Background: an optimization exercise with open tools, aiming at small area. Do not read the settings as production practice.
In this exercise RTL edits were held to simulation tests only and were not proved equivalent to the original.
Not every run is shown, and edits may drop behaviour that the tests do not exercise.
No activity file was given, so power comes from the tool's default toggle rates.

<file path="config.mk">
export PLATFORM = sky130hd
export DESIGN_NAME = USB_Device_Controller_Top
export DESIGN_NICKNAME = USB_Device_Controller_Top
export VERILOG_FILES = /design/flow/design.v
export SDC_FILE = /design/flow/constraint.sdc
export NUM_CORES = 4
export LEC_CHECK = 0
export CAP_MARGIN = 20
export CORE_MARGIN = 2
export CORE_UTILIZATION = 40
export PLACE_DENSITY = 0.6
export SLEW_MARGIN = 20
</file>
<file path="design.v">
module usb_device_controller
(
        input clk_i,
        input reset_i,
        output usbrst_o,
        output highspeed_o,
        output suspend_o,
        output online_o,
        input  [7:0]    txdat_i  ,
        input           txval_i  ,
        input  [11:0]   txdat_len_i,
        input  [3:0]    txiso_pid_i,
        input           txcork_i ,
        output          txpop_o  ,
        output          txact_o  ,
        output [7:0]    rxdat_o  ,
        output          rxval_o  ,
        input           rxrdy_i  ,
        output          rxact_o  ,
        output          rxpktval_o,
        output          txpktfin_o,
        output          setup_o,
        output [3:0]    endpt_o  ,
        output          sof_o    ,
        input  [7:0]    inf_alter_i,
        output [7:0]    inf_alter_o,
        output [7:0]    inf_sel_o,
        output          inf_set_o,
        output [15:0]   descrom_raddr_o,
        output [7:0]    desc_index_o,
        output [7:0]    desc_type_o,
        input  [7:0]    descrom_rdata_i,
        input  [15:0]    desc_dev_addr_i,
        input  [15:0]    desc_dev_len_i,
        input  [15:0]    desc_qual_addr_i,
        input  [15:0]    desc_qual_len_i,
        input  [15:0]    desc_fscfg_addr_i,
        input  [15:0]    desc_fscfg_len_i,
        input  [15:0]    desc_hscfg_addr_i,
        input  [15:0]    desc_hscfg_len_i,
        input  [15:0]    desc_oscfg_addr_i,
        input  [15:0]    desc_strlang_addr_i,
        input  [15:0]    desc_strvendor_addr_i,
        input  [15:0]    desc_strvendor_len_i,
        input  [15:0]    desc_strproduct_addr_i,
        input  [15:0]    desc_strproduct_len_i,
        input  [15:0]    desc_strserial_addr_i,
        input  [15:0]    desc_strserial_len_i,
        input           desc_have_strings_i,
        input  [15:0]    desc_hidrpt_addr_i,
        input  [15:0]    desc_hidrpt_len_i,
        output [7:0] utmi_dataout_o   ,
        output       utmi_txvalid_o   ,
        input        utmi_txready_i   ,
        input  [7:0] utmi_datain_i    ,
        input        utmi_rxactive_i  ,
        input        utmi_rxvalid_i   ,
        input        utmi_rxerror_i   ,
        input  [1:0] utmi_linestate_i ,
        output [1:0] utmi_opmode_o    ,
        output       utmi_xcvrselect_o,
        output       utmi_termselect_o,
        output       utmi_reset_o     ,
        output       ack_timeout_o    ,
        output       ack_received_o   , 
        output       ack_bad_packet_o
        ,output wire [3:0] transact_state_o
        ,output wire [3:0] crc_dbg_dataout_o
        ,input wire clk_120
        ,output wire stuck_in_2nd_or_3rd_state_o
        ,output wire [19:0] dev_controller_dbg_o
);
    parameter ENDPT_NUM = 0; 
    localparam ST_IDLE= 0;
    localparam ST_STALL= 1;
    localparam ST_NAK= 2;
    localparam ST_INSTART= 3;
    localparam ST_INSEND= 4;
    localparam ST_INDONE= 5;
    localparam ST_OUTRECV= 6;
    localparam ST_OUTNAK = 7;
    localparam ST_SETUP= 8;
    wire [7:0] txbuf_rdat;
    wire       usbi_usbrst;
    wire       usbi_highspeed;
    wire       usbi_suspend;
    wire       usbp_chirpk;
    wire       usbp_rxact;
    wire       usbp_rxrdy;
    wire       usbp_rxfin;
    wire [7:0] usbp_rxdat;
    wire       usbp_txact;
    wire       usbp_txrdy;
    wire [7:0] usbp_txdat;
    wire       usbt_in;
    wire       usbt_out;
    wire       usbt_setup;
    wire       usbt_ping;
    wire       usbt_fin;
    wire [3:0] usbt_endpt;
    wire       usbt_nak;
    wire       usbt_stall;
    wire       usbt_nyet;
    wire       usbt_send;
    wire       usbt_isync;
    wire       usbt_osync;
    wire       usbt_rxrdy;
    wire [7:0] usbt_rxdat;
    reg  [1:0] usbt_type;
    wire       usbt_txrdy;
    wire [7:0] usbt_txdat;
    wire [6:0] usbc_addr;
    wire       usbc_confd;
    wire [1:ENDPT_NUM] usbc_clr_in;
    wire [1:ENDPT_NUM] usbc_clr_out;
    wire [1:ENDPT_NUM] usbc_sethlt_in;
    wire [1:ENDPT_NUM] usbc_sethlt_out;
    wire       usbc_dscbusy;
    wire       usbc_dscrd;
    wire [7:0] usbc_dsctyp;
    wire [7:0] usbc_dscinx;
    wire [15:0] usbc_dscoff;
    reg  [15:0] descrom_raddr;
    reg  [15:0] descrom_start;
    reg  [15:0] usbc_dsclen;
    wire       usbc_selfpowered;
    wire       usbc_in;
    wire       usbc_out;
    wire       usbc_setup;
    wire       usbc_ping;
    wire       usbc_nak;
    wire       usbc_stall;
    wire       usbc_nyet;
    wire       usbc_send;
    wire       usbc_isync;
    wire [7:0] usbc_txdat;
    reg  [3:0] cur_state;
    reg  [3:0] next_state;
    reg [1:ENDPT_NUM] isync;
    reg [1:ENDPT_NUM] osync;
    reg [1:ENDPT_NUM] halt_in;
    reg [1:ENDPT_NUM] halt_out;
    reg [11 : 0] s_txbuf_stop;
    reg [11 : 0] s_bufptr;
    reg          s_isync;
    reg          s_osync;
    reg          s_halt_in;
    reg          s_halt_out;
    reg          s_endpt_rxrdy;
    reg          s_endpt_txcork;
    reg          s_endpt_tx_en;
    reg          s_nyet;
    wire         s_reset;
    wire         q_usbrst;
    wire         q_online;
    wire         q_highspeed;
    wire       usbp_txvalid_o;
    wire [1:0] usbi_opmode;
    wire [7:0] usbp_dataout_o;
    assign utmi_opmode_o = usbi_opmode;
    assign utmi_dataout_o = usbp_dataout_o;
    assign utmi_txvalid_o = usbp_txvalid_o; 
    wire [9:0] dev_packet_dbg_o;
    wire [9:0] dev_control_dbg_o;
    wire [9:0] dev_transact_dbg_o;
    assign dev_controller_dbg_o[0]  = isync[1];
    assign dev_controller_dbg_o[1]  = osync[1];
    assign dev_controller_dbg_o[2]  = usbt_fin;
    assign dev_controller_dbg_o[3]  = usbc_clr_in[1];
    assign dev_controller_dbg_o[4]  = usbc_clr_out[1];
    assign dev_controller_dbg_o[5]  = dev_control_dbg_o[0];
    assign dev_controller_dbg_o[6]  = dev_control_dbg_o[1];
    assign dev_controller_dbg_o[7]  = 1'b0;
    assign dev_controller_dbg_o[8]  = 1'b0;
    assign dev_controller_dbg_o[9]  = 1'b0;
    assign dev_controller_dbg_o[10] = 1'b0;
    assign dev_controller_dbg_o[11] = 1'b0;
    assign dev_controller_dbg_o[12] = 1'b0;
    assign dev_controller_dbg_o[13] = 1'b0;
    assign dev_controller_dbg_o[14] = 1'b0;
    assign dev_controller_dbg_o[15] = 1'b0;
    assign dev_controller_dbg_o[16] = 1'b0;
    assign dev_controller_dbg_o[17] = 1'b0;
    assign dev_controller_dbg_o[18] = 1'b0;
    assign dev_controller_dbg_o[19] = 1'b0;
    usb_init u_usb_init (
         .CLK             (clk_i            )
        ,.RESET           (s_reset          )
        ,.I_USBRST        (usbi_usbrst      )
        ,.I_HIGHSPEED     (usbi_highspeed   )
        ,.I_SUSPEND       (usbi_suspend     )
        ,.P_CHIRPK        (usbp_chirpk      )
        ,.PHY_RESET       (utmi_reset_o     )
        ,.PHY_LINESTATE   (utmi_linestate_i )
        ,.PHY_OPMODE      (usbi_opmode      )
        ,.PHY_XCVRSELECT  (utmi_xcvrselect_o)
        ,.PHY_TERMSELECT  (utmi_termselect_o)
    );  
    usb_packet u_usb_packet(
         .CLK             (clk_i            )
        ,.RESET           (usbi_usbrst      )
        ,.P_CHIRPK        (usbp_chirpk      )
        ,.P_RXACT         (usbp_rxact       )
        ,.P_RXRDY         (usbp_rxrdy       )
        ,.P_RXFIN         (usbp_rxfin       )
        ,.P_RXDAT         (usbp_rxdat       )
        ,.P_TXACT         (usbp_txact       )
        ,.P_TXRDY         (usbp_txrdy       )
        ,.P_TXDAT         (usbp_txdat       )
        ,.PHY_DATAOUT     (usbp_dataout_o   )
        ,.PHY_TXVALID     (usbp_txvalid_o   )
        ,.PHY_TXREADY     (utmi_txready_i   )
        ,.PHY_DATAIN      (utmi_datain_i    )
        ,.PHY_RXACTIVE    (utmi_rxactive_i  )
        ,.PHY_RXVALID     (utmi_rxvalid_i   )
        ,.PHY_RXERROR     (utmi_rxerror_i   )
        ,.clk_120 (clk_120) 
        ,.crc_dbg_dataout_o () 
        ,.dev_packet_dbg_o(dev_packet_dbg_o)
    );
    usb_transact usb_transact_inst(
         .CLK             (clk_i         )
        ,.RESET           (usbi_usbrst   )
        ,.T_IN            (usbt_in       )
        ,.T_OUT           (usbt_out      )
        ,.T_SOF           (sof_o         )
        ,.T_SETUP         (usbt_setup    )
        ,.T_PING          (usbt_ping     )
        ,.T_FIN           (usbt_fin      )
        ,.T_ADDR          (usbc_addr     )
        ,.T_ENDPT         (usbt_endpt    )
        ,.T_NAK           (usbt_nak      )
        ,.T_STALL         (usbt_stall    )
        ,.T_NYET          (usbt_nyet     )
        ,.T_SEND          (usbt_send     )
        ,.T_ISYNC         (usbt_isync    )
        ,.T_OSYNC         (usbt_osync    )
        ,.T_RXRDY         (usbt_rxrdy    )
        ,.T_RXDAT         (usbt_rxdat    )
        ,.T_TYPE          (usbt_type     )
        ,.T_PID_DATA      (txiso_pid_i   )
        ,.T_TXRDY         (usbt_txrdy    )
        ,.T_TXDAT         (usbt_txdat    )
        ,.I_HIGHSPEED     (usbi_highspeed)
        ,.P_RXACT         (usbp_rxact    )
        ,.P_RXRDY         (usbp_rxrdy    )
        ,.P_RXFIN         (usbp_rxfin    )
        ,.P_RXDAT         (usbp_rxdat    )
        ,.P_TXACT         (usbp_txact    )
        ,.P_TXRDY         (usbp_txrdy    )
        ,.P_TXDAT         (usbp_txdat    )
        ,.ack_timeout_o                  (ack_timeout_o )
        ,.ack_received_o                 (ack_received_o  )
        ,.ack_bad_packet_o               (ack_bad_packet_o)
        ,.transact_state_o               (transact_state_o)
        ,.stuck_in_2nd_or_3rd_state_o    (stuck_in_2nd_or_3rd_state_o)
        ,.dev_transact_dbg_o (dev_transact_dbg_o)
    );
    usb_control #(.NENDPT(ENDPT_NUM))
    usb_control_inst (
         .CLK                    (clk_i           )
        ,.RESET                  (usbi_usbrst     )
        ,.C_ADDR                 (usbc_addr       )
        ,.C_CONFD                (usbc_confd      )
        ,.C_CLRIN                (usbc_clr_in     )
        ,.C_CLROUT               (usbc_clr_out    )
        ,.C_HLTIN                (halt_in         )
        ,.C_HLTOUT               (halt_out        )
        ,.C_SHLTIN               (usbc_sethlt_in  )
        ,.C_SHLTOUT              (usbc_sethlt_out )
        ,.C_INTERFACE_ALTER_I    (inf_alter_i     )
        ,.C_INTERFACE_ALTER_O    (inf_alter_o     )
        ,.C_INTERFACE            (inf_sel_o       )
        ,.C_INTERFACE_UPDATE     (inf_set_o       )
        ,.C_DSCBUSY              (usbc_dscbusy    )
        ,.C_DSCRD                (usbc_dscrd      )
        ,.C_DSCTYP               (usbc_dsctyp     )
        ,.C_DSCINX               (usbc_dscinx     )
        ,.C_DSCOFF               (usbc_dscoff     )
        ,.C_DSCLEN               (usbc_dsclen     )
        ,.C_SELFPOWERED          (usbc_selfpowered)
        ,.T_IN                   (usbc_in         )
        ,.T_OUT                  (usbc_out        )
        ,.T_SETUP                (usbc_setup      )
        ,.T_PING                 (usbc_ping       )
        ,.T_FIN                  (usbt_fin        )
        ,.T_NAK                  (usbc_nak        )
        ,.T_STALL                (usbc_stall      )
        ,.T_NYET                 (usbc_nyet       )
        ,.T_SEND                 (usbc_send       )
        ,.T_ISYNC                (usbc_isync      )
        ,.T_OSYNC                (usbt_osync      )
        ,.T_RXRDY                (usbt_rxrdy      )
        ,.T_RXDAT                (usbt_rxdat      )
        ,.T_TXRDY                (usbt_txrdy      )
        ,.T_TXDAT                (usbc_txdat      )
        ,.dev_control_dbg_o      (dev_control_dbg_o)
    );
    assign usbrst_o      = q_usbrst;
    assign highspeed_o   = q_highspeed;
    assign suspend_o     = usbi_suspend;
    assign online_o      = q_online;
    assign usbc_in     = (usbt_endpt == 4'b0000) ? usbt_in    : 0;
    assign usbc_out    = (usbt_endpt == 4'b0000) ? usbt_out   : 0;
    assign usbc_setup  = (usbt_endpt == 4'b0000) ? usbt_setup : 0;
    assign usbc_ping   = (usbt_endpt == 4'b0000) ? usbt_ping  : 0;
    assign usbc_selfpowered = 1'b0;
    assign usbt_nak    = (usbt_endpt == 4'b0000) ? usbc_nak : (next_state == ST_NAK) ? 1 : 0;
    assign usbt_stall  = (usbt_endpt == 4'b0000) ? usbc_stall : (next_state == ST_STALL) ? 1 : 0;
    assign usbt_nyet   = (usbt_endpt == 4'b0000) ? usbc_nyet  : s_nyet;
    assign usbt_send   = (usbt_endpt == 4'b0000) ? txval_i|usbc_send  : (cur_state == ST_INSEND) ? 1 : 0;
    assign usbt_isync  = (usbt_endpt == 4'b0000) ? endpt0_isync : s_isync;
    assign usbt_txdat  = (usbt_endpt == 4'b0000 && usbc_dscbusy == 0) ? (txval_i ? txbuf_rdat : usbc_txdat) : (usbt_endpt == 4'b0000) ? descrom_rdata_i : txbuf_rdat;
    assign s_reset     = reset_i;
    assign q_online    = usbc_confd;
    assign q_usbrst    = usbi_usbrst;
    assign q_highspeed = usbi_highspeed;
    wire [ENDPT_NUM:0] endpt_in;
    wire [ENDPT_NUM:0] endpt_out;
    genvar i;
    generate
        for(i=1;i<=ENDPT_NUM;i=i+1) begin : halt_sync
            always @(posedge clk_i) begin
                if (s_reset == 1) begin
                    halt_in[i] <= 0;
                    halt_out[i] <= 0;
                end
                else if (usbi_usbrst == 1) begin
                    halt_in[i] <= 0;
                    halt_out[i] <= 0;
                end
                else begin
                    halt_in[i] <= (halt_in[i] || usbc_sethlt_in[i]) && (~usbc_clr_in[i]);
                    halt_out[i] <= (halt_out[i] || usbc_sethlt_out[i]) && (~usbc_clr_out[i]);
                end
            end
            always @(posedge clk_i) begin
                if (s_reset == 1) begin
                    isync[i] <= 0;
                    osync[i] <= 0;
                end
                else if (usbi_usbrst == 1) begin
                    isync[i] <= 0;
                    osync[i] <= 0;
                end
                else if (cur_state == ST_IDLE) begin
                    isync[i] <= isync[i] && (~usbc_clr_in[i]);
                    osync[i] <= osync[i] && (~usbc_clr_out[i]);
                end
                else if (cur_state == ST_INDONE) begin
                    if ( (usbt_endpt == i) ) begin
                        if (usbt_type == 2'd1) begin
                            isync[i] <= 1'b0;
                        end
                        else if (usbt_fin == 1) begin
                            isync[i] <= ~isync[i];
                        end
                    end
                end
                else if (cur_state == ST_OUTRECV) begin
                    if ( (usbt_endpt == i) && (usbt_fin == 1) && (usbt_osync == osync[i])) begin
                        osync[i] <= ~osync[i];
                    end
                end
            end
        end
    endgenerate
    reg endpt0_isync;
    reg endpt0_osync;
    always @(posedge clk_i) begin
        if (s_reset == 1) begin
            endpt0_isync <= 1'b1;
            endpt0_osync <= 1'b1;
        end
        else if (usbi_usbrst == 1) begin
            endpt0_isync <= 1'b1;
            endpt0_osync <= 1'b1;
        end
        else if (cur_state == ST_SETUP) begin
            endpt0_isync <= 1'b1;
            endpt0_osync <= 1'b1;
        end
        else if (cur_state == ST_INDONE) begin
            if (usbt_endpt == 4'b0000) begin
                if (usbt_fin == 1) begin
                    endpt0_isync <= ~endpt0_isync;
                end
            end
        end
        else if (cur_state == ST_OUTRECV) begin
            if ( (usbt_endpt == 4'b0000) && (usbt_fin == 1) && (usbt_osync == endpt0_osync)) begin
                endpt0_osync <= ~endpt0_osync;
            end
        end
    end
    assign crc_dbg_dataout_o[0] = endpt0_isync; 
    assign crc_dbg_dataout_o[1] = endpt0_osync; 
    assign crc_dbg_dataout_o[2] = isync[1]; 
    assign crc_dbg_dataout_o[3] = osync[1]; 
    always @(posedge clk_i) begin
        if (s_reset == 1) begin
            s_endpt_rxrdy  <= 1'b0;
            s_endpt_txcork <= 1'b0;
            s_halt_out     <= 1'b0;
            s_halt_in      <= 1'b0;
            s_osync        <= 1'b0;
            s_isync        <= 1'b0;
        end
        else begin
            s_endpt_rxrdy  <= rxrdy_i;
            s_endpt_txcork <= txcork_i;
            s_halt_out     <= (usbt_endpt >= 1 && usbt_endpt <= ENDPT_NUM) ? halt_out[usbt_endpt] : 1'b0;
            s_halt_in      <= (usbt_endpt >= 1 && usbt_endpt <= ENDPT_NUM) ? halt_in[usbt_endpt] : 1'b0;
            s_osync        <= (usbt_endpt >= 1 && usbt_endpt <= ENDPT_NUM) ? osync[usbt_endpt] : 1'b0;
            s_isync        <= (usbt_endpt >= 1 && usbt_endpt <= ENDPT_NUM) ? isync[usbt_endpt] : 1'b0;
        end
    end
    always @(posedge clk_i) begin
        if (s_reset == 1) begin
            s_txbuf_stop   <= 12'd32;
        end
        else begin
            s_txbuf_stop <= txdat_len_i;  
        end
    end
    always @(posedge clk_i) begin
        if (s_reset == 1) begin
            usbt_type <= 2'd0;
        end
        else begin
            usbt_type <= 2'b00;  
        end
    end
    generate
       for(i=0;i<=ENDPT_NUM;i=i+1) begin : set_endpt
            assign endpt_in[i]  = (usbt_endpt == i);
            assign endpt_out[i] = (usbt_endpt == i);
        end
    endgenerate
    always @(posedge clk_i) begin
        if (s_reset == 1) begin
            cur_state <= ST_IDLE;
        end
        else begin
            cur_state <= next_state;
        end
    end
    always @(*) begin
        if (s_reset == 1) begin
            next_state = ST_IDLE;
        end
        else if (usbi_usbrst == 1) begin
            next_state  = ST_IDLE;
        end
        else begin
            case (cur_state)
                ST_IDLE : begin
                    if ((usbt_out == 1)&&(|endpt_out))begin
                        if (s_halt_out == 1) begin
                            next_state = ST_STALL;
                        end
                        else if (s_endpt_rxrdy == 1) begin
                            next_state = ST_OUTRECV;
                        end
                        else begin
                            next_state = ST_OUTNAK;
                        end
                    end
                    else if (usbt_setup == 1)begin
                        next_state = ST_SETUP;
                    end
                    else if ((usbt_in == 1)&&(|endpt_in)) begin
                        if (s_halt_in == 1)
                            next_state = ST_STALL;
                        else if (s_endpt_txcork == 0) begin
                            next_state = ST_INSTART;
                        end else begin
                            next_state = ST_NAK;
                        end
                    end
                    else if ((usbt_ping == 1) && (|endpt_out)) begin
                        if (s_endpt_rxrdy == 1) begin
                            next_state = ST_IDLE;
                        end
                        else begin
                            next_state = ST_NAK;
                        end
                    end
                    else begin
                        next_state = ST_IDLE;
                    end
                end
                ST_STALL :
                    if ((usbt_in == 0) && (usbt_out == 0) && (usbt_ping == 0)) begin
                        next_state = ST_IDLE;
                    end
                    else begin
                        next_state = ST_STALL;
                    end
                ST_NAK :
                    if ((usbt_in == 0) && (usbt_out == 0) && (usbt_ping == 0)) begin
                        next_state = ST_IDLE;
                    end
                    else begin
                        next_state = ST_NAK;
                    end
                ST_INSTART : begin
                    if (usbt_in == 0)
                        next_state = ST_IDLE;
                    else if (s_bufptr == s_txbuf_stop) begin
                        next_state = ST_INDONE;
                    end
                    else begin
                        next_state = ST_INSEND;
                    end
                end
                ST_INSEND :
                    if (usbt_in == 0) begin
                        next_state = ST_IDLE;
                    end
                     else if ( usbt_txrdy == 1) begin
                        if (s_bufptr >= s_txbuf_stop) begin
                            next_state = ST_INDONE;
                        end
                        else begin
                            next_state = ST_INSEND;
                        end
                    end
                    else begin
                        next_state = ST_INSEND;
                    end
                ST_INDONE : begin
                    if (usbt_in == 0) begin
                        next_state = ST_IDLE;
                    end
                    else if ( usbt_fin == 1) begin
                        next_state = ST_IDLE;
                    end
                    else begin
                        next_state = ST_INDONE;
                    end
                end
                ST_SETUP :
                    if (usbt_setup == 0) begin
                        next_state = ST_IDLE;
                    end
                    else begin
                        next_state = ST_SETUP;
                    end
                ST_OUTRECV :
                    if (usbt_out == 0) begin
                        next_state = ST_IDLE;
                    end
                    else begin
                        next_state = ST_OUTRECV;
                    end
                ST_OUTNAK :
                    if (usbt_out == 0) begin
                        next_state = ST_IDLE;
                    end
                    else if (usbt_rxrdy == 1) begin
                        if (usbt_type == 1'b1) begin
                            next_state = ST_IDLE;
                        end
                        else if (usbt_osync == s_osync) begin
                            next_state = ST_NAK;
                        end
                        else begin
                            next_state = ST_OUTNAK;
                        end
                    end
                    else begin
                        next_state = ST_OUTNAK;
                    end
                default: next_state  = ST_IDLE;
            endcase
        end
    end
    always @(posedge clk_i) begin
        if (s_reset == 1) begin
            s_bufptr <= 0; 
            s_endpt_tx_en <= 1'b0;
            s_nyet <= 0;
        end
        else if (usbi_usbrst == 1) begin
            s_bufptr <= 0; 
            s_endpt_tx_en <= 1'b0;
            s_nyet <= 0;
        end
        else begin
            case (cur_state)
                ST_IDLE : begin
                    s_bufptr <= 0;
                    s_nyet <= 0;
                    s_endpt_tx_en <= 1'b0;
                end
                ST_INSTART : begin
                    s_bufptr <= s_bufptr + 1'b1;
                    s_endpt_tx_en <= 1'b1;
                end
                ST_INSEND :
                     if ( usbt_txrdy == 1) begin
                    s_bufptr <= s_bufptr + 1;
                    end
                ST_OUTRECV :
                    if ( usbt_rxrdy == 1) begin
                        s_nyet <= ~s_endpt_rxrdy;
                    end
                default:;
            endcase
        end
    end
reg [7:0] rxdat_d0;
reg [7:0] rxdat_d1;
reg [7:0] rxdat_d2;
reg       rxval_d0;
reg       rxval_d1;
reg       rxval_d2;
always @ (posedge clk_i, posedge reset_i) begin
    if (reset_i) begin
        rxdat_d0 <= 8'd0;
        rxdat_d1 <= 8'd0;
        rxdat_d2 <= 8'd0;
        rxval_d0 <= 1'd0;
        rxval_d1 <= 1'd0;
        rxval_d2 <= 1'd0;
    end
    else begin
        if (cur_state == ST_OUTRECV && usbt_rxrdy == 1) begin
            rxdat_d0 <= usbt_rxdat;
            rxdat_d1 <= rxdat_d0;
            rxdat_d2 <= rxdat_d1;
            rxval_d0 <= 1'b1;
            rxval_d1 <= rxval_d0;
            rxval_d2 <= rxval_d1;
        end
        else if (cur_state == ST_SETUP && usbt_rxrdy == 1) begin
            rxdat_d0 <= usbt_rxdat;
            rxdat_d1 <= rxdat_d0;
            rxdat_d2 <= rxdat_d1;
            rxval_d0 <= 1'b1;
            rxval_d1 <= rxval_d0;
            rxval_d2 <= rxval_d1;
        end
        else if (cur_state == ST_OUTRECV && usbt_out == 0) begin
            rxdat_d0 <= 8'd0;
            rxdat_d1 <= 8'd0;
            rxdat_d2 <= 8'd0;
            rxval_d0 <= 1'd0;
            rxval_d1 <= 1'd0;
            rxval_d2 <= 1'd0;
        end
        else if (cur_state == ST_SETUP && usbt_setup == 0) begin
            rxdat_d0 <= 8'd0;
            rxdat_d1 <= 8'd0;
            rxdat_d2 <= 8'd0;
            rxval_d0 <= 1'd0;
            rxval_d1 <= 1'd0;
            rxval_d2 <= 1'd0;
        end
        else begin
            rxdat_d2 <= 8'd0;
            rxval_d2 <= 1'd0;
        end
    end
end
reg rx_packet_valid;
always @ (posedge clk_i, posedge reset_i) begin
    if (reset_i) begin
        rx_packet_valid <= 1'b0;
    end
    else begin
        if (cur_state == ST_OUTRECV) begin
            if (usbt_fin == 1) begin
                if (usbt_type == 1'b1) begin
                    rx_packet_valid <= 1'b1;
                end
                else if (usbt_osync == s_osync) begin
                    rx_packet_valid <= 1'b1;
                end
                else begin
                    rx_packet_valid <= 1'b0;
                end
            end
            else begin
                rx_packet_valid <= 1'b0;
            end
        end
        else begin
            rx_packet_valid <= 1'b0;
        end
    end
end
assign txpktfin_o = (cur_state == ST_INDONE)&(usbt_fin == 1);
assign txbuf_rdat = txdat_i;
assign rxdat_o  = ((cur_state == ST_OUTRECV)|(cur_state == ST_SETUP)) ? rxdat_d2 : 0;
assign rxval_o  = ((cur_state == ST_OUTRECV)|(cur_state == ST_SETUP)) ? rxval_d2 : 0;
assign rxact_o  = (cur_state == ST_OUTRECV);
assign rxpktval_o = rx_packet_valid;
assign setup_o = (cur_state == ST_SETUP);
assign endpt_o  = usbt_endpt;
assign txpop_o  = usbt_txrdy;
assign txact_o  = s_endpt_tx_en;
    assign desc_index_o = usbc_dscinx;
    assign desc_type_o  = usbc_dsctyp;
    always @(*)  
    begin
        descrom_start <= 0;
        usbc_dsclen <= 0;
        case (usbc_dsctyp)
            8'h01 : begin    
                descrom_start <= desc_dev_addr_i;
                usbc_dsclen   <= desc_dev_len_i;
            end
            8'h02 : begin    
                if (usbc_dscinx == 0) begin
                    descrom_start <= desc_hscfg_addr_i;
                    usbc_dsclen   <= desc_hscfg_len_i;
                end
            end
            8'h03 : begin    
                case (usbc_dscinx)
                    0: begin  
                        descrom_start <= desc_strlang_addr_i;
                        usbc_dsclen <= 4;
                    end
                    default: begin  
                        descrom_start <= desc_strvendor_addr_i;
                        usbc_dsclen <= desc_strvendor_len_i;
                    end
                endcase
            end
            8'h06 : begin    
                    descrom_start <= desc_qual_addr_i;
                    usbc_dsclen   <= desc_qual_len_i;
            end
            8'h07 : begin    
                if (usbc_dscinx == 0) begin
                    descrom_start <= desc_hscfg_addr_i;
                    usbc_dsclen   <= desc_hscfg_len_i;
                end
            end
        endcase
    end
    always @(posedge clk_i) begin
        if (s_reset == 1) begin
           descrom_raddr <= 16'd0;
        end
        else if (usbc_dscrd == 1) begin
           descrom_raddr <= descrom_start + usbc_dscoff;
       end
    end
    assign descrom_raddr_o = descrom_raddr;
endmodule
`timescale 1ns / 1ps
module usb_init #(
    parameter HSSUPPORT = 1 
)
(
    input wire CLK,
    input wire RESET,
    output wire I_USBRST,
    output wire I_HIGHSPEED,
    output wire I_SUSPEND,
    output wire P_CHIRPK,
    output wire PHY_RESET,
    input wire [1 : 0] PHY_LINESTATE,
    output wire [1 : 0] PHY_OPMODE,
    output wire         PHY_XCVRSELECT,
    output wire PHY_TERMSELECT
);
    localparam TIME_SUSPEND = 20'd180000;
    localparam TIME_RESET = 16'd10000;
    localparam TIME_SUSPRST = 20'd360000;
    localparam TIME_CHIRPK  = 20'd72000;
    localparam TIME_FILT = 8'd165;
    localparam TIME_WTFS = 20'd66000;
    localparam TIME_WTRSTHS = 20'd6000;
    localparam TIME_OVERFLOW = 20'd102000;
    localparam ST_INIT        = 4'h0;
    localparam ST_FSRESET    = 4'h1;
    localparam ST_FULLSPEED    = 4'h2;
    localparam ST_SUSPEND    = 4'h3;
    localparam ST_SUSPRESET    = 4'h4;
    localparam ST_SENDCHIRP    = 4'h5;
    localparam ST_RECVCHIRP    = 4'h6;
    localparam ST_HIGHSPEED    = 4'h7;
    localparam ST_HSREVERT    = 4'h8;
    reg [3 : 0] s_state;
    reg [15 : 0] s_timer1;
    reg [19 : 0] s_timer2;
    reg [2 : 0] s_chirpcnt;
    reg s_highspeed;
    reg s_suspend;
    reg [1 : 0] s_linestate;
    reg         s_reset;
    reg [1 : 0] s_opmode;
    reg         s_xcvrselect;
    reg         s_termselect;
    reg         s_chirpk;
    reg v_clrtimer1;
    reg v_clrtimer2;
    assign I_USBRST          = s_reset;
    assign I_HIGHSPEED       = s_highspeed;
    wire phy_linestate_rst;
    assign phy_linestate_rst =  (PHY_LINESTATE != 2'b01) ? 1'b1 : 1'b0;
    assign I_SUSPEND         = s_suspend & ~phy_linestate_rst;
    assign P_CHIRPK          = s_chirpk;
    assign PHY_RESET         = s_reset;
    assign PHY_OPMODE        = s_opmode;
    assign PHY_XCVRSELECT    = s_xcvrselect;
    assign PHY_TERMSELECT    = s_termselect;
    always@(posedge CLK) begin
        v_clrtimer1 <= 1'b0;
        v_clrtimer2 <= 1'b0;
        s_linestate <= PHY_LINESTATE;
        s_reset  <= 1'b0;
        s_chirpk <= 1'b0;
        if (RESET) begin
            s_reset      <= 1'b1;
            s_opmode     <= 2'b01;
            s_xcvrselect <= 1'b1;
            s_termselect <= 1'b1;
            v_clrtimer1  <= 1'b1;
            v_clrtimer2  <= 1'b1;
            s_highspeed  <= 1'b0;
            s_state      <= ST_INIT;
            s_timer1     <= 'h0;
            s_timer2     <= 'h0;
        end
        else begin
            case(s_state)
                ST_INIT : begin
                    s_opmode     <= 2'b01;    
                    s_xcvrselect <= 1'b1;     
                    s_termselect <= 1'b1;     
                    v_clrtimer1  <= 1'b1;
                    if(s_timer2 >= TIME_OVERFLOW) begin
                        v_clrtimer2 <= 1'b1;
                        s_state     <= ST_FULLSPEED;
                    end
                end
                ST_FSRESET : begin
                    s_highspeed  <= 1'b0;
                    s_opmode     <= 2'b00;    
                    s_xcvrselect <= 1'b1;     
                    s_termselect <= 1'b1;     
                    v_clrtimer1  <= 1'b1;
                    v_clrtimer2  <= 1'b1;
                    if(s_linestate != 2'b00) begin
                        s_state  <= ST_FULLSPEED;
                    end
                end
                ST_FULLSPEED : begin
                    s_highspeed  <= 1'b0;
                    s_opmode     <= 2'b00;    
                    s_xcvrselect <= 1'b1;     
                    s_termselect <= 1'b1;     
                    if(s_linestate != 2'b00) begin
                        v_clrtimer1 <= 1'b1;
                    end
                    if(s_linestate != 2'b01) begin
                        v_clrtimer2 <= 1'b1;
                    end
                    if(s_timer1 == TIME_RESET) begin
                        s_reset <= 1'b1;
                        s_state <= ST_SENDCHIRP;
                    end
                    else if(s_timer2 == TIME_SUSPEND) begin
                        s_state <= ST_SUSPEND;
                    end
                end
                ST_SUSPEND : begin
                    s_opmode     <= 2'b00;    
                    s_xcvrselect <= 'b1;     
                    s_termselect <= 'b1;     
                    v_clrtimer1  <= 'b1;
                    v_clrtimer2  <= 'b1;
                    if(s_linestate != 'b01) begin
                            if(s_highspeed == 1'b1) begin
                                if(s_linestate == 2'b10) begin
                                    s_state <= ST_HIGHSPEED;
                                end
                                else if(s_linestate == 2'b00) begin
                                    s_state <= ST_SUSPRESET;
                                end
                            end
                            else begin
                                s_state <= ST_FULLSPEED;
                            end
                    end
                end
                ST_SUSPRESET : begin
                    s_opmode     <= 2'b00;    
                    s_xcvrselect <= 1'b1;     
                    s_termselect <= 1'b1;     
                    if(s_linestate != 2'b00) begin
                        v_clrtimer1 <= 1'b1;
                    end
                    if(s_timer1 == TIME_RESET) begin
                        s_reset     <= 1'b1;
                        v_clrtimer2 <= 1'b1;
                        s_state     <= ST_SENDCHIRP;
                    end
                    if(s_timer2 == TIME_SUSPRST) begin
                        s_state <= ST_SUSPEND;
                    end
                end
                ST_SENDCHIRP : begin
                    s_highspeed  <= 1'b0;
                    s_opmode     <= 2'b10;    
                    s_xcvrselect <= 1'b0;     
                    s_termselect <= 1'b1;     
                    s_chirpk     <= 1'b1;     
                    v_clrtimer1  <= 1'b1;
                    if(s_timer2 == TIME_CHIRPK) begin
                        v_clrtimer2 <= 1'b1;
                        s_chirpcnt  <= 3'b000;
                        s_state     <= ST_RECVCHIRP;
                    end
                end
                ST_RECVCHIRP : begin
                    s_opmode     <= 2'b10;    
                    s_xcvrselect <= 1'b0;     
                    s_termselect <= 1'b1;     
                    if((s_chirpcnt[0] == 1'b0 && s_linestate != 2'b10) || (s_chirpcnt[0] == 1'b1 && s_linestate != 2'b01)) begin
                        v_clrtimer1 <= 1'b1;
                    end
                    if(s_timer2 == TIME_WTFS) begin
                        v_clrtimer1 <= 1'b1;
                        v_clrtimer2 <= 1'b1;
                        s_state     <= ST_FSRESET;
                    end
                    else if (s_timer1 == TIME_FILT) begin
                        if(s_chirpcnt == 5) begin
                            v_clrtimer2 <= 1'b1;
                            s_state     <= ST_HIGHSPEED;
                        end
                        s_chirpcnt  <= s_chirpcnt + 1;
                        v_clrtimer1 <= 1'b1;
                    end
                end
                ST_HIGHSPEED : begin
                    s_highspeed  <= 1'b1;
                    s_opmode     <= 2'b00;    
                    s_xcvrselect <= 1'b0;     
                    s_termselect <= 1'b0;     
                    if(s_linestate != 2'b00) begin
                        v_clrtimer2 <= 1'b1;
                    end
                    if(s_timer2 == TIME_SUSPEND) begin
                        v_clrtimer2 <= 1'b1;
                        s_state     <= ST_HSREVERT;
                    end
                end
                ST_HSREVERT : begin
                    s_opmode     <= 2'b00;    
                    s_xcvrselect <= 1'b1;     
                    s_termselect <= 1'b1;     
                    if(s_timer2 == TIME_WTRSTHS) begin
                        v_clrtimer2 <= 1'b1;
                        if(s_linestate == 2'b00) begin
                            s_reset <= 1'b1;
                            s_state <= ST_SENDCHIRP;
                        end
                        else begin
                            s_state <= ST_SUSPEND;
                        end
                    end
                end
            endcase
            if(v_clrtimer1 == 1'b1) begin
                s_timer1 <= 'h0;
            end
            else begin
                s_timer1 <= s_timer1 + 1;
            end
            if(v_clrtimer2 == 1'b1) begin
                s_timer2 <= 'h0;
            end
            else begin
                s_timer2 <= s_timer2 + 1;
            end
        end
    end
    always@(posedge CLK) begin
        if(phy_linestate_rst || RESET) begin
            s_suspend <= 1'b0;
      end
        else begin
            if (s_state == ST_SUSPEND) begin
                s_suspend   <= 1'b1;
            end
        end
    end
endmodule
module usb_transact 
#(
    parameter HSSUPPORT = 1 
)
(
        input CLK,
        input RESET,
        output T_IN,
        output T_OUT,
        output T_SOF,
        output T_SETUP,  
        output T_PING,
        output T_FIN,
        input [6:0] T_ADDR,
        output [3:0] T_ENDPT,
        input T_NAK,
        input T_STALL,
        input T_NYET,
        input T_SEND,
        input T_ISYNC,
        output T_OSYNC,
        output T_RXRDY,
        input [1:0] T_TYPE,
        input [3:0] T_PID_DATA,
        output [7:0] T_RXDAT,
        output T_TXRDY,
        input [7:0] T_TXDAT,
        input I_HIGHSPEED,
        input P_RXACT,
        input P_RXRDY,
        input P_RXFIN,
        input [7:0] P_RXDAT,
        output P_TXACT,
        input P_TXRDY,
        output [7:0] P_TXDAT,
        output reg ack_timeout_o,
        output reg ack_received_o,
        output reg ack_bad_packet_o
        ,output wire [3:0] transact_state_o
        ,output wire stuck_in_2nd_or_3rd_state_o
        ,output wire [9:0] dev_transact_dbg_o
    );
    localparam pid_out   = 4'b0001;
    localparam pid_in    = 4'b1001;
    localparam pid_sof   = 4'b0101;
    localparam pid_setup = 4'b1101;
    localparam pid_ack   = 4'b0010;
    localparam pid_nak   = 4'b1010;
    localparam pid_stall = 4'b1110;
    localparam pid_nyet  = 4'b0110;
    localparam pid_ping  = 4'b0100;
    localparam pid_data  = 3'b011;
    localparam ST_IDLE      = 16'h0000;
    localparam ST_SKIP      = 16'h0001;
    localparam ST_GETTOKEN1 = 16'h0002;
    localparam ST_GETTOKEN2 = 16'h0004;
    localparam ST_GETTOKEN3 = 16'h0008;
    localparam ST_GOTTOKEN  = 16'h0010;
    localparam ST_SENDSHAKE = 16'h0020;
    localparam ST_GETDATA   = 16'h0040;
    localparam ST_GOTDATA   = 16'h0080;
    localparam ST_SENDDATA  = 16'h0100;
    localparam ST_SENDING   = 16'h0200;
    localparam ST_WAITACK   = 16'h0400;
    localparam ST_WAITSKIP  = 16'h0800;
    localparam ST_GETACK    = 16'h1000;
    reg [15:0] s_state;
    wire s_active;
    reg [3:0] transact_state;
    always @(posedge CLK) begin
        case (s_state)
            ST_IDLE     :   begin   transact_state <= 4'd0    ;end
            ST_SKIP     :   begin   transact_state <= 4'd1    ;end  
            ST_GETTOKEN1:   begin   transact_state <= 4'd2    ;end
            ST_GETTOKEN2:   begin   transact_state <= 4'd3    ;end
            ST_GETTOKEN3:   begin   transact_state <= 4'd4    ;end
            ST_GOTTOKEN :   begin   transact_state <= 4'd5    ;end
            ST_SENDSHAKE:   begin   transact_state <= 4'd6    ;end
            ST_GETDATA  :   begin   transact_state <= 4'd7    ;end
            ST_GOTDATA  :   begin   transact_state <= 4'd8    ;end
            ST_SENDDATA :   begin   transact_state <= 4'd9    ;end
            ST_SENDING  :   begin   transact_state <= 4'd10   ;end
            ST_WAITACK  :   begin   transact_state <= 4'd11   ;end
            ST_WAITSKIP :   begin   transact_state <= 4'd12   ;end
            ST_GETACK   :   begin   transact_state <= 4'd13   ;end
            default     :   begin   transact_state <= 4'd15   ;end
        endcase
    end
    assign transact_state_o = transact_state;
    wire stuck_in_2nd_or_3rd_state;
    reg [3:0] stuck_in_2nd_or_3rd_state_counter;
    assign stuck_in_2nd_or_3rd_state = (stuck_in_2nd_or_3rd_state_counter >= 4'd10) ? 1'b1 : 1'b0;
    assign stuck_in_2nd_or_3rd_state_o = stuck_in_2nd_or_3rd_state;
    reg s_in;
    reg s_out;
    reg s_sof;
    reg s_in_valid;
    reg s_out_valid;
    reg s_sof_valid;
    reg s_setup   ;
    reg s_ping;
    reg s_finished;
    reg s_prevrxact;
    reg [3:0] s_sendpid;
    wire [7:0] s_sendpid_mirrored;
    assign s_sendpid_mirrored = {~s_sendpid, s_sendpid};
    reg [3:0] s_endpt;
    reg s_osync;
    localparam wait_timeout_ls = 16'b0001111111111111;
    localparam wait_timeout_fs = 16'b0000000111111111;
    localparam wait_timeout_hs = 16'b0000000011111111;
    localparam wait_send_fs = 16'b0000000000001110;
    localparam wait_send_ls = 16'b0000000001110000;
    localparam wait_send_hs = 16'b0000000000000010;
    reg[15:0] wait_count;
    assign T_IN    = s_in_valid & s_active;   
    assign T_OUT   = s_out_valid & s_active;  
    assign T_SOF   = s_sof_valid; 
    assign T_SETUP = s_setup & s_active;
    assign T_PING  = s_ping & s_active;
    assign T_FIN   = s_finished;   
    assign T_ENDPT = s_endpt;
    assign T_OSYNC = s_osync;
    assign T_RXRDY = (s_state == ST_GETDATA) ? P_RXRDY : 0;
    assign T_RXDAT = P_RXDAT;
    assign T_TXRDY = (s_state == ST_SENDING) ? P_TXRDY : 0;
    assign P_TXACT = (s_state == ST_SENDSHAKE || s_state == ST_SENDDATA || (s_state == ST_SENDING && T_SEND == 1)) ? 1 : 0;
    assign P_TXDAT = (s_state == ST_SENDSHAKE || s_state == ST_SENDDATA) ? s_sendpid_mirrored : T_TXDAT;
    assign s_active =
                 (s_state == ST_IDLE || s_state == ST_GOTTOKEN ||
                  s_state == ST_SENDSHAKE ||
                  s_state == ST_GETDATA || s_state == ST_GOTDATA ||
                  s_state == ST_SENDDATA || s_state == ST_SENDING ||
                  s_state == ST_WAITACK || s_state == ST_WAITSKIP || s_state == ST_GETACK);
always @(posedge CLK)
    s_prevrxact     <= P_RXACT;
always @(posedge CLK  ) begin
    if(RESET) begin
        s_state         <= ST_IDLE;
        s_in            <= 0;
        s_out           <= 0;
        s_sof           <= 0;
        s_in_valid      <= 1'b0;
        s_out_valid     <= 1'b0;
        s_sof_valid     <= 0;
        s_setup         <= 0;
        s_ping          <= 0;
        s_finished      <= 0;
        s_endpt         <= 0;
        s_osync         <= 0;
        wait_count      <= 0;
        s_sendpid       <= 0;
        ack_timeout_o   <= 1'b0;
        ack_received_o  <= 1'b0;
        ack_bad_packet_o<= 1'b0;
        stuck_in_2nd_or_3rd_state_counter <= 4'b0;
    end
    else begin
        case(s_state)
            ST_IDLE: begin
                s_in            <= 0;
                s_out           <= 0;
                s_setup         <= 0;
                s_ping          <= 0;
                s_finished      <= 0;
                s_in_valid      <= 1'b0;
                s_out_valid     <= 1'b0;
                s_sof_valid     <= 0;
                ack_timeout_o   <= 1'b0;
                ack_received_o  <= 1'b0;
                ack_bad_packet_o<= 1'b0;
                stuck_in_2nd_or_3rd_state_counter <= 4'b0;
                if(P_RXRDY == 1) begin
                    case (P_RXDAT[3:0])
                        pid_out: begin
                            s_out   <= 1;
                            s_state <= ST_GETTOKEN1;
                        end
                        pid_in: begin
                            s_in    <= 1;
                            s_state <= ST_GETTOKEN1;
                        end
                        pid_sof: begin
                            s_sof   <= 1;
                            s_state <= ST_GETTOKEN1;
                        end
                        pid_setup: begin
                            s_setup <= 1;
                            s_state <= ST_GETTOKEN1;
                        end
                        pid_ping: begin
                                s_ping  <= 1;
                                s_state <= ST_GETTOKEN1;
                        end
                        default: begin
                            s_state <= ST_SKIP;
                        end
                    endcase
                end
            end
            ST_SKIP: begin
                stuck_in_2nd_or_3rd_state_counter <= 4'b0;
                if(P_RXACT == 0) begin
                    s_state <= ST_IDLE;
                end
            end
            ST_GETTOKEN1: begin
                if(P_RXACT == 0) begin
                    s_state <= ST_IDLE;
                    s_sof <= 1'b0;
                end else if(P_RXRDY == 1) begin
                    if(s_sof == 1) begin  
                        s_state <= ST_GETTOKEN2;
                    end
                    else begin
                        s_endpt[0] <= P_RXDAT[7];
                        if ((P_RXDAT[6:0] == T_ADDR)) begin
                            s_state <= ST_GETTOKEN2;
                        end
                        else begin
                            s_state <= ST_SKIP;
                        end
                    end
                end
                if (stuck_in_2nd_or_3rd_state_counter < 4'd10) stuck_in_2nd_or_3rd_state_counter <= stuck_in_2nd_or_3rd_state_counter + 1'b1;
                else stuck_in_2nd_or_3rd_state_counter <= stuck_in_2nd_or_3rd_state_counter;
            end
            ST_GETTOKEN2: begin
                if (P_RXACT == 0) begin
                    s_state <= ST_IDLE;
                    s_sof <= 1'b0;
                end
                else if (P_RXRDY == 1) begin
                    if(s_sof == 1) begin  
                        s_state <= ST_IDLE;
                        s_sof <= 1'b0;
                        s_sof_valid <= 1;
                    end
                    else begin
                        s_endpt[3:1] <= P_RXDAT[2:0];
                        s_state <= ST_GETTOKEN3;
                    end
                end
                if (stuck_in_2nd_or_3rd_state_counter < 4'd10) stuck_in_2nd_or_3rd_state_counter <= stuck_in_2nd_or_3rd_state_counter + 1'b1;
                else stuck_in_2nd_or_3rd_state_counter <= stuck_in_2nd_or_3rd_state_counter;
            end
            ST_GETTOKEN3: begin
                stuck_in_2nd_or_3rd_state_counter <= 4'b0;
                if (P_RXFIN == 1) begin
                    s_state <= ST_GOTTOKEN;
                    if (s_in) begin
                        s_in_valid <= 1'b1;
                        s_out_valid <= 1'b0;
                    end
                    else if (s_out) begin
                        s_in_valid <= 1'b0;
                        s_out_valid <= 1'b1;
                    end
                end else if(P_RXACT == 0) begin
                    s_state <= ST_IDLE;
                end
                if (s_in == 1) begin
                   if (I_HIGHSPEED == 1)
                       wait_count <= wait_send_hs;
                   else
                       wait_count <= wait_send_fs;
                end
                else if (s_ping == 1) begin
                    if (I_HIGHSPEED == 1)
                        wait_count <= wait_send_hs;
                    else
                        wait_count <= wait_send_fs;
                end
                else begin
                   if (I_HIGHSPEED == 1)
                       wait_count <= wait_timeout_hs;
                   else
                       wait_count <= wait_timeout_fs;
                end
            end
            ST_GOTTOKEN: begin
                if (P_RXACT == 1) begin
                    if (P_RXRDY == 1) begin
                        if (((s_out == 1) || (s_setup == 1)) && (P_RXDAT[2:0] == pid_data)) begin
                            s_osync <= P_RXDAT[3];
                            s_state <= ST_GETDATA;
                        end    else begin
                            s_in_valid <= 0;
                            s_out_valid <= 0;
                            s_in    <= 0;
                            s_out   <= 0;
                            s_setup <= 0;
                            s_ping  <= 0;
                            case(P_RXDAT[3:0])
                                pid_out: begin
                                    s_out <= 1;
                                    s_state <= ST_GETTOKEN1;
                                end
                                pid_in: begin
                                    s_in <= 1;
                                    s_state <= ST_GETTOKEN1;
                                end
                                pid_setup: begin
                                    s_setup <= 1;
                                    s_state <= ST_GETTOKEN1;
                                end
                                pid_ping: begin
                                        s_ping  <= 1;
                                        s_state <= ST_GETTOKEN1;
                                end
                                default: begin
                                    s_state <= ST_SKIP;
                                end
                            endcase
                        end
                    end
                end else if (s_prevrxact == 1) begin
                    s_state <= ST_IDLE;
               end else if (s_in == 1) begin
                    if (T_STALL == 1) begin
                        s_state   <= ST_SENDSHAKE;
                        s_sendpid <= pid_stall;
                    end else if (T_NAK == 1) begin
                        s_state   <= ST_SENDSHAKE;
                        s_sendpid <= pid_nak;
                    end else begin
                        if (wait_count == 0)begin
                            s_state   <= ST_SENDDATA;
                            if (T_TYPE == 2'd1) begin  
                                s_sendpid <= T_PID_DATA;
                            end
                            else begin
                                s_sendpid <= {T_ISYNC, pid_data};
                            end
                        end
                    end
                end
                else if ((s_ping == 1)) begin
                    s_state <= ST_SENDSHAKE;
                    if (T_STALL == 1)
                        s_sendpid <= pid_stall;
                    else if (T_NAK == 1)
                        s_sendpid <= pid_nak;
                    else
                        s_sendpid <= pid_ack;
                end
                else if (wait_count == 0)begin
                    s_state <= ST_IDLE;
                end
                wait_count <= wait_count - 1;
            end
            ST_SENDSHAKE: begin
                if (P_TXRDY == 1) begin
                    s_finished <= 1;
                    s_state <= ST_IDLE;
                end
            end
            ST_GETDATA: begin
                if (P_RXFIN == 1) begin
                    s_state <= ST_GOTDATA;
                end
                else if (P_RXACT == 0) begin
                    s_state <= ST_IDLE;
                end
                if (I_HIGHSPEED == 1)
                   wait_count <= wait_send_hs;
                else
                   wait_count <= wait_send_fs;
            end
            ST_GOTDATA: begin
                if (wait_count == 0) begin
                    if (T_TYPE == 2'd1) begin  
                        s_state <= ST_IDLE;
                        s_finished <= 1;
                    end
                    else begin
                        s_state <= ST_SENDSHAKE;
                    end
                    if (T_STALL == 1) begin
                        s_sendpid <= pid_stall;
                    end else if (T_NAK == 1) begin
                        s_sendpid <= pid_nak;
                    end
                    else if ((I_HIGHSPEED == 1) && (T_NYET == 1)) begin
                        s_sendpid <= pid_nyet;
                    end
                    else begin
                        s_sendpid <= pid_ack;
                    end
                end
                else begin
                    wait_count <= wait_count - 1;
                end
            end
            ST_SENDDATA: begin
                if (P_TXRDY == 1) begin
                    s_state <= ST_SENDING;
                end
            end
            ST_SENDING: begin
                if (T_SEND == 0) begin
                    if (P_RXACT == 1) begin
                        s_state <= ST_WAITSKIP;
                    end else begin
                        if (T_TYPE == 2'd1) begin  
                            s_state <= ST_IDLE;
                            s_finished <= 1;
                        end
                        else begin
                            s_state <= ST_WAITACK;
                        end
                    end
                end
                    if (I_HIGHSPEED == 1)
                       wait_count <= wait_timeout_hs;
                    else
                       wait_count <= wait_timeout_fs;
            end
            ST_WAITACK: begin
                if (P_RXACT == 1) begin
                    if (P_RXRDY == 1) begin
                        case (P_RXDAT[3:0])
                            pid_ack: begin
                                s_state <= ST_GETACK;
                            end
                            pid_out: begin
                                s_in_valid <= 0;
                                s_in    <= 0;
                                s_out   <= 1;
                                s_state <= ST_GETTOKEN1;
                            end
                            pid_in: begin
                                s_in    <= 1;
                                s_state <= ST_GETTOKEN1;
                            end
                            pid_setup: begin
                                s_in_valid <= 0;
                                s_in    <= 0;
                                s_setup <= 1;
                                s_state <= ST_GETTOKEN1;
                            end
                            pid_ping: begin
                                        s_in_valid <= 0;
                                    s_in    <= 0;
                                    s_ping  <= 1;
                                    s_state <= ST_GETTOKEN1;
                            end
                            default: begin
                                s_state <= ST_WAITSKIP;
                            end
                        endcase
                    end
                end else if (s_prevrxact == 1) begin
                        ack_bad_packet_o <= 1'b1;
                        s_state <= ST_IDLE;
                end else if (wait_count == 0) begin
                    ack_timeout_o <= 1'b1;
                    s_state <= ST_IDLE;
                end
                    wait_count <= wait_count - 1;
            end
            ST_WAITSKIP: begin
                if (wait_count == 0) begin
                    s_state <= ST_SKIP;
                end else if (P_RXACT == 0) begin
                    if (T_TYPE == 2'd1) begin  
                        s_state <= ST_IDLE;
                        s_finished <= 1;
                    end
                    else begin
                        s_state <= ST_WAITACK;
                    end
                end
                wait_count <= wait_count - 1;
            end
            ST_GETACK: begin
                if (P_RXFIN == 1) begin
                    ack_received_o <= 1'b1;
                    s_finished <= 1;
                    s_state <= ST_IDLE;
                end
                else if (P_RXACT == 0) begin
                    s_state <= ST_IDLE;
                end
            end
        endcase
    end
end
endmodule
module usb_packet (
    input wire CLK,
    input wire RESET,
    input wire P_CHIRPK,
    output wire P_RXACT,
    output wire P_RXRDY,
    output wire P_RXFIN,
    output wire [7 : 0] P_RXDAT,
    input wire P_TXACT,
    output wire P_TXRDY,
    input wire [7 : 0] P_TXDAT,
    input wire [7 : 0] PHY_DATAIN,
    output reg [7 : 0] PHY_DATAOUT,
    output reg PHY_TXVALID,
    input wire PHY_TXREADY,
    input wire PHY_RXACTIVE,
    input PHY_RXVALID,
    input wire PHY_RXERROR
    ,input wire clk_120
    ,output reg [3:0] crc_dbg_dataout_o
    ,output wire [9 : 0] dev_packet_dbg_o
);
    localparam ST_NONE        = 12'h000;
    localparam ST_CHIRPK    = 12'h001;
    localparam ST_RWAIT        = 12'h002;
    localparam ST_RTOKEN    = 12'h004;
    localparam ST_RDATA        = 12'h008;
    localparam ST_RSHAKE    = 12'h010;
    localparam ST_TSTART    = 12'h020;
    localparam ST_TDATA        = 12'h040;
    localparam ST_TCRC1        = 12'h080;
    localparam ST_TCRC2        = 12'h100;
    reg [11 : 0] s_state;
    reg s_txfirst;
    reg s_rxactive;
    reg s_rxvalid;
    reg s_rxerror;
    reg [7 : 0] s_datain;
    reg s_txready;
    reg [7 : 0] s_dataout;
    reg s_rxgoodpacket;
    localparam crc5_gen  = 5'b00101;
    localparam crc5_res  = 5'b01100;
    localparam crc16_gen = 16'b1000000000000101;
    localparam crc16_res = 16'b1000000000001101;
    reg [4 : 0] crc5_buf ;
    reg [15 : 0]  crc16_buf;
    reg [7 : 0] v_dataout;
    reg v_txvalid;
    reg v_crc_upd;
    reg [7 : 0] v_crc_data;
    reg [4 : 0] v_crc5_new;
    reg [15 : 0] v_crc16_new;
    integer i;
    function [4 : 0] crc5_upd;
        input  [4 : 0] c;
        input  [7 : 0] b;
        reg [4 : 0] t;
        begin
             t = {b[0] ^ c[4],
                        b[1] ^ c[3],
                        b[2] ^ c[2],
                        b[3] ^ c[1],
                        b[4] ^ c[0]};
         crc5_upd = {b[5] ^ t[1] ^ t[2],
                        b[6] ^ t[0] ^ t[1] ^ t[4],
                        b[5] ^ b[7] ^ t[0] ^ t[3] ^ t[4],
                        b[6] ^ t[1] ^ t[3] ^ t[4],
                        b[7] ^ t[0] ^ t[2] ^ t[3] };
        end
    endfunction
    function [15:0] crc16_upd;
        input  [15 : 0] c;
        input  [ 7 : 0] b;
        reg [7 : 0] t;
        begin
             t = {b[0] ^ c[15],
                        b[1] ^ c[14],
                        b[2] ^ c[13],
                        b[3] ^ c[12],
                        b[4] ^ c[11],
                        b[5] ^ c[10],
                        b[6] ^ c[9],
                        b[7] ^ c[8] };
             crc16_upd = {c[7] ^ t[0] ^ t[1] ^ t[2] ^ t[3] ^ t[4] ^ t[5] ^ t[6] ^ t[7],
                        c[6], c[5], c[4], c[3], c[2],
                        c[1] ^ t[7],
                        c[0] ^ t[6] ^ t[7],
                        t[5] ^ t[6],
                        t[4] ^ t[5],
                        t[3] ^ t[4],
                        t[2] ^ t[3],
                        t[1] ^ t[2],
                        t[0] ^ t[1],
                        t[1] ^ t[2] ^ t[3] ^ t[4] ^ t[5] ^ t[6] ^ t[7],
                        t[0] ^ t[1] ^ t[2] ^ t[3] ^ t[4] ^ t[5] ^ t[6] ^ t[7] };
        end
    endfunction
    assign P_RXACT = s_rxactive;
    assign P_RXFIN = ~s_rxactive & ~s_rxerror & s_rxgoodpacket;
    assign P_RXRDY = s_rxactive & s_rxvalid;
    assign P_RXDAT = s_datain;
    assign P_TXRDY = (s_state == ST_TSTART) ? 1'b1 : ((s_state == ST_TDATA)&P_TXACT) ? (s_txfirst | s_txready) : 1'b0;
    always@(posedge CLK) begin
        v_dataout   = s_dataout;
        v_txvalid   = 1'b0;
        v_crc_upd   = 1'b0;
        v_crc_data  = 8'h00;
        v_crc5_new  = 5'h00;
        v_crc16_new = 16'h0000;
        s_txfirst <= 1'b0;
        s_rxactive <= PHY_RXACTIVE;
        s_rxvalid  <= PHY_RXVALID;
        s_rxerror  <= PHY_RXERROR;
        s_datain   <= PHY_DATAIN;
        s_txready  <= PHY_TXREADY;
        if(RESET) begin
            s_state        <= ST_NONE;
            s_rxgoodpacket <= 1'b0;
        end
        else begin
            case(s_state)
                ST_NONE : begin
                    crc5_buf       <= 5'h1F;
                    crc16_buf      <= 16'hFFFF;
                    s_rxgoodpacket <= 1'b0;
                    if(P_CHIRPK) begin
                        s_state <= ST_CHIRPK;
                    end    else if(s_rxactive) begin
                        if(s_rxerror) begin
                            s_state <= ST_RWAIT;
                        end    else if(s_rxvalid) begin
                            if (s_datain[3:0] ==  ~s_datain[7:4]) begin
                                case (s_datain[1:0])
                                    2'b01 : begin  
                                        s_state <= ST_RTOKEN;
                                    end
                                    2'b11 : begin  
                                        s_state <= ST_RDATA;
                                    end
                                    2'b10 : begin  
                                        s_state        <= ST_RSHAKE;
                                        s_rxgoodpacket <= 1'b1;
                                    end
                                    default : begin  
                                        s_state <= ST_RTOKEN;
                                    end
                                endcase
                            end    else begin
                                s_state <= ST_RWAIT;
                            end
                        end
                    end    else if (P_TXACT) begin
                        v_txvalid = 1'b1;
                        v_dataout = P_TXDAT;
                        s_state   <= ST_TSTART;
                    end
                end
                ST_CHIRPK : begin
                    if (!P_CHIRPK) begin
                        s_state <= ST_NONE;
                    end
                end
                ST_RTOKEN : begin
                    if(!s_rxactive) begin
                        s_rxgoodpacket <= 1'b0;
                        s_state        <= ST_NONE;
                    end    else if(s_rxerror) begin
                        s_rxgoodpacket <= 1'b0;
                        s_state <= ST_RWAIT;
                    end    else if(s_rxvalid) begin
                        v_crc5_new = crc5_upd(crc5_buf, s_datain);
                        crc5_buf   <= v_crc5_new;
                        if(v_crc5_new == crc5_res) begin
                            s_rxgoodpacket <= 1'b1;
                        end    else begin
                            s_rxgoodpacket <= 1'b0;
                        end
                    end
                end
                ST_RDATA : begin
                    if(!s_rxactive) begin
                        s_rxgoodpacket <= 1'b0;
                        s_state        <= ST_NONE;
                    end    else if(s_rxerror) begin
                        s_rxgoodpacket <= 1'b0;
                        s_state        <= ST_RWAIT;
                    end else if(s_rxvalid) begin
                        v_crc_upd  = 1'b1;
                        v_crc_data = s_datain;
                    end
                end
                ST_RWAIT : begin
                    if (!s_rxactive) begin
                        s_state <= ST_NONE;
                    end
                end
                ST_RSHAKE : begin
                    if(!s_rxactive) begin
                        s_rxgoodpacket <= 1'b0;
                        s_state        <= ST_NONE;
                    end    else if(s_rxerror | s_rxvalid) begin
                        s_rxgoodpacket <= 1'b0;
                        s_state        <= ST_RWAIT;
                    end
                end
                ST_TSTART : begin
                    v_txvalid = 1'b1;
                    case(P_TXDAT[1:0])
                        2'b11 : begin  
                            s_state   <= ST_TDATA;
                            s_txfirst <= 1'b1;
                        end
                        2'b10 : begin  
                            s_state <= ST_RWAIT;
                        end
                        default : begin  
                        end
                    endcase
                end
                ST_TDATA : begin
                    v_txvalid = 1'b1;
                    if(s_txready | s_txfirst) begin
                        if(!P_TXACT) begin
                            for(i=0; i<=7; i=i+1) begin
                                v_dataout[i] = ~crc16_buf[15-i];
                            end
                            s_state <= ST_TCRC1;
                        end    else begin
                            v_dataout = P_TXDAT;
                            v_crc_upd  = 1'b1;
                            v_crc_data = P_TXDAT;
                        end
                    end
                end
                ST_TCRC1 : begin
                    v_txvalid = 1'b1;
                    if(s_txready) begin
                        for(i=0; i<=7; i=i+1) begin
                            v_dataout[i] = ~crc16_buf[7-i];
                        end
                        s_state <= ST_TCRC2;
                    end
                end
                ST_TCRC2 : begin
                    if(s_txready) begin
                        s_state <= ST_RWAIT;
                    end
                    else begin
                        v_txvalid = 1'b1;
                    end
                end
            endcase
        end
        if(v_crc_upd) begin
            v_crc16_new = crc16_upd(crc16_buf, v_crc_data);
            crc16_buf   <= v_crc16_new;
            if(s_state == ST_RDATA && v_crc16_new == crc16_res) begin
                s_rxgoodpacket <= 1'b1;
            end    else begin
                s_rxgoodpacket <= 1'b0;
            end
        end
        if(RESET) begin
            PHY_TXVALID <= 1'b0;
            PHY_DATAOUT <= 8'h00;
        end    else if(s_state == ST_CHIRPK) begin
            PHY_TXVALID <= P_CHIRPK;
            PHY_DATAOUT <= 8'h00;
        end    else if((PHY_TXREADY==1'b1) || (s_state == ST_NONE && P_TXACT == 1'b1)) begin
            PHY_TXVALID <= v_txvalid;
            PHY_DATAOUT <= v_dataout;
        end
        s_dataout <= v_dataout;
    end
endmodule
`timescale 1ns / 1ps
module usb_control #(
    parameter NENDPT = 4'h0
)(
    input wire CLK,
    input wire RESET,
    output wire [6 : 0] C_ADDR,
    output wire C_CONFD,
    output reg [1 : NENDPT] C_CLRIN,
    output reg [1 : NENDPT] C_CLROUT,
    input wire [1 : NENDPT] C_HLTIN,
    input wire [1 : NENDPT] C_HLTOUT,
    output reg [1 : NENDPT] C_SHLTIN,
    output reg [1 : NENDPT] C_SHLTOUT,
    input      [7 : 0] C_INTERFACE_ALTER_I,
    output     [7 : 0] C_INTERFACE_ALTER_O,
    output     [7 : 0] C_INTERFACE,
    output             C_INTERFACE_UPDATE,
    output wire C_DSCBUSY,
    output wire C_DSCRD,
    output wire [7 : 0] C_DSCTYP,
    output wire [7 : 0] C_DSCINX,
    output wire [15 : 0] C_DSCOFF,
    input wire [15 : 0] C_DSCLEN,
    input wire C_SELFPOWERED,
    input wire T_IN,
    input wire T_OUT,
    input wire T_SETUP,
    input wire T_PING,
    input wire T_FIN,
    output wire T_NAK,
    output wire T_STALL,
    output wire T_NYET,
    output wire T_SEND,
    output wire T_ISYNC,
    input wire T_OSYNC,
    input wire T_RXRDY,
    input wire [7 : 0] T_RXDAT,
    input wire T_TXRDY,
    output wire [7 : 0] T_TXDAT
    ,output reg [9 : 0] dev_control_dbg_o
);
    localparam req_getstatus    = 4'b0000;
    localparam req_clearfeature = 4'b0001;
    localparam req_setfeature   = 4'b0011;
    localparam req_setaddress   = 4'b0101;
    localparam req_getdesc      = 4'b0110;
    localparam req_getconf      = 4'b1000;
    localparam req_setconf      = 4'b1001;
    localparam req_getiface     = 4'b1010;
    localparam req_setinterface = 4'b1011;
    localparam ST_IDLE            = 12'h000;
    localparam ST_STALL           = 12'h001;
    localparam ST_SETUP           = 12'h002;
    localparam ST_SETUPERR        = 12'h004;
    localparam ST_NONSTANDARD     = 12'h008;
    localparam ST_ENDSETUP        = 12'h010;
    localparam ST_WAITIN          = 12'h020;
    localparam ST_SENDRESP        = 12'h040;
    localparam ST_STARTDESC       = 12'h080;
    localparam ST_SENDDESC        = 12'h100;
    localparam ST_DONESEND        = 12'h200;
    reg [11 : 0] s_state;
    reg [ 3:0] s_ctlrequest;
    reg [ 7:0] s_ctlparam;
    reg [ 7:0] s_desctyp;
    reg [15:0] s_answerlen;
    reg [ 7:0] s_sendbyte;
    reg [ 7:0] s_interface_alter;
    reg [ 7:0] s_interface;
    reg        s_interface_set;
    reg [ 6:0] s_addr;
    reg        s_confd;
    reg [ 2:0] s_setupptr;
    reg [15:0] s_answerptr;
    reg        s_nak;
    assign dev_control_dbg_o[1] = T_STALL;
   assign C_INTERFACE_ALTER_O  = s_interface_alter;
   assign C_INTERFACE          = s_interface;
   assign C_INTERFACE_UPDATE  = s_interface_set;
    assign C_ADDR  = s_addr;
    assign C_CONFD = s_confd;
    assign C_DSCBUSY = (s_state == ST_WAITIN) ? T_IN : (s_state == ST_STARTDESC || s_state == ST_SENDDESC) ? 1'b1 : 1'b0;
    assign C_DSCRD   = (s_state == ST_STARTDESC) ? 1'b1 : T_TXRDY;
    assign C_DSCTYP  = s_desctyp;
    assign C_DSCINX  = s_ctlparam;
    assign C_DSCOFF  = s_answerptr;
    assign T_NAK   = 1'b0;
    assign T_STALL = (s_state == ST_STALL) ? 1'b1 : 1'b0;
    assign T_NYET  = 1'b0;
    assign T_SEND  = ((s_state == ST_SENDRESP) || (s_state == ST_SENDDESC)) ? 1'b1 : 1'b0;
        assign T_ISYNC = ~s_answerptr[6];
    assign T_TXDAT = s_sendbyte;
integer i;
    always@(posedge CLK) begin
        if(RESET) begin
            s_state <= ST_IDLE;
            s_addr  <= 'h0;
            s_confd <= 'b0;
            C_CLRIN  <= ~0;
            C_CLROUT <= ~0;
            C_SHLTIN  <= 'h0;
            C_SHLTOUT <= 'h0;
            s_interface_alter <= 'd0;
            s_interface <= 'd0;
            s_interface_set <= 'd0;
            dev_control_dbg_o[0] <= 1'b0;
        end
        else begin
            case(s_state)
                ST_IDLE : begin
                    s_answerptr <= 'h0;
                    s_interface_set <= 'd0;
                    if(T_SETUP == 1'b1) begin
                        s_state <= ST_SETUP;
                        s_setupptr <= 'h0;
                        C_CLRIN   <= 'h0;
                        C_CLROUT  <= 'h0;
                        C_SHLTIN  <= 'h0;
                        C_SHLTOUT <= 'h0;
                    end
                    dev_control_dbg_o[0] <= 1'b0;
                end
                ST_STALL : begin
                    if(T_SETUP == 1'b1) begin
                        s_state <= ST_SETUP;
                        s_setupptr <= 'h0;
                    end
                end
                ST_SETUP : begin
                    s_answerptr <= 'h0;
                    if (T_RXRDY == 1'b1) begin
                        case (s_setupptr)
                            3'b000 : begin
                                s_ctlparam <= T_RXDAT;
                                if (T_RXDAT[6:5] != 2'b00) begin
                                    s_state <= ST_NONSTANDARD;
                                end
                            end
                            3'b001 : begin
                                s_ctlrequest <= T_RXDAT[3:0];
                                if (T_RXDAT[7:4] != 4'b0000) begin
                                    s_state <= ST_SETUPERR;
                                end
                            end
                            3'b010 : begin
                                if(s_ctlrequest != req_getstatus) begin
                                    s_ctlparam <= T_RXDAT;
                                    s_interface_alter <= T_RXDAT;
                                end
                            end
                            3'b011 : begin
                                s_desctyp <= T_RXDAT[7:0];
                            end
                            3'b100 : begin
                                case (s_ctlrequest)
                                    req_clearfeature : begin
                                        if (s_ctlparam == 8'h0) begin
                                            s_ctlparam <= T_RXDAT;
                                        end
                                        else begin
                                            s_ctlparam <= 0;
                                        end
                                    end
                                    req_setfeature : begin
                                        if(s_ctlparam == 8'h0) begin
                                            s_ctlparam <= T_RXDAT;
                                        end
                                        else begin
                                            s_state <= ST_SETUPERR;
                                        end
                                    end
                                    req_getiface : begin
                                        s_interface <= T_RXDAT;
                                    end
                                    req_setinterface : begin
                                        s_interface <= T_RXDAT;
                                    end
                                    req_getstatus : begin
                                        if(s_ctlparam[1:0] == 2'b00) begin
                                            s_sendbyte <= {7'h0, C_SELFPOWERED};
                                            s_ctlparam <= 8'h0;
                                        end
                                        else if(s_ctlparam[1:0] == 2'b10) begin
                                            s_sendbyte <= 8'h0;
                                            s_ctlparam <= T_RXDAT;
                                        end
                                        else begin
                                            s_sendbyte <= 8'h0;
                                            s_ctlparam <= 8'h0;
                                        end
                                    end
                                    default : begin
                                    end
                                endcase
                            end
                            3'b101 : begin
                                if (s_ctlrequest == req_setfeature) begin
                                end
                            end
                            3'b110 : begin
                                s_answerlen[7:0] <= T_RXDAT;
                            end
                            3'b111 : begin
                                s_answerlen[15:8] <= T_RXDAT;
                                s_state <= ST_ENDSETUP;
                            end
                            default : begin
                            end
                        endcase
                        s_setupptr <= s_setupptr + 1;
                    end
                    else if(T_FIN == 1'b1) begin
                        s_state <= ST_STALL;
                    end
                    else if(T_SETUP == 1'b0) begin
                        s_state <= ST_IDLE;
                    end
                end
                ST_SETUPERR : begin
                    if(T_FIN == 1'b1) begin
                        s_state <= ST_STALL;
                    end
                    else if(T_SETUP == 1'b0) begin
                        s_state <= ST_IDLE;
                    end
                end
                ST_NONSTANDARD : begin
                    if(T_SETUP == 1'b0) begin
                        s_state <= ST_IDLE;
                    end
                end
                ST_ENDSETUP : begin
                    if(T_FIN == 1'b1) begin
                        case (s_ctlrequest)
                            req_getstatus : begin
                                for(i=1; i<=NENDPT; i=i+1) begin
                                    if(s_ctlparam[3:0] == i) begin
                                        if(s_ctlparam[7] == 1'b1) begin
                                            s_sendbyte <= {7'h0, C_HLTIN[i]};
                                        end
                                        else begin
                                            s_sendbyte <= {7'h0, C_HLTOUT[i]};
                                        end
                                    end
                                end
                               s_state <= ST_WAITIN;
                            end
                            req_clearfeature : begin
                                dev_control_dbg_o[0] <= 1'b1;
                                for(i=1; i<=NENDPT; i=i+1) begin
                                    if(s_ctlparam[3:0] == i) begin
                                        if(s_ctlparam[7] == 1'b1) begin
                                            C_CLRIN[i] <= 1'b1;
                                        end
                                        else begin
                                            C_CLROUT[i] <= 1'b1;
                                        end
                                    end
                                end
                                s_state <= ST_IDLE;
                            end
                            req_setfeature : begin
                                    for(i=1; i<=NENDPT; i=i+1) begin
                                        if(s_ctlparam[3:0] == i) begin
                                            if(s_ctlparam[7] == 1'b1) begin
                                                C_SHLTIN[i] <= 1'b1;
                                            end
                                            else begin
                                                C_SHLTOUT[i] <= 1'b1;
                                            end
                                        end
                                    end
                                    s_state <= ST_IDLE;
                            end
                            req_setinterface : begin
                                s_interface_set <= 1'b1;
                            end
                            req_setaddress : begin
                                s_state <= ST_WAITIN;
                            end
                            req_getdesc : begin
                                s_state <= ST_WAITIN;
                            end
                            req_getconf : begin
                                s_state <= ST_WAITIN;
                            end
                            req_setconf : begin
                                if(s_ctlparam[7:1] == 7'h0) begin
                                    s_confd  <= s_ctlparam[0];
                                    s_state  <= ST_IDLE;
                                    C_CLRIN  <= ~0;
                                    C_CLROUT <= ~0;
                                end
                                else begin
                                    s_state <= ST_STALL;
                                end
                            end
                            req_setinterface : begin
                                s_state <= ST_IDLE;
                            end
                            req_getiface : begin
                                s_state <= ST_WAITIN;
                            end
                            default : begin
                                s_state <= ST_STALL;
                            end
                        endcase
                    end
                    else if(T_SETUP == 1'b0) begin
                        s_state <= ST_IDLE;
                    end
                end
                ST_WAITIN : begin
                        s_answerptr[5:0] <= 6'd0;
                    if(T_SETUP == 1'b1) begin
                        s_state    <= ST_SETUP;
                        s_setupptr <= 'h0;
                    end
                    else if(T_IN == 1'b1) begin
                        case(s_ctlrequest)
                            req_getstatus : begin
                                s_state <= ST_SENDRESP;
                            end
                            req_setaddress : begin
                                s_addr  <= s_ctlparam[6:0];
                                s_state <= ST_IDLE;
                            end
                            req_getdesc : begin
                                s_state <= ST_STARTDESC;
                            end
                            req_getconf : begin
                                s_sendbyte <= {7'h0, s_confd};
                                s_state <= ST_SENDRESP;
                            end
                            req_getiface : begin
                                s_sendbyte <= C_INTERFACE_ALTER_I;
                                s_state <= ST_SENDRESP;
                            end
                            req_setfeature : begin
                                s_state <= ST_STALL;
                            end
                            default : begin
                            end
                        endcase
                    end
                end
                ST_SENDRESP : begin
                    if(T_IN == 1'b0) begin
                        s_state <= ST_WAITIN;
                    end
                    else if(T_TXRDY == 1'b1) begin
                        s_sendbyte <= 8'h0;
                        if(s_answerptr[0] | s_answerlen[0]) begin
                            s_state <= ST_DONESEND;
                        end
                            s_answerptr[5:0] <= s_answerptr[5:0] + 1'b1;
                    end
                end
                ST_STARTDESC : begin
                    if(T_IN == 1'b0) begin
                        s_state <= ST_WAITIN;
                    end
                    else if(C_DSCLEN == 'h0) begin
                        s_state <= ST_STALL;
                    end
                    else if((s_answerptr == C_DSCLEN) || (s_answerptr == s_answerlen)) begin
                        s_state <= ST_DONESEND;
                    end
                    else begin
                        s_state <= ST_SENDDESC;
                    end
                        s_answerptr[5:0] <= s_answerptr[5:0] + 1'b1;
                end
                ST_SENDDESC : begin
                    if(T_IN == 1'b0) begin
                        s_state <= ST_WAITIN;
                    end    else if(T_TXRDY == 1'b1) begin
                            if((s_answerptr[5:0] == 0) || (s_answerptr == C_DSCLEN) || (s_answerptr == s_answerlen)) begin
                            s_state <= ST_DONESEND;
                        end
                        else begin
                                s_answerptr[5:0] <= s_answerptr[5:0] + 1'b1;
                        end
                    end
                end
                ST_DONESEND : begin
                    if(T_FIN == 1'b1) begin
                            if(s_answerptr[5:0] == 0) begin
                            s_state <= ST_WAITIN;
                        end    else begin
                            s_state <= ST_IDLE;
                        end
                            s_answerptr <= s_answerptr + 64;
                    end    else if(T_IN == 1'b0) begin
                        s_state <= ST_WAITIN;
                    end
                end
            endcase
        end
    end
endmodule
module USB_Device_Controller_Top
(
    input clk_i         ,
    input reset_i       ,
    output usbrst_o      ,
    output highspeed_o   ,
    output suspend_o     ,
    output online_o      ,
    input  [7:0]    txdat_i  ,
    input           txval_i  ,
    input  [11:0]   txdat_len_i  ,
    input  [3:0]    txiso_pid_i  ,
    input           txcork_i ,
    output          txpop_o  ,
    output          txact_o  ,
    output          txpktfin_o  ,
    output [7:0]    rxdat_o  ,
    output          rxval_o  ,
    input           rxrdy_i  ,
    output          rxact_o  ,
    output          rxpktval_o  ,
    output          setup_o,
    output [3:0]    endpt_o  ,
    output          sof_o    ,
    input  [7:0]    inf_alter_i,
    output [7:0]    inf_alter_o,
    output [7:0]    inf_sel_o,
    output          inf_set_o,
    output [9:0]    descrom_raddr_o,         
    input  [7:0]    descrom_rdata_i,         
    input  [9:0]    desc_dev_addr_i,         
    input  [7:0]    desc_dev_len_i,          
    input  [9:0]    desc_qual_addr_i,        
    input  [7:0]    desc_qual_len_i,         
    input  [9:0]    desc_fscfg_addr_i,       
    input  [7:0]    desc_fscfg_len_i,        
    input  [9:0]    desc_hscfg_addr_i,       
    input  [7:0]    desc_hscfg_len_i,        
    input  [9:0]    desc_oscfg_addr_i,       
    input  [9:0]    desc_strlang_addr_i,     
    input  [9:0]    desc_strvendor_addr_i,   
    input  [7:0]    desc_strvendor_len_i,    
    input  [9:0]    desc_strproduct_addr_i,  
    input  [7:0]    desc_strproduct_len_i,   
    input  [9:0]    desc_strserial_addr_i,   
    input  [7:0]    desc_strserial_len_i,    
    input           desc_have_strings_i,     
    output [7:0] utmi_dataout_o   ,
    output       utmi_txvalid_o   ,
    input        utmi_txready_i   ,
    input  [7:0] utmi_datain_i    ,
    input        utmi_rxactive_i  ,
    input        utmi_rxvalid_i   ,
    input        utmi_rxerror_i   ,
    input  [1:0] utmi_linestate_i ,
    output [1:0] utmi_opmode_o    ,
    output       utmi_xcvrselect_o,
    output       utmi_termselect_o,
    output       utmi_reset_o
);
    usb_device_controller #(.ENDPT_NUM(1))
    u_usb_device_controller (
         .clk_i                 (clk_i               )
        ,.reset_i               (reset_i             )
        ,.usbrst_o              (usbrst_o            )
        ,.highspeed_o           (highspeed_o         )
        ,.suspend_o             (suspend_o           )
        ,.online_o              (online_o            )
        ,.txdat_i               (txdat_i             )
        ,.txval_i               (txval_i             )
        ,.txdat_len_i           (txdat_len_i         )
        ,.txiso_pid_i           (txiso_pid_i         )
        ,.txcork_i              (txcork_i            )
        ,.txpop_o               (txpop_o             )
        ,.txact_o               (txact_o             )
        ,.txpktfin_o            (txpktfin_o          )
        ,.rxdat_o               (rxdat_o             )
        ,.rxval_o               (rxval_o             )
        ,.rxact_o               (rxact_o             )
        ,.rxrdy_i               (rxrdy_i             )
        ,.rxpktval_o            (rxpktval_o          )
        ,.setup_o               (setup_o             )
        ,.endpt_o               (endpt_o             )
        ,.sof_o                 (sof_o               )
        ,.inf_alter_i           (inf_alter_i         )
        ,.inf_alter_o           (inf_alter_o         )
        ,.inf_sel_o             (inf_sel_o           )
        ,.inf_set_o             (inf_set_o           )
        ,.descrom_rdata_i       (descrom_rdata_i     )
        ,.descrom_raddr_o       (descrom_raddr_o     )
        ,.desc_dev_addr_i       (desc_dev_addr_i       )
        ,.desc_dev_len_i        (desc_dev_len_i        )
        ,.desc_qual_addr_i      (desc_qual_addr_i      )
        ,.desc_qual_len_i       (desc_qual_len_i       )
        ,.desc_fscfg_addr_i     (desc_fscfg_addr_i     )
        ,.desc_fscfg_len_i      (desc_fscfg_len_i      )
        ,.desc_hscfg_addr_i     (desc_hscfg_addr_i     )
        ,.desc_hscfg_len_i      (desc_hscfg_len_i      )
        ,.desc_oscfg_addr_i     (desc_oscfg_addr_i     )
        ,.desc_strlang_addr_i   (desc_strlang_addr_i   )
        ,.desc_strvendor_addr_i (desc_strvendor_addr_i )
        ,.desc_strvendor_len_i  (desc_strvendor_len_i  )
        ,.desc_strproduct_addr_i(desc_strproduct_addr_i)
        ,.desc_strproduct_len_i (desc_strproduct_len_i )
        ,.desc_strserial_addr_i (desc_strserial_addr_i )
        ,.desc_strserial_len_i  (desc_strserial_len_i  )
        ,.desc_have_strings_i   (desc_have_strings_i   )
        ,.utmi_dataout_o        (utmi_dataout_o      )
        ,.utmi_txvalid_o        (utmi_txvalid_o      )
        ,.utmi_txready_i        (utmi_txready_i      )
        ,.utmi_datain_i         (utmi_datain_i       )
        ,.utmi_rxactive_i       (utmi_rxactive_i     )
        ,.utmi_rxvalid_i        (utmi_rxvalid_i      )
        ,.utmi_rxerror_i        (utmi_rxerror_i      )
        ,.utmi_linestate_i      (utmi_linestate_i    )
        ,.utmi_opmode_o         (utmi_opmode_o       )
        ,.utmi_xcvrselect_o     (utmi_xcvrselect_o   )
        ,.utmi_termselect_o     (utmi_termselect_o   )
        ,.utmi_reset_o          (utmi_reset_o        )
        ,.ack_timeout_o         (                    )
        ,.ack_received_o        (                    )
        ,.ack_bad_packet_o      (                    )
        ,.transact_state_o              ()
        ,.clk_120                       (1'b0)
        ,.crc_dbg_dataout_o             ()
        ,.stuck_in_2nd_or_3rd_state_o   ()
        ,.dev_controller_dbg_o          ()
    );
endmodule
</file>
<file path="constraint.sdc">
create_clock -name core_clock -period 10.0 [get_ports {clk_i}]
set_input_delay 2.0000 -clock core_clock [delete_from_list [all_inputs] [get_ports {clk_i}]]
set_output_delay 2.0000 -clock core_clock [all_outputs]
set_load 0.01 [all_outputs]
</file>
<file path="run.sh">
#!/bin/bash
# synth_recipe.tcl (not shown) runs the flow's synth.tcl, then flattens the netlist and writes it again
# the make line also repeats each setting of config.mk as NAME=value (left out here)
make -C /OpenROAD-flow-scripts/flow DESIGN_CONFIG=/design/flow/config.mk WORK_HOME=/design/flow/orfs CLKGATE_MAP_FILE= SYNTH_SCRIPT=/design/flow/synth_recipe.tcl finish
</file>
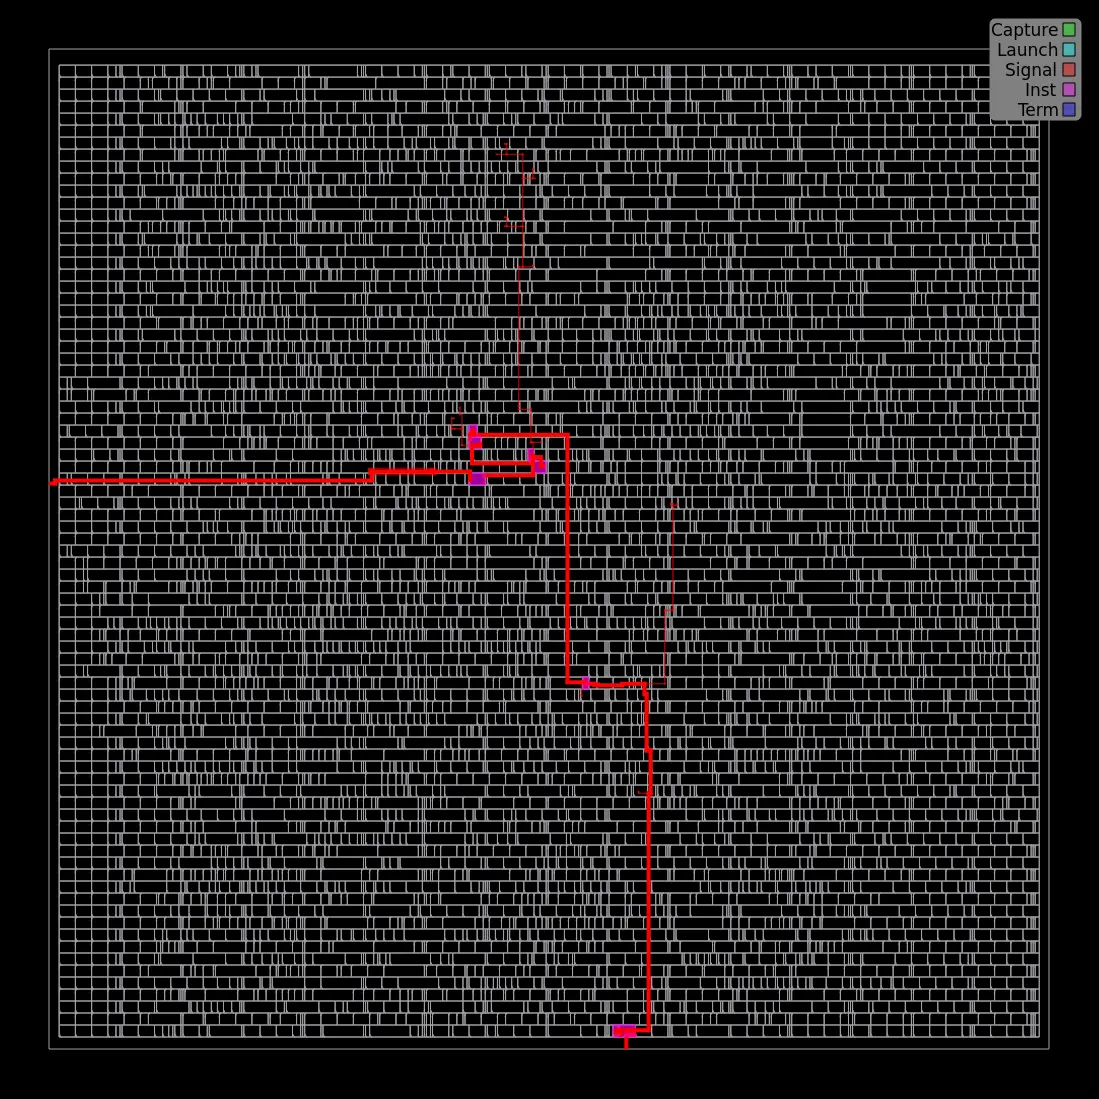
Fig. 1. Path with the least slack (run 1).
Cell Count, Final, Fillers Out: 3,185
Setup TNS: 0 ns

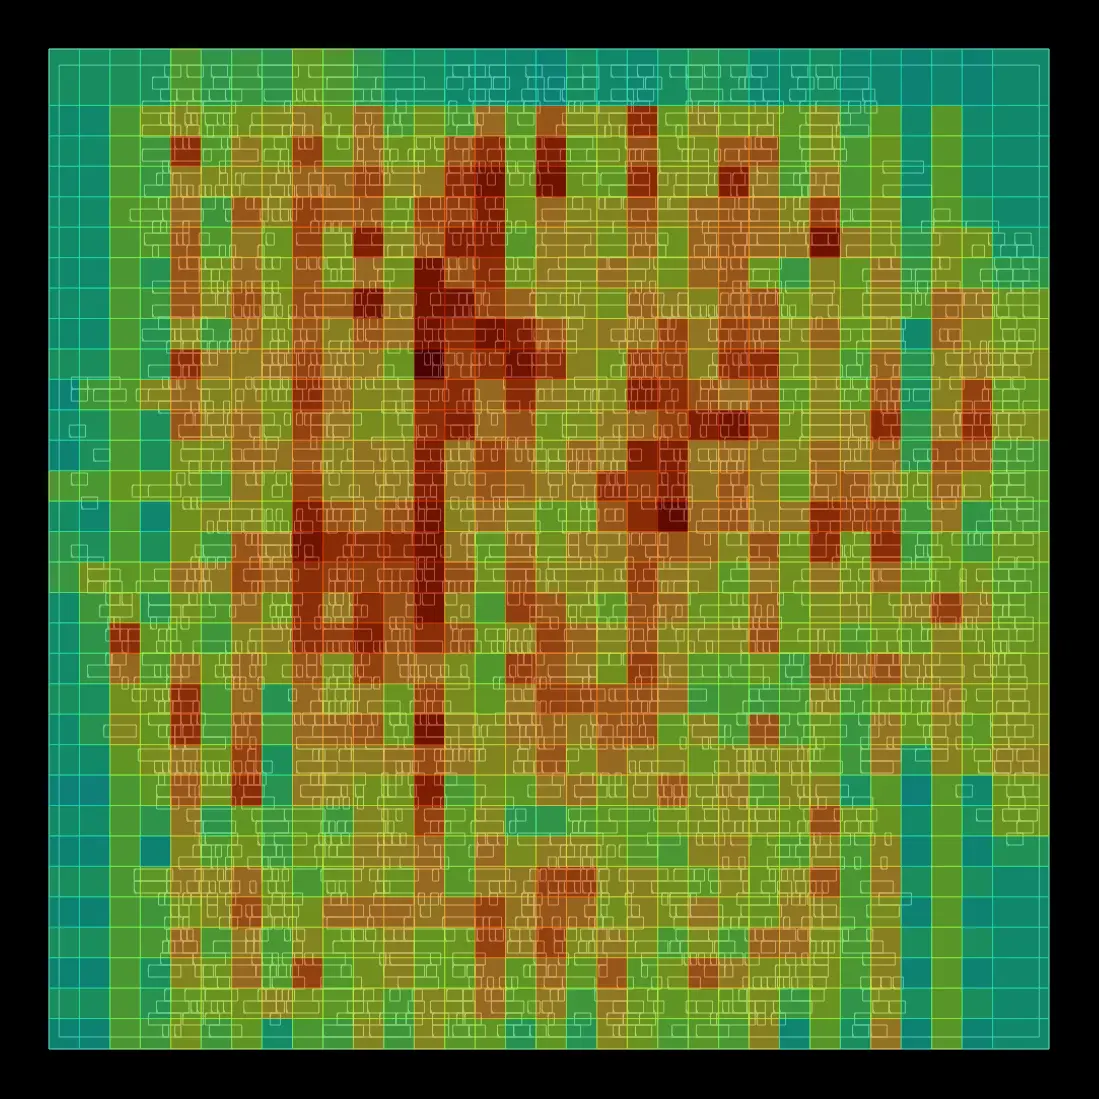
Fig. 2. Routing congestion (run 1).
average wire per standard cell: 19.3 um
met2 usage: 0.387

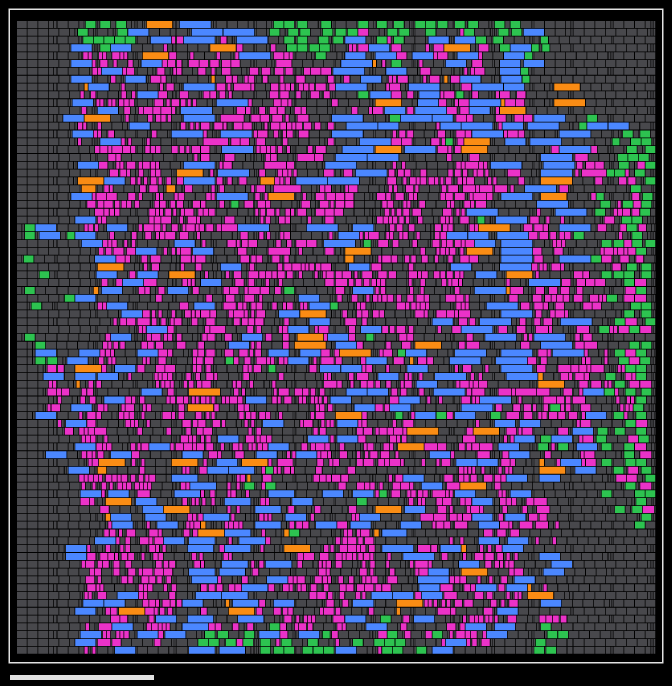
Fig. 3. Placed cells, one color a class (run 1).
Bar = 50 um. Fill, decap, tap and diode cells in gray.
legend:
  green:
    class: other buffers and delay cells
    cells: 226
    share_of_their_area: 9.5%
  magenta:
    class: all other logic
    cells: 1,869
    share_of_their_area: 49%
  blue:
    class: flip-flops
    cells: 350
    share_of_their_area: 35%
  orange:
    class: clock drivers and dummy loads
    cells: 76
    share_of_their_area: 6.3%

==> impl_metrics.yaml, run 1 <==
outcome:
  status: "complete, no violations"
worst_setup_path:
  rrSetupSlack_ns: 4.78
  crit_buf_inv: 3
  critPathRequiredTime_ns: 8.00
  cp_num_cells: 8
  crit_type: "in2out"
  cp_max_fo: 12
  critPathArrivalTime_ns: 4.65
  max_stage_delay_ns: 0.82
  critPathCaptureType: "primary output"
  ff2ff_path_depth: 13
  crit_top_cell: "clkdlybuf4s50_1"
  cp-endpoint: "txpop_o"
  cpMaxStageDelayCell: "clkdlybuf4s50_1"
  startpoint: "txval_i"
pwr:
  combPwrFrac: 0.205
  p_sw_uw: 1230
  power_frac_seq: 0.400
  sequentialPower_uw: 1640
  power_leader: "sequential cells"
  clock_power_share: 0.395
  swShare: 0.301
  ir_drop_mv: 0.103
  totalPowerFinal_uw: 4100
  clock_power_uw: 1620
  comb_cell_power_uw: 841
  p_int_uw: 2870
timing:
  clock.fmax_ghz: 0.150
  grt_setup_unrepaired: "no"
  whs_ns: 0.439
  worst_pin_slew_ns: 1.03
  hold_viol_final: 0
  fin_ws_ns: 3.35
  timing.final.crit_share: 0.665
  min_period_ns: 6.65
  slew-limit-headroom: 0.303
  fin_skew_ns: 0.0151
  setup_violations: 0
  slew_viol_final: 0
synth:
  syn_area_um2: 19800
  synthDominantCellAreaShare: 0.236
  avgSynthCellArea_um2: 8.47
  yosysWarnings: 23
  synthCells: 2343
  muxShareOfSynthArea: 0.0391
  synth-compound-area-share: 0.160
  synth_edf_count: 88
  synth_common_cells: "nor2_1 (308), nand2_1 (237), dfxtp_1 (234), a21oi_1 (124), o21ai_0 (115)"
  synthXorXnorAreaFrac: 0.0694
  synth-simple-area-share: 0.261
  yosysTopAreaCell: "dfxtp_1"
  ys.flop_type: "dfxtp_1"
  synthArstFlopShare: 0.0800
  ys_seq_area_frac: 0.405
  synth_area_leaders: "dfxtp_1 (24%), edfxtp_1 (13%), nor2_1 (5.8%)"
detailed_routing:
  antenna_left: 0
  met1_length_mm: 26.7
  wl_met2_mm: 28.8
  drt-pass1-iter-count: 5
  maxUsedRoutingLayer: "met5"
  totalWireLength_mm: 61.5
  avgViaCountPerCell: 5.71
  drt_iter0_drc: 1544
  drc: 0
floorplan:
  core_um2: 49000
  ios: 271
  die_w_um: 227
  rows: 81
  taps: 664
  die_h_um: 227
cts:
  tritoncts: "built"
  cts_setup_buffers: 0
  cts_buffer_depth: 3
  worstSkewPairLatency_ns: 0.57
  clkTransAtPathRegs_ns: 0.06
global_route:
  grt_pass1_wl_mm: 95.5
  gr-total-overflow: 0
  grt_use_met3: 0.0390
  grt_usage: 0.235
  antenna_found_initial: 2
  grt_pass1_vias: 17420
  grt_max_degree: 42
  grt_busiest_layer: "met2"
  grt_use_met1: 0.308
layout:
  final_common_cell: "nor2_1"
  antenna_cells_inserted: 0
  buf_share: 0.0921
  seq-cell-share: 0.336
  final_util: 0.488
  regArea_um2: 8030
  multi_input_area_share: 0.464
  largestClassByArea: "multi-input combinational cells"
  drive_gt1_frac: 0.0583
  nMultiInputCombCells: 1795
  nNetsFinal: 2737
  nFillCells: 4686
  inverters: 74
  flops_and_latches: 350
  clkCellAreaFrac: 0.0607
  clock_buffers: 57
placement:
  dpl_worst_slack_ns: 3.32
  gp_congestion: 0.916
  port_buffers: 201
  hpwlAfterDp_mm: 45.1
  place_inst: 3109
worst_hold_path:
  hold_end: "u_usb_device_controller.halt_in"
  hp-class: "reg2reg"
==> inputs of run 2 (changes only) <==
--- a/design.v
+++ b/design.v
@@ -106,7 +106,7 @@
     wire       usbt_osync;
     wire       usbt_rxrdy;
     wire [7:0] usbt_rxdat;
-    reg  [1:0] usbt_type;
+    wire [1:0] usbt_type = 2'd0;  
     wire       usbt_txrdy;
     wire [7:0] usbt_txdat;
     wire [6:0] usbc_addr;
@@ -423,14 +423,6 @@
             s_txbuf_stop <= txdat_len_i;  
         end
     end
-    always @(posedge clk_i) begin
-        if (s_reset == 1) begin
-            usbt_type <= 2'd0;
-        end
-        else begin
-            usbt_type <= 2'b00;  
-        end
-    end
     generate
        for(i=0;i<=ENDPT_NUM;i=i+1) begin : set_endpt
             assign endpt_in[i]  = (usbt_endpt == i);
@@ -703,7 +695,7 @@
 assign txact_o  = s_endpt_tx_en;
     assign desc_index_o = usbc_dscinx;
     assign desc_type_o  = usbc_dsctyp;
-    always @(*)  
+    always @(*) 
     begin
         descrom_start <= 0;
         usbc_dsclen <= 0;
@@ -787,8 +779,8 @@
     localparam ST_HIGHSPEED    = 4'h7;
     localparam ST_HSREVERT    = 4'h8;
     reg [3 : 0] s_state;
-    reg [15 : 0] s_timer1;
-    reg [19 : 0] s_timer2;
+    reg [13 : 0] s_timer1;
+    reg [18 : 0] s_timer2;
     reg [2 : 0] s_chirpcnt;
     reg s_highspeed;
     reg s_suspend;
@@ -1046,21 +1038,21 @@
     localparam pid_nyet  = 4'b0110;
     localparam pid_ping  = 4'b0100;
     localparam pid_data  = 3'b011;
-    localparam ST_IDLE      = 16'h0000;
-    localparam ST_SKIP      = 16'h0001;
-    localparam ST_GETTOKEN1 = 16'h0002;
-    localparam ST_GETTOKEN2 = 16'h0004;
-    localparam ST_GETTOKEN3 = 16'h0008;
-    localparam ST_GOTTOKEN  = 16'h0010;
-    localparam ST_SENDSHAKE = 16'h0020;
-    localparam ST_GETDATA   = 16'h0040;
-    localparam ST_GOTDATA   = 16'h0080;
-    localparam ST_SENDDATA  = 16'h0100;
-    localparam ST_SENDING   = 16'h0200;
-    localparam ST_WAITACK   = 16'h0400;
-    localparam ST_WAITSKIP  = 16'h0800;
-    localparam ST_GETACK    = 16'h1000;
-    reg [15:0] s_state;
+    localparam ST_IDLE = 4'd0;
+    localparam ST_SKIP = 4'd1;
+    localparam ST_GETTOKEN1 = 4'd2;
+    localparam ST_GETTOKEN2 = 4'd3;
+    localparam ST_GETTOKEN3 = 4'd4;
+    localparam ST_GOTTOKEN = 4'd5;
+    localparam ST_SENDSHAKE = 4'd6;
+    localparam ST_GETDATA = 4'd7;
+    localparam ST_GOTDATA = 4'd8;
+    localparam ST_SENDDATA = 4'd9;
+    localparam ST_SENDING = 4'd10;
+    localparam ST_WAITACK = 4'd11;
+    localparam ST_WAITSKIP = 4'd12;
+    localparam ST_GETACK = 4'd13;
+    reg [3:0] s_state;
     wire s_active;
     reg [3:0] transact_state;
     always @(posedge CLK) begin
@@ -1097,7 +1089,9 @@
     reg s_ping;
     reg s_finished;
     reg s_prevrxact;
-    reg [3:0] s_sendpid;
+    reg s_sendpid3;
+    reg s_sendpid2;
+    wire [3:0] s_sendpid = (s_state == ST_SENDDATA) ? {s_sendpid3, 3'b011} : {s_sendpid3, s_sendpid2, 2'b10};
     wire [7:0] s_sendpid_mirrored;
     assign s_sendpid_mirrored = {~s_sendpid, s_sendpid};
     reg [3:0] s_endpt;
@@ -1145,7 +1139,6 @@
         s_endpt         <= 0;
         s_osync         <= 0;
         wait_count      <= 0;
-        s_sendpid       <= 0;
         ack_timeout_o   <= 1'b0;
         ack_received_o  <= 1'b0;
         ack_bad_packet_o<= 1'b0;
@@ -1315,30 +1308,23 @@
                end else if (s_in == 1) begin
                     if (T_STALL == 1) begin
                         s_state   <= ST_SENDSHAKE;
-                        s_sendpid <= pid_stall;
+                        s_sendpid3 <= 1'b1;
+                        s_sendpid2 <= 1'b1;
                     end else if (T_NAK == 1) begin
                         s_state   <= ST_SENDSHAKE;
-                        s_sendpid <= pid_nak;
+                        s_sendpid3 <= 1'b1;
+                        s_sendpid2 <= 1'b0;
                     end else begin
                         if (wait_count == 0)begin
                             s_state   <= ST_SENDDATA;
-                            if (T_TYPE == 2'd1) begin  
-                                s_sendpid <= T_PID_DATA;
-                            end
-                            else begin
-                                s_sendpid <= {T_ISYNC, pid_data};
-                            end
+                            s_sendpid3 <= T_ISYNC;
                         end
                     end
                 end
                 else if ((s_ping == 1)) begin
                     s_state <= ST_SENDSHAKE;
-                    if (T_STALL == 1)
-                        s_sendpid <= pid_stall;
-                    else if (T_NAK == 1)
-                        s_sendpid <= pid_nak;
-                    else
-                        s_sendpid <= pid_ack;
+                    s_sendpid3 <= T_STALL | T_NAK;
+                    s_sendpid2 <= T_STALL;
                 end
                 else if (wait_count == 0)begin
                     s_state <= ST_IDLE;
@@ -1365,24 +1351,9 @@
             end
             ST_GOTDATA: begin
                 if (wait_count == 0) begin
-                    if (T_TYPE == 2'd1) begin  
-                        s_state <= ST_IDLE;
-                        s_finished <= 1;
-                    end
-                    else begin
-                        s_state <= ST_SENDSHAKE;
-                    end
-                    if (T_STALL == 1) begin
-                        s_sendpid <= pid_stall;
-                    end else if (T_NAK == 1) begin
-                        s_sendpid <= pid_nak;
-                    end
-                    else if ((I_HIGHSPEED == 1) && (T_NYET == 1)) begin
-                        s_sendpid <= pid_nyet;
-                    end
-                    else begin
-                        s_sendpid <= pid_ack;
-                    end
+                    s_state <= ST_SENDSHAKE;
+                    s_sendpid3 <= T_STALL | T_NAK;
+                    s_sendpid2 <= T_STALL | (~T_NAK & I_HIGHSPEED & T_NYET);
                 end
                 else begin
                     wait_count <= wait_count - 1;
@@ -1505,17 +1476,17 @@
     ,output reg [3:0] crc_dbg_dataout_o
     ,output wire [9 : 0] dev_packet_dbg_o
 );
-    localparam ST_NONE        = 12'h000;
-    localparam ST_CHIRPK    = 12'h001;
-    localparam ST_RWAIT        = 12'h002;
-    localparam ST_RTOKEN    = 12'h004;
-    localparam ST_RDATA        = 12'h008;
-    localparam ST_RSHAKE    = 12'h010;
-    localparam ST_TSTART    = 12'h020;
-    localparam ST_TDATA        = 12'h040;
-    localparam ST_TCRC1        = 12'h080;
-    localparam ST_TCRC2        = 12'h100;
-    reg [11 : 0] s_state;
+    localparam ST_NONE = 4'd0;
+    localparam ST_CHIRPK = 4'd1;
+    localparam ST_RWAIT = 4'd2;
+    localparam ST_RTOKEN = 4'd3;
+    localparam ST_RDATA = 4'd4;
+    localparam ST_RSHAKE = 4'd5;
+    localparam ST_TSTART = 4'd6;
+    localparam ST_TDATA = 4'd7;
+    localparam ST_TCRC1 = 4'd8;
+    localparam ST_TCRC2 = 4'd9;
+    reg [3 : 0] s_state;
     reg s_txfirst;
     reg s_rxactive;
     reg s_rxvalid;
@@ -1606,7 +1577,6 @@
         else begin
             case(s_state)
                 ST_NONE : begin
-                    crc5_buf       <= 5'h1F;
                     crc16_buf      <= 16'hFFFF;
                     s_rxgoodpacket <= 1'b0;
                     if(P_CHIRPK) begin
@@ -1654,8 +1624,8 @@
                         s_rxgoodpacket <= 1'b0;
                         s_state <= ST_RWAIT;
                     end    else if(s_rxvalid) begin
-                        v_crc5_new = crc5_upd(crc5_buf, s_datain);
-                        crc5_buf   <= v_crc5_new;
+                        v_crc5_new = crc5_upd(crc16_buf[4:0], s_datain);
+                        crc16_buf[4:0] <= v_crc5_new;
                         if(v_crc5_new == crc5_res) begin
                             s_rxgoodpacket <= 1'b1;
                         end    else begin
@@ -1810,18 +1780,18 @@
     localparam req_setconf      = 4'b1001;
     localparam req_getiface     = 4'b1010;
     localparam req_setinterface = 4'b1011;
-    localparam ST_IDLE            = 12'h000;
-    localparam ST_STALL           = 12'h001;
-    localparam ST_SETUP           = 12'h002;
-    localparam ST_SETUPERR        = 12'h004;
-    localparam ST_NONSTANDARD     = 12'h008;
-    localparam ST_ENDSETUP        = 12'h010;
-    localparam ST_WAITIN          = 12'h020;
-    localparam ST_SENDRESP        = 12'h040;
-    localparam ST_STARTDESC       = 12'h080;
-    localparam ST_SENDDESC        = 12'h100;
-    localparam ST_DONESEND        = 12'h200;
-    reg [11 : 0] s_state;
+    localparam ST_IDLE = 4'd0;
+    localparam ST_STALL = 4'd1;
+    localparam ST_SETUP = 4'd2;
+    localparam ST_SETUPERR = 4'd3;
+    localparam ST_NONSTANDARD = 4'd4;
+    localparam ST_ENDSETUP = 4'd5;
+    localparam ST_WAITIN = 4'd6;
+    localparam ST_SENDRESP = 4'd7;
+    localparam ST_STARTDESC = 4'd8;
+    localparam ST_SENDDESC = 4'd9;
+    localparam ST_DONESEND = 4'd10;
+    reg [3 : 0] s_state;
     reg [ 3:0] s_ctlrequest;
     reg [ 7:0] s_ctlparam;
     reg [ 7:0] s_desctyp;
==> flow/run.sh (new file) <==
#!/bin/bash
# Own layout flow: the standard flow (standard.sh, unchanged synthesis) with
# plain buf_1 port buffers and a clock tree built without dummy loads.
set -uo pipefail
export BUFFER_PORTS_ARGS="-buffer_cell sky130_fd_sc_hd__buf_1"
export CTS_ARGS="-sink_clustering_enable -repair_clock_nets -dont_use_dummy_load"
bash standard.sh finish > flow_make.log 2>&1
==> standard.sh (new file) <==
#!/bin/bash
# synth_recipe.tcl (not shown) runs the flow's synth.tcl, then flattens the netlist and writes it again
# the make line also repeats each setting of config.mk as NAME=value (left out here)
make -C /OpenROAD-flow-scripts/flow DESIGN_CONFIG=/design/flow/config.mk WORK_HOME=/design/flow/orfs CLKGATE_MAP_FILE= SYNTH_SCRIPT=/design/flow/synth_recipe.tcl "${@:-finish}"
removed: run.sh
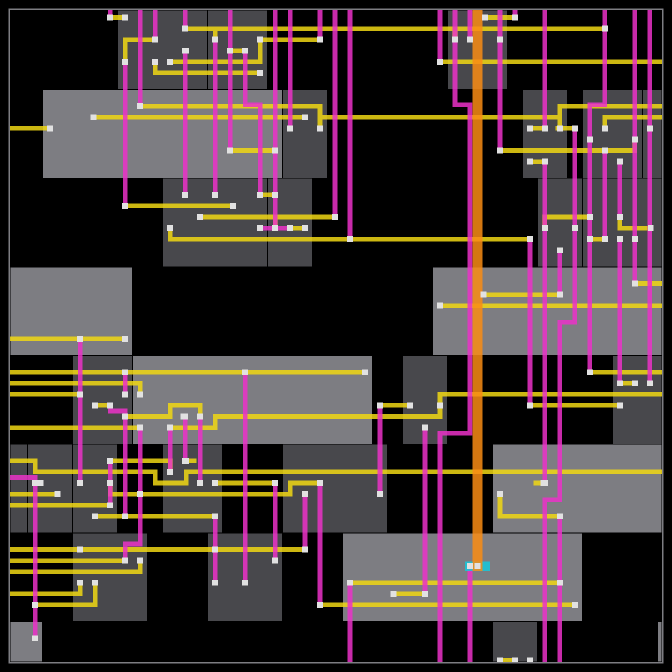
Fig. 4. Close-up of the layout (run 2).
Region (45, 45) to (65, 65) um. Cells in gray, sequential cells in the stronger gray; small squares are vias.
legend:
  magenta:
    layer: met2
  cyan:
    layer: met3
  yellow:
    layer: met1
  orange:
    layer: met4
cells with their middle in the window: 24
netlist names of flops here include: `u_usb_device_controller.u_usb_init.s_timer1` (3), `u_usb_device_controller.usb_transact_inst.wait_count` (3)
most frequent: dfxtp_1 (6), nor2_1 (5), o21ai_0 (4)
sequential cells in the window: 6

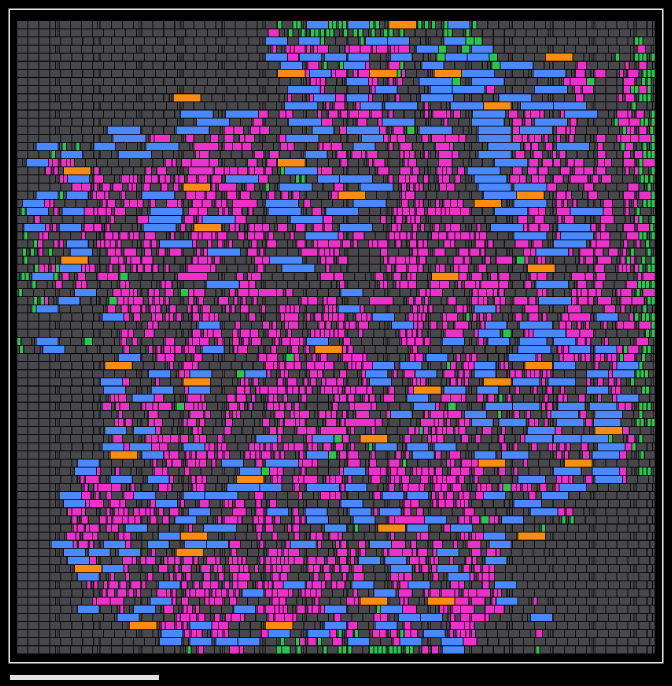
Fig. 5. Placed cells, one color a class (run 2).
Bar = 50 um. Fill, decap, tap and diode cells in gray.
legend:
  orange:
    class: cells driving clock nets
    cells: 38
    share_of_their_area: 4.8%
  green:
    class: other buffers and delay cells
    cells: 227
    share_of_their_area: 4.8%
  blue:
    class: flip-flops
    cells: 315
    share_of_their_area: 37%
  magenta:
    class: all other logic
    cells: 1,720
    share_of_their_area: 54%

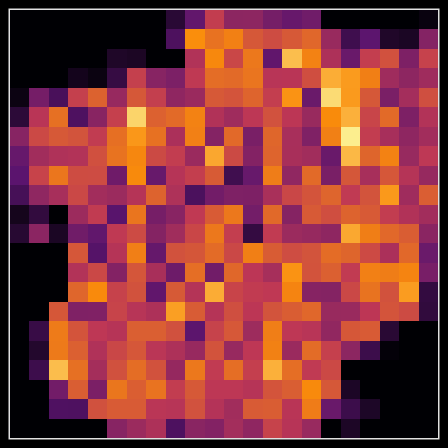
Fig. 6. Cell density map (run 2).
22 x 22 tiles, from black (low) to pale yellow (high), 0 to 100% covered.
nearly empty tiles: 16%
mean over tiles: 42%
fullest tile: 96%
tiles over 75% full: 4.3%

==> run 2 against run 1 <==
Net effect:
- combinational power grew 43%
- core utilization shrank 3.5 points
- cell count shrank 8.9%
- largest cell class unchanged
- critical endpoint unchanged
- power shrank 3.6%
- maximum frequency grew 0.52%
- area after synthesis shrank 7.3%
==> impl_metrics.yaml, run 2 <==
outcome:
  status: "complete, no violations"
worst_setup_path:
  cpMaxStageDelayCell: "or4b_1"
  crit_type: "in2out"
  ff2ff_path_depth: 19
  critPathArrivalTime_ns: 4.61
  cp_num_cells: 8
  cp-endpoint: "txpop_o"
  crit_top_cell: "buf_1"
  rrSetupSlack_ns: 5.44
  startpoint: "txval_i"
  cp_max_fo: 18
  crit_buf_inv: 3
pwr:
  power_leader: "sequential cells"
  comb_cell_power_uw: 1200
  combPwrFrac: 0.303
  sequentialPower_uw: 1600
  clock_power_share: 0.292
  power_frac_seq: 0.405
  ir_drop_mv: 0.0798
  p_sw_uw: 1410
  totalPowerFinal_uw: 3950
layout:
  inverters: 66
  drive_gt1_frac: 0.0570
  multi_input_area_share: 0.504
  antenna_cells_inserted: 0
  final_util: 0.453
  clock_buffers: 38
  final_common_cell: "nor2_1"
  clkCellAreaFrac: 0.0463
timing:
  fin_ws_ns: 3.39
  grt_setup_unrepaired: "no"
  setup_violations: 0
  clock.fmax_ghz: 0.151
  slew-limit-headroom: 0.324
floorplan:
  taps: 600
  die_w_um: 218
  die_h_um: 218
synth:
  ys.flop_type: "dfxtp_1"
  yosysWarnings: 23
  synthArstFlopShare: 0.0889
  synthDominantCellAreaShare: 0.220
  synth-compound-area-share: 0.180
  avgSynthCellArea_um2: 8.48
  synth_area_leaders: "dfxtp_1 (22%), edfxtp_1 (14%), nor2_1 (6.0%)"
cts:
  cts_buffer_depth: 3
  tritoncts: "built"
  worstSkewPairLatency_ns: 0.56
  cts_setup_buffers: 0
detailed_routing:
  drt_iter0_drc: 1542
  antenna_left: 0
  drc: 0
  maxUsedRoutingLayer: "met4"
  totalWireLength_mm: 54.1
placement:
  gp_congestion: 0.913
  port_buffers: 201
  hpwlAfterDp_mm: 39.2
  place_inst: 2862
worst_hold_path:
  hold_end: "u_usb_device_controller.u_usb_init.s_timer2[0]"
  hp-class: "reg2reg"
global_route:
  grt_usage: 0.220
  grt_max_degree: 54
  grt_use_met1: 0.280
  grt_use_met3: 0.0349
  antenna_found_initial: 0
==> inputs of run 3 (changes only) <==
--- a/design.v
+++ b/design.v
@@ -62,7 +62,7 @@
         output       utmi_termselect_o,
         output       utmi_reset_o     ,
         output       ack_timeout_o    ,
-        output       ack_received_o   , 
+        output       ack_received_o   ,
         output       ack_bad_packet_o
         ,output wire [3:0] transact_state_o
         ,output wire [3:0] crc_dbg_dataout_o
@@ -70,7 +70,7 @@
         ,output wire stuck_in_2nd_or_3rd_state_o
         ,output wire [19:0] dev_controller_dbg_o
 );
-    parameter ENDPT_NUM = 0; 
+    parameter ENDPT_NUM = 0;
     localparam ST_IDLE= 0;
     localparam ST_STALL= 1;
     localparam ST_NAK= 2;
@@ -140,7 +140,6 @@
     reg [1:ENDPT_NUM] osync;
     reg [1:ENDPT_NUM] halt_in;
     reg [1:ENDPT_NUM] halt_out;
-    reg [11 : 0] s_txbuf_stop;
     reg [11 : 0] s_bufptr;
     reg          s_isync;
     reg          s_osync;
@@ -159,7 +158,7 @@
     wire [7:0] usbp_dataout_o;
     assign utmi_opmode_o = usbi_opmode;
     assign utmi_dataout_o = usbp_dataout_o;
-    assign utmi_txvalid_o = usbp_txvalid_o; 
+    assign utmi_txvalid_o = usbp_txvalid_o;
     wire [9:0] dev_packet_dbg_o;
     wire [9:0] dev_control_dbg_o;
     wire [9:0] dev_transact_dbg_o;
@@ -195,7 +194,7 @@
         ,.PHY_OPMODE      (usbi_opmode      )
         ,.PHY_XCVRSELECT  (utmi_xcvrselect_o)
         ,.PHY_TERMSELECT  (utmi_termselect_o)
-    );  
+    );
     usb_packet u_usb_packet(
          .CLK             (clk_i            )
         ,.RESET           (usbi_usbrst      )
@@ -214,7 +213,7 @@
         ,.PHY_RXACTIVE    (utmi_rxactive_i  )
         ,.PHY_RXVALID     (utmi_rxvalid_i   )
         ,.PHY_RXERROR     (utmi_rxerror_i   )
-        ,.clk_120 (clk_120) 
+        ,.clk_120 (clk_120)
         ,.crc_dbg_dataout_o () 
         ,.dev_packet_dbg_o(dev_packet_dbg_o)
     );
@@ -393,10 +392,10 @@
             end
         end
     end
-    assign crc_dbg_dataout_o[0] = endpt0_isync; 
-    assign crc_dbg_dataout_o[1] = endpt0_osync; 
-    assign crc_dbg_dataout_o[2] = isync[1]; 
-    assign crc_dbg_dataout_o[3] = osync[1]; 
+    assign crc_dbg_dataout_o[0] = endpt0_isync;
+    assign crc_dbg_dataout_o[1] = endpt0_osync;
+    assign crc_dbg_dataout_o[2] = isync[1];
+    assign crc_dbg_dataout_o[3] = osync[1];
     always @(posedge clk_i) begin
         if (s_reset == 1) begin
             s_endpt_rxrdy  <= 1'b0;
@@ -415,12 +414,26 @@
             s_isync        <= (usbt_endpt >= 1 && usbt_endpt <= ENDPT_NUM) ? isync[usbt_endpt] : 1'b0;
         end
     end
+    reg [11:0] bufptr_d;
+    always @(*) begin
+        if (s_reset == 1 || usbi_usbrst == 1 || cur_state == ST_IDLE)
+            bufptr_d = 12'd0;
+        else if (cur_state == ST_INSTART || (cur_state == ST_INSEND && usbt_txrdy == 1))
+            bufptr_d = s_bufptr + 1'b1;
+        else
+            bufptr_d = s_bufptr;
+    end
+    reg s_bufptr_eq_stop;
+    reg s_bufptr_ge_stop;
     always @(posedge clk_i) begin
+        s_bufptr <= bufptr_d;
         if (s_reset == 1) begin
-            s_txbuf_stop   <= 12'd32;
+            s_bufptr_eq_stop <= 1'b0;
+            s_bufptr_ge_stop <= 1'b0;
         end
         else begin
-            s_txbuf_stop <= txdat_len_i;  
+            s_bufptr_eq_stop <= (bufptr_d == txdat_len_i);
+            s_bufptr_ge_stop <= (bufptr_d >= txdat_len_i);
         end
     end
     generate
@@ -499,7 +512,7 @@
                 ST_INSTART : begin
                     if (usbt_in == 0)
                         next_state = ST_IDLE;
-                    else if (s_bufptr == s_txbuf_stop) begin
+                    else if (s_bufptr_eq_stop) begin
                         next_state = ST_INDONE;
                     end
                     else begin
@@ -511,7 +524,7 @@
                         next_state = ST_IDLE;
                     end
                      else if ( usbt_txrdy == 1) begin
-                        if (s_bufptr >= s_txbuf_stop) begin
+                        if (s_bufptr_ge_stop) begin
                             next_state = ST_INDONE;
                         end
                         else begin
@@ -570,30 +583,22 @@
     end
     always @(posedge clk_i) begin
         if (s_reset == 1) begin
-            s_bufptr <= 0; 
             s_endpt_tx_en <= 1'b0;
             s_nyet <= 0;
         end
         else if (usbi_usbrst == 1) begin
-            s_bufptr <= 0; 
             s_endpt_tx_en <= 1'b0;
             s_nyet <= 0;
         end
         else begin
             case (cur_state)
                 ST_IDLE : begin
-                    s_bufptr <= 0;
                     s_nyet <= 0;
                     s_endpt_tx_en <= 1'b0;
                 end
                 ST_INSTART : begin
-                    s_bufptr <= s_bufptr + 1'b1;
                     s_endpt_tx_en <= 1'b1;
                 end
-                ST_INSEND :
-                     if ( usbt_txrdy == 1) begin
-                    s_bufptr <= s_bufptr + 1;
-                    end
                 ST_OUTRECV :
                     if ( usbt_rxrdy == 1) begin
                         s_nyet <= ~s_endpt_rxrdy;
@@ -608,7 +613,7 @@
 reg       rxval_d0;
 reg       rxval_d1;
 reg       rxval_d2;
-always @ (posedge clk_i, posedge reset_i) begin
+always @ (posedge clk_i) begin
     if (reset_i) begin
         rxdat_d0 <= 8'd0;
         rxdat_d1 <= 8'd0;
@@ -657,7 +662,7 @@
     end
 end
 reg rx_packet_valid;
-always @ (posedge clk_i, posedge reset_i) begin
+always @ (posedge clk_i) begin
     if (reset_i) begin
         rx_packet_valid <= 1'b0;
     end
@@ -746,7 +751,7 @@
 endmodule
 `timescale 1ns / 1ps
 module usb_init #(
-    parameter HSSUPPORT = 1 
+    parameter HSSUPPORT = 1
 )
 (
     input wire CLK,
@@ -827,7 +832,7 @@
                     s_xcvrselect <= 1'b1;     
                     s_termselect <= 1'b1;     
                     v_clrtimer1  <= 1'b1;
-                    if(s_timer2 >= TIME_OVERFLOW) begin
+                    if(s_timer2 == TIME_OVERFLOW) begin
                         v_clrtimer2 <= 1'b1;
                         s_state     <= ST_FULLSPEED;
                     end
@@ -986,9 +991,9 @@
         end
     end
 endmodule
-module usb_transact 
+module usb_transact
 #(
-    parameter HSSUPPORT = 1 
+    parameter HSSUPPORT = 1
 )
 (
         input CLK,
@@ -996,7 +1001,7 @@
         output T_IN,
         output T_OUT,
         output T_SOF,
-        output T_SETUP,  
+        output T_SETUP,
         output T_PING,
         output T_FIN,
         input [6:0] T_ADDR,
@@ -1058,7 +1063,7 @@
     always @(posedge CLK) begin
         case (s_state)
             ST_IDLE     :   begin   transact_state <= 4'd0    ;end
-            ST_SKIP     :   begin   transact_state <= 4'd1    ;end  
+            ST_SKIP     :   begin   transact_state <= 4'd1    ;end
             ST_GETTOKEN1:   begin   transact_state <= 4'd2    ;end
             ST_GETTOKEN2:   begin   transact_state <= 4'd3    ;end
             ST_GETTOKEN3:   begin   transact_state <= 4'd4    ;end
@@ -1081,11 +1086,11 @@
     assign stuck_in_2nd_or_3rd_state_o = stuck_in_2nd_or_3rd_state;
     reg s_in;
     reg s_out;
-    reg s_sof;
+    wire s_sof = ~(s_in | s_out | s_setup | s_ping);
     reg s_in_valid;
     reg s_out_valid;
     reg s_sof_valid;
-    reg s_setup   ;
+    reg s_setup  ;
     reg s_ping;
     reg s_finished;
     reg s_prevrxact;
@@ -1124,12 +1129,11 @@
                   s_state == ST_WAITACK || s_state == ST_WAITSKIP || s_state == ST_GETACK);
 always @(posedge CLK)
     s_prevrxact     <= P_RXACT;
-always @(posedge CLK  ) begin
+always @(posedge CLK ) begin
     if(RESET) begin
         s_state         <= ST_IDLE;
         s_in            <= 0;
         s_out           <= 0;
-        s_sof           <= 0;
         s_in_valid      <= 1'b0;
         s_out_valid     <= 1'b0;
         s_sof_valid     <= 0;
@@ -1170,7 +1174,6 @@
                             s_state <= ST_GETTOKEN1;
                         end
                         pid_sof: begin
-                            s_sof   <= 1;
                             s_state <= ST_GETTOKEN1;
                         end
                         pid_setup: begin
@@ -1196,7 +1199,6 @@
             ST_GETTOKEN1: begin
                 if(P_RXACT == 0) begin
                     s_state <= ST_IDLE;
-                    s_sof <= 1'b0;
                 end else if(P_RXRDY == 1) begin
                     if(s_sof == 1) begin  
                         s_state <= ST_GETTOKEN2;
@@ -1217,12 +1219,10 @@
             ST_GETTOKEN2: begin
                 if (P_RXACT == 0) begin
                     s_state <= ST_IDLE;
-                    s_sof <= 1'b0;
                 end
                 else if (P_RXRDY == 1) begin
                     if(s_sof == 1) begin  
                         s_state <= ST_IDLE;
-                        s_sof <= 1'b0;
                         s_sof_valid <= 1;
                     end
                     else begin
==> flow/run.sh (replaced) <==
#!/bin/bash
# Own layout flow: the standard flow (standard.sh, unchanged synthesis) with
#  - plain buf_1 cells as the input/output port buffers,
#  - synthesis buffers removed at floorplan instead of timing-driven placement,
#  - a clock tree of clkbuf_4 cells over clusters of at most 10 flip-flops, without dummy loads.
# All tool output goes to the ORFS logs under orfs/logs and to flow_make.log here.
set -uo pipefail
export BUFFER_PORTS_ARGS="-buffer_cell sky130_fd_sc_hd__buf_1"
export CTS_ARGS="-sink_clustering_enable -repair_clock_nets -dont_use_dummy_load -buf_list {sky130_fd_sc_hd__clkbuf_4} -sink_clustering_size 10 -sink_clustering_max_diameter 50"
export REMOVE_ABC_BUFFERS=1
bash standard.sh finish > flow_make.log 2>&1
--- a/config.mk
+++ b/config.mk
@@ -5,8 +5,10 @@
 export SDC_FILE = /design/flow/constraint.sdc
 export NUM_CORES = 4
 export LEC_CHECK = 0
+export ABC_AREA = 1
 export CAP_MARGIN = 20
 export CORE_MARGIN = 2
 export CORE_UTILIZATION = 40
+export GPL_TIMING_DRIVEN = 0
 export PLACE_DENSITY = 0.6
 export SLEW_MARGIN = 20
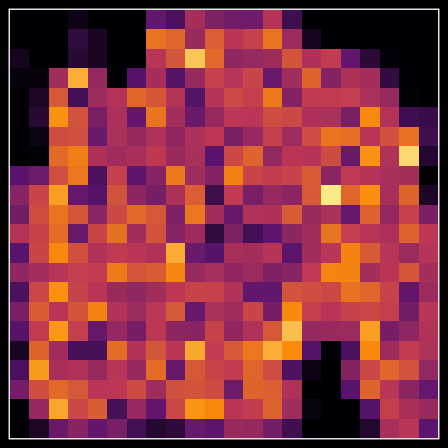
Fig. 7. Cell density map (run 3).
22 x 22 tiles, from black (low) to pale yellow (high), 0 to 100% covered.
initial core utilization: 0.405
Post-Route Utilization: 0.443
Core Region: 44,300 um^2

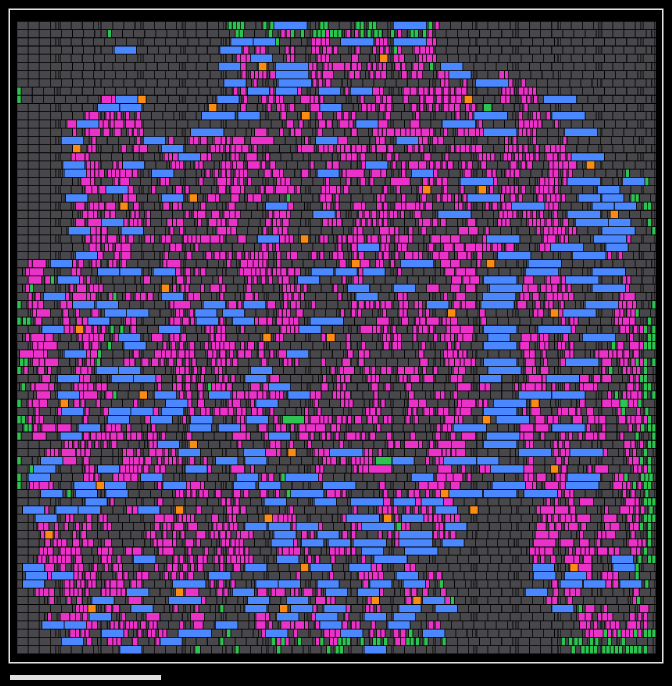
Fig. 8. Placed cells, one color a class (run 3).
Bar = 50 um. Fill, decap, tap and diode cells in gray.
legend:
  green:
    class: other buffers and delay cells
    cells: 206
    share_of_their_area: 4.3%
  magenta:
    class: all other logic
    cells: 2,201
    share_of_their_area: 57%
  blue:
    class: flip-flops
    cells: 304
    share_of_their_area: 37%
  orange:
    class: cells driving clock nets
    cells: 43
    share_of_their_area: 1.7%

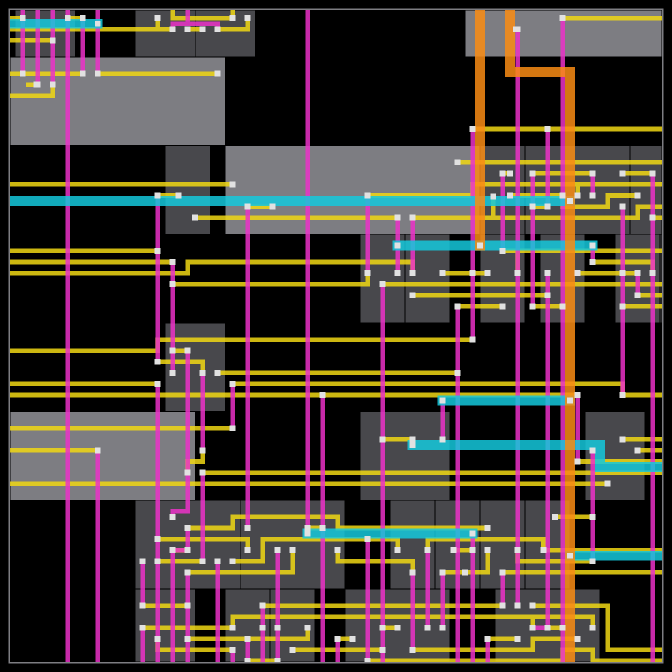
Fig. 9. Close-up of the layout (run 3).
Region (44, 44) to (64, 64) um. Cells in gray, sequential cells in the stronger gray; small squares are vias.
legend:
  magenta:
    layer: met2
  orange:
    layer: met4
  yellow:
    layer: met1
  cyan:
    layer: met3
sequential cells in the window: 4
cells with their middle in the window: 30
most frequent: nor2_1 (6), inv_1 (4), nand2_1 (4)

==> run 3 against run 2 <==
Net effect:
- worst hold slack lost 0.028 ns
- wire length up 5.7%
- non-clock buffer count is 21 lower
- highest routed layer unchanged
- global-route usage up 1.8 points
- area after synthesis decreased by 2.4%
- largest power group unchanged
- count of clock-buffer cells in the layout up 5
- critical path type unchanged
==> impl_metrics.yaml, run 3 <==
outcome:
  status: "complete, no violations"
worst_hold_path:
  hp-class: "reg2reg"
synth:
  muxShareOfSynthArea: 0
  synth-compound-area-share: 0.165
  yosysWarnings: 23
  synth_area_leaders: "dfxtp_1 (24%), edfxtp_1 (14%), nand2_1 (9.9%)"
  synthArstFlopShare: 0
  avgSynthCellArea_um2: 7.02
  synthXorXnorAreaFrac: 0.0322
  synth_edf_count: 85
floorplan:
  die_w_um: 216
  ios: 271
  rows: 77
worst_setup_path:
  critPathCaptureType: "primary output"
  crit_buf_inv: 3
  startpoint: "txval_i"
  critPathRequiredTime_ns: 8.00
  cp_max_fo: 15
  critPathArrivalTime_ns: 3.76
  cpMaxStageDelayCell: "buf_1"
  crit_type: "in2out"
  cp_num_cells: 10
layout:
  fin_cells: 3347
  nNetsFinal: 3005
  clkCellAreaFrac: 0.0164
  nFillCells: 4752
  largestClassByArea: "multi-input combinational cells"
  multi_input_area_share: 0.480
  regArea_um2: 6940
  final_common_cell: "nand2_1"
  buf_share: 0.0413
  antenna_cells_inserted: 1
  seq-cell-share: 0.353
cts:
  cts_buffer_depth: 3
  tritoncts: "built"
  cts_setup_buffers: 0
detailed_routing:
  avgViaCountPerCell: 5.38
  wl_met2_mm: 26.0
  antenna_left: 0
  maxUsedRoutingLayer: "met4"
  drc: 0
  met1_length_mm: 25.3
  drt_iter0_drc: 1347
  routedWlPerCell_um: 17.1
pwr:
  power_frac_seq: 0.505
  p_int_uw: 1790
  comb_cell_power_uw: 794
  ir_drop_mv: 0.0554
  clock_power_share: 0.217
  totalPowerFinal_uw: 2860
timing:
  worst_pin_slew_ns: 1.18
  finalSetupTns_ns: 0
  setup_violations: 0
  min_period_ns: 5.76
  grt_setup_unrepaired: "no"
  clock.fmax_ghz: 0.173
global_route:
  grtUsageMet2: 0.393
  grt_pass1_wl_mm: 88.7
  gr-total-overflow: 0
  grt_max_degree: 68
  grt_use_met1: 0.310
  grt_pass1_vias: 16748
  antenna_found_initial: 1
  grt_busiest_layer: "met2"
placement:
  hpwlAfterDp_mm: 43.5
  place_inst: 3303

==> screenshots <==
Pin placement.
Pins as bars across the die edge, other pins in gray.
picture 1
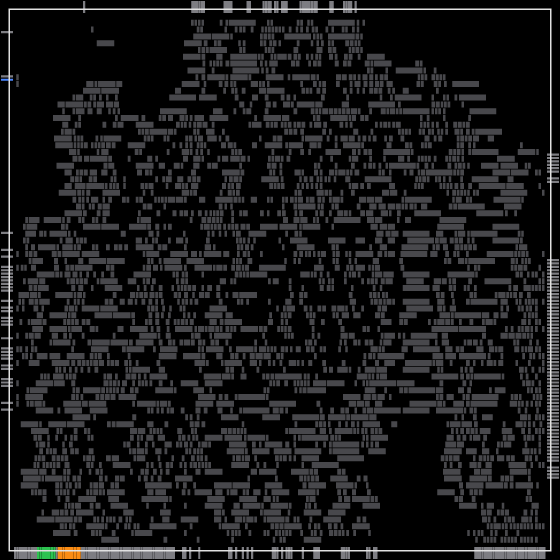
picture 2
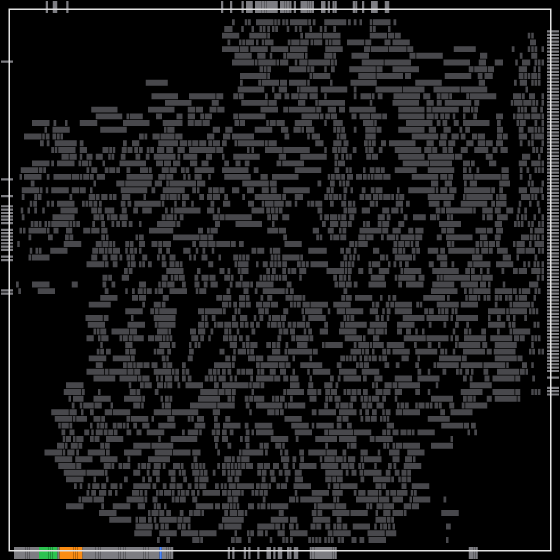
picture 3
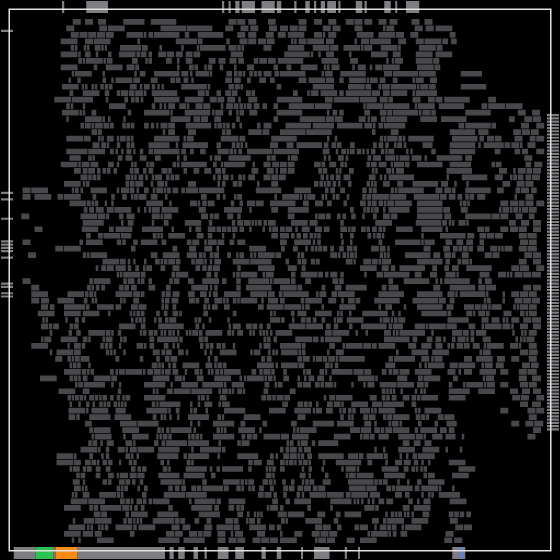
Picture 1 is run 3.
Picture 2 is run 2.
Picture 3 is run 1.

Key to picture 2:
legend:
  green:
    port: `desc_fscfg_len_i`
    pins: 8
    direction: input
    edge: bottom
  orange:
    port: `desc_oscfg_addr_i`
    pins: 10
    direction: input
    edge: bottom
  blue:
    port: `utmi_reset_o`
    pins: 1
    direction: output
    edge: bottom
all pins by edge: 106 right, 100 bottom, 45 top, 20 left

[port drivers added, routing unchanged]
How much do the figures lean on ideal ports? The routed layouts below were timed once more, with nothing changed but the port constraints.
Step 1 sets driving cells, clkbuf_16 on the clock port and buf_2 on the other inputs (assumed; they add their load-dependent delay and slew).
Step 2 adds t to the input delays and takes it off the output delays; t is the mean of the earliest and latest rising clock arrival at the registers after step 1. Input paths then give back, and output paths get back, about the clock's delay inside the block.
a / b / c = ideal / step 1 / step 2; a / b = the first two.
run	shift t [ns]	slack for setup (ns)	pins driven straight from the clock port
run 1	0.623	3.351 / 3.243 / 3.243	1
run 2	0.589	3.385 / 3.321 / 3.321	1
run 3	0.787	4.236 / 4.211 / 4.211	1
After both steps every run listed still meets setup and hold. For run 1, which loses most, drivers alone change the setup slack by -0.108 ns; drivers and shift together by -0.108 ns.
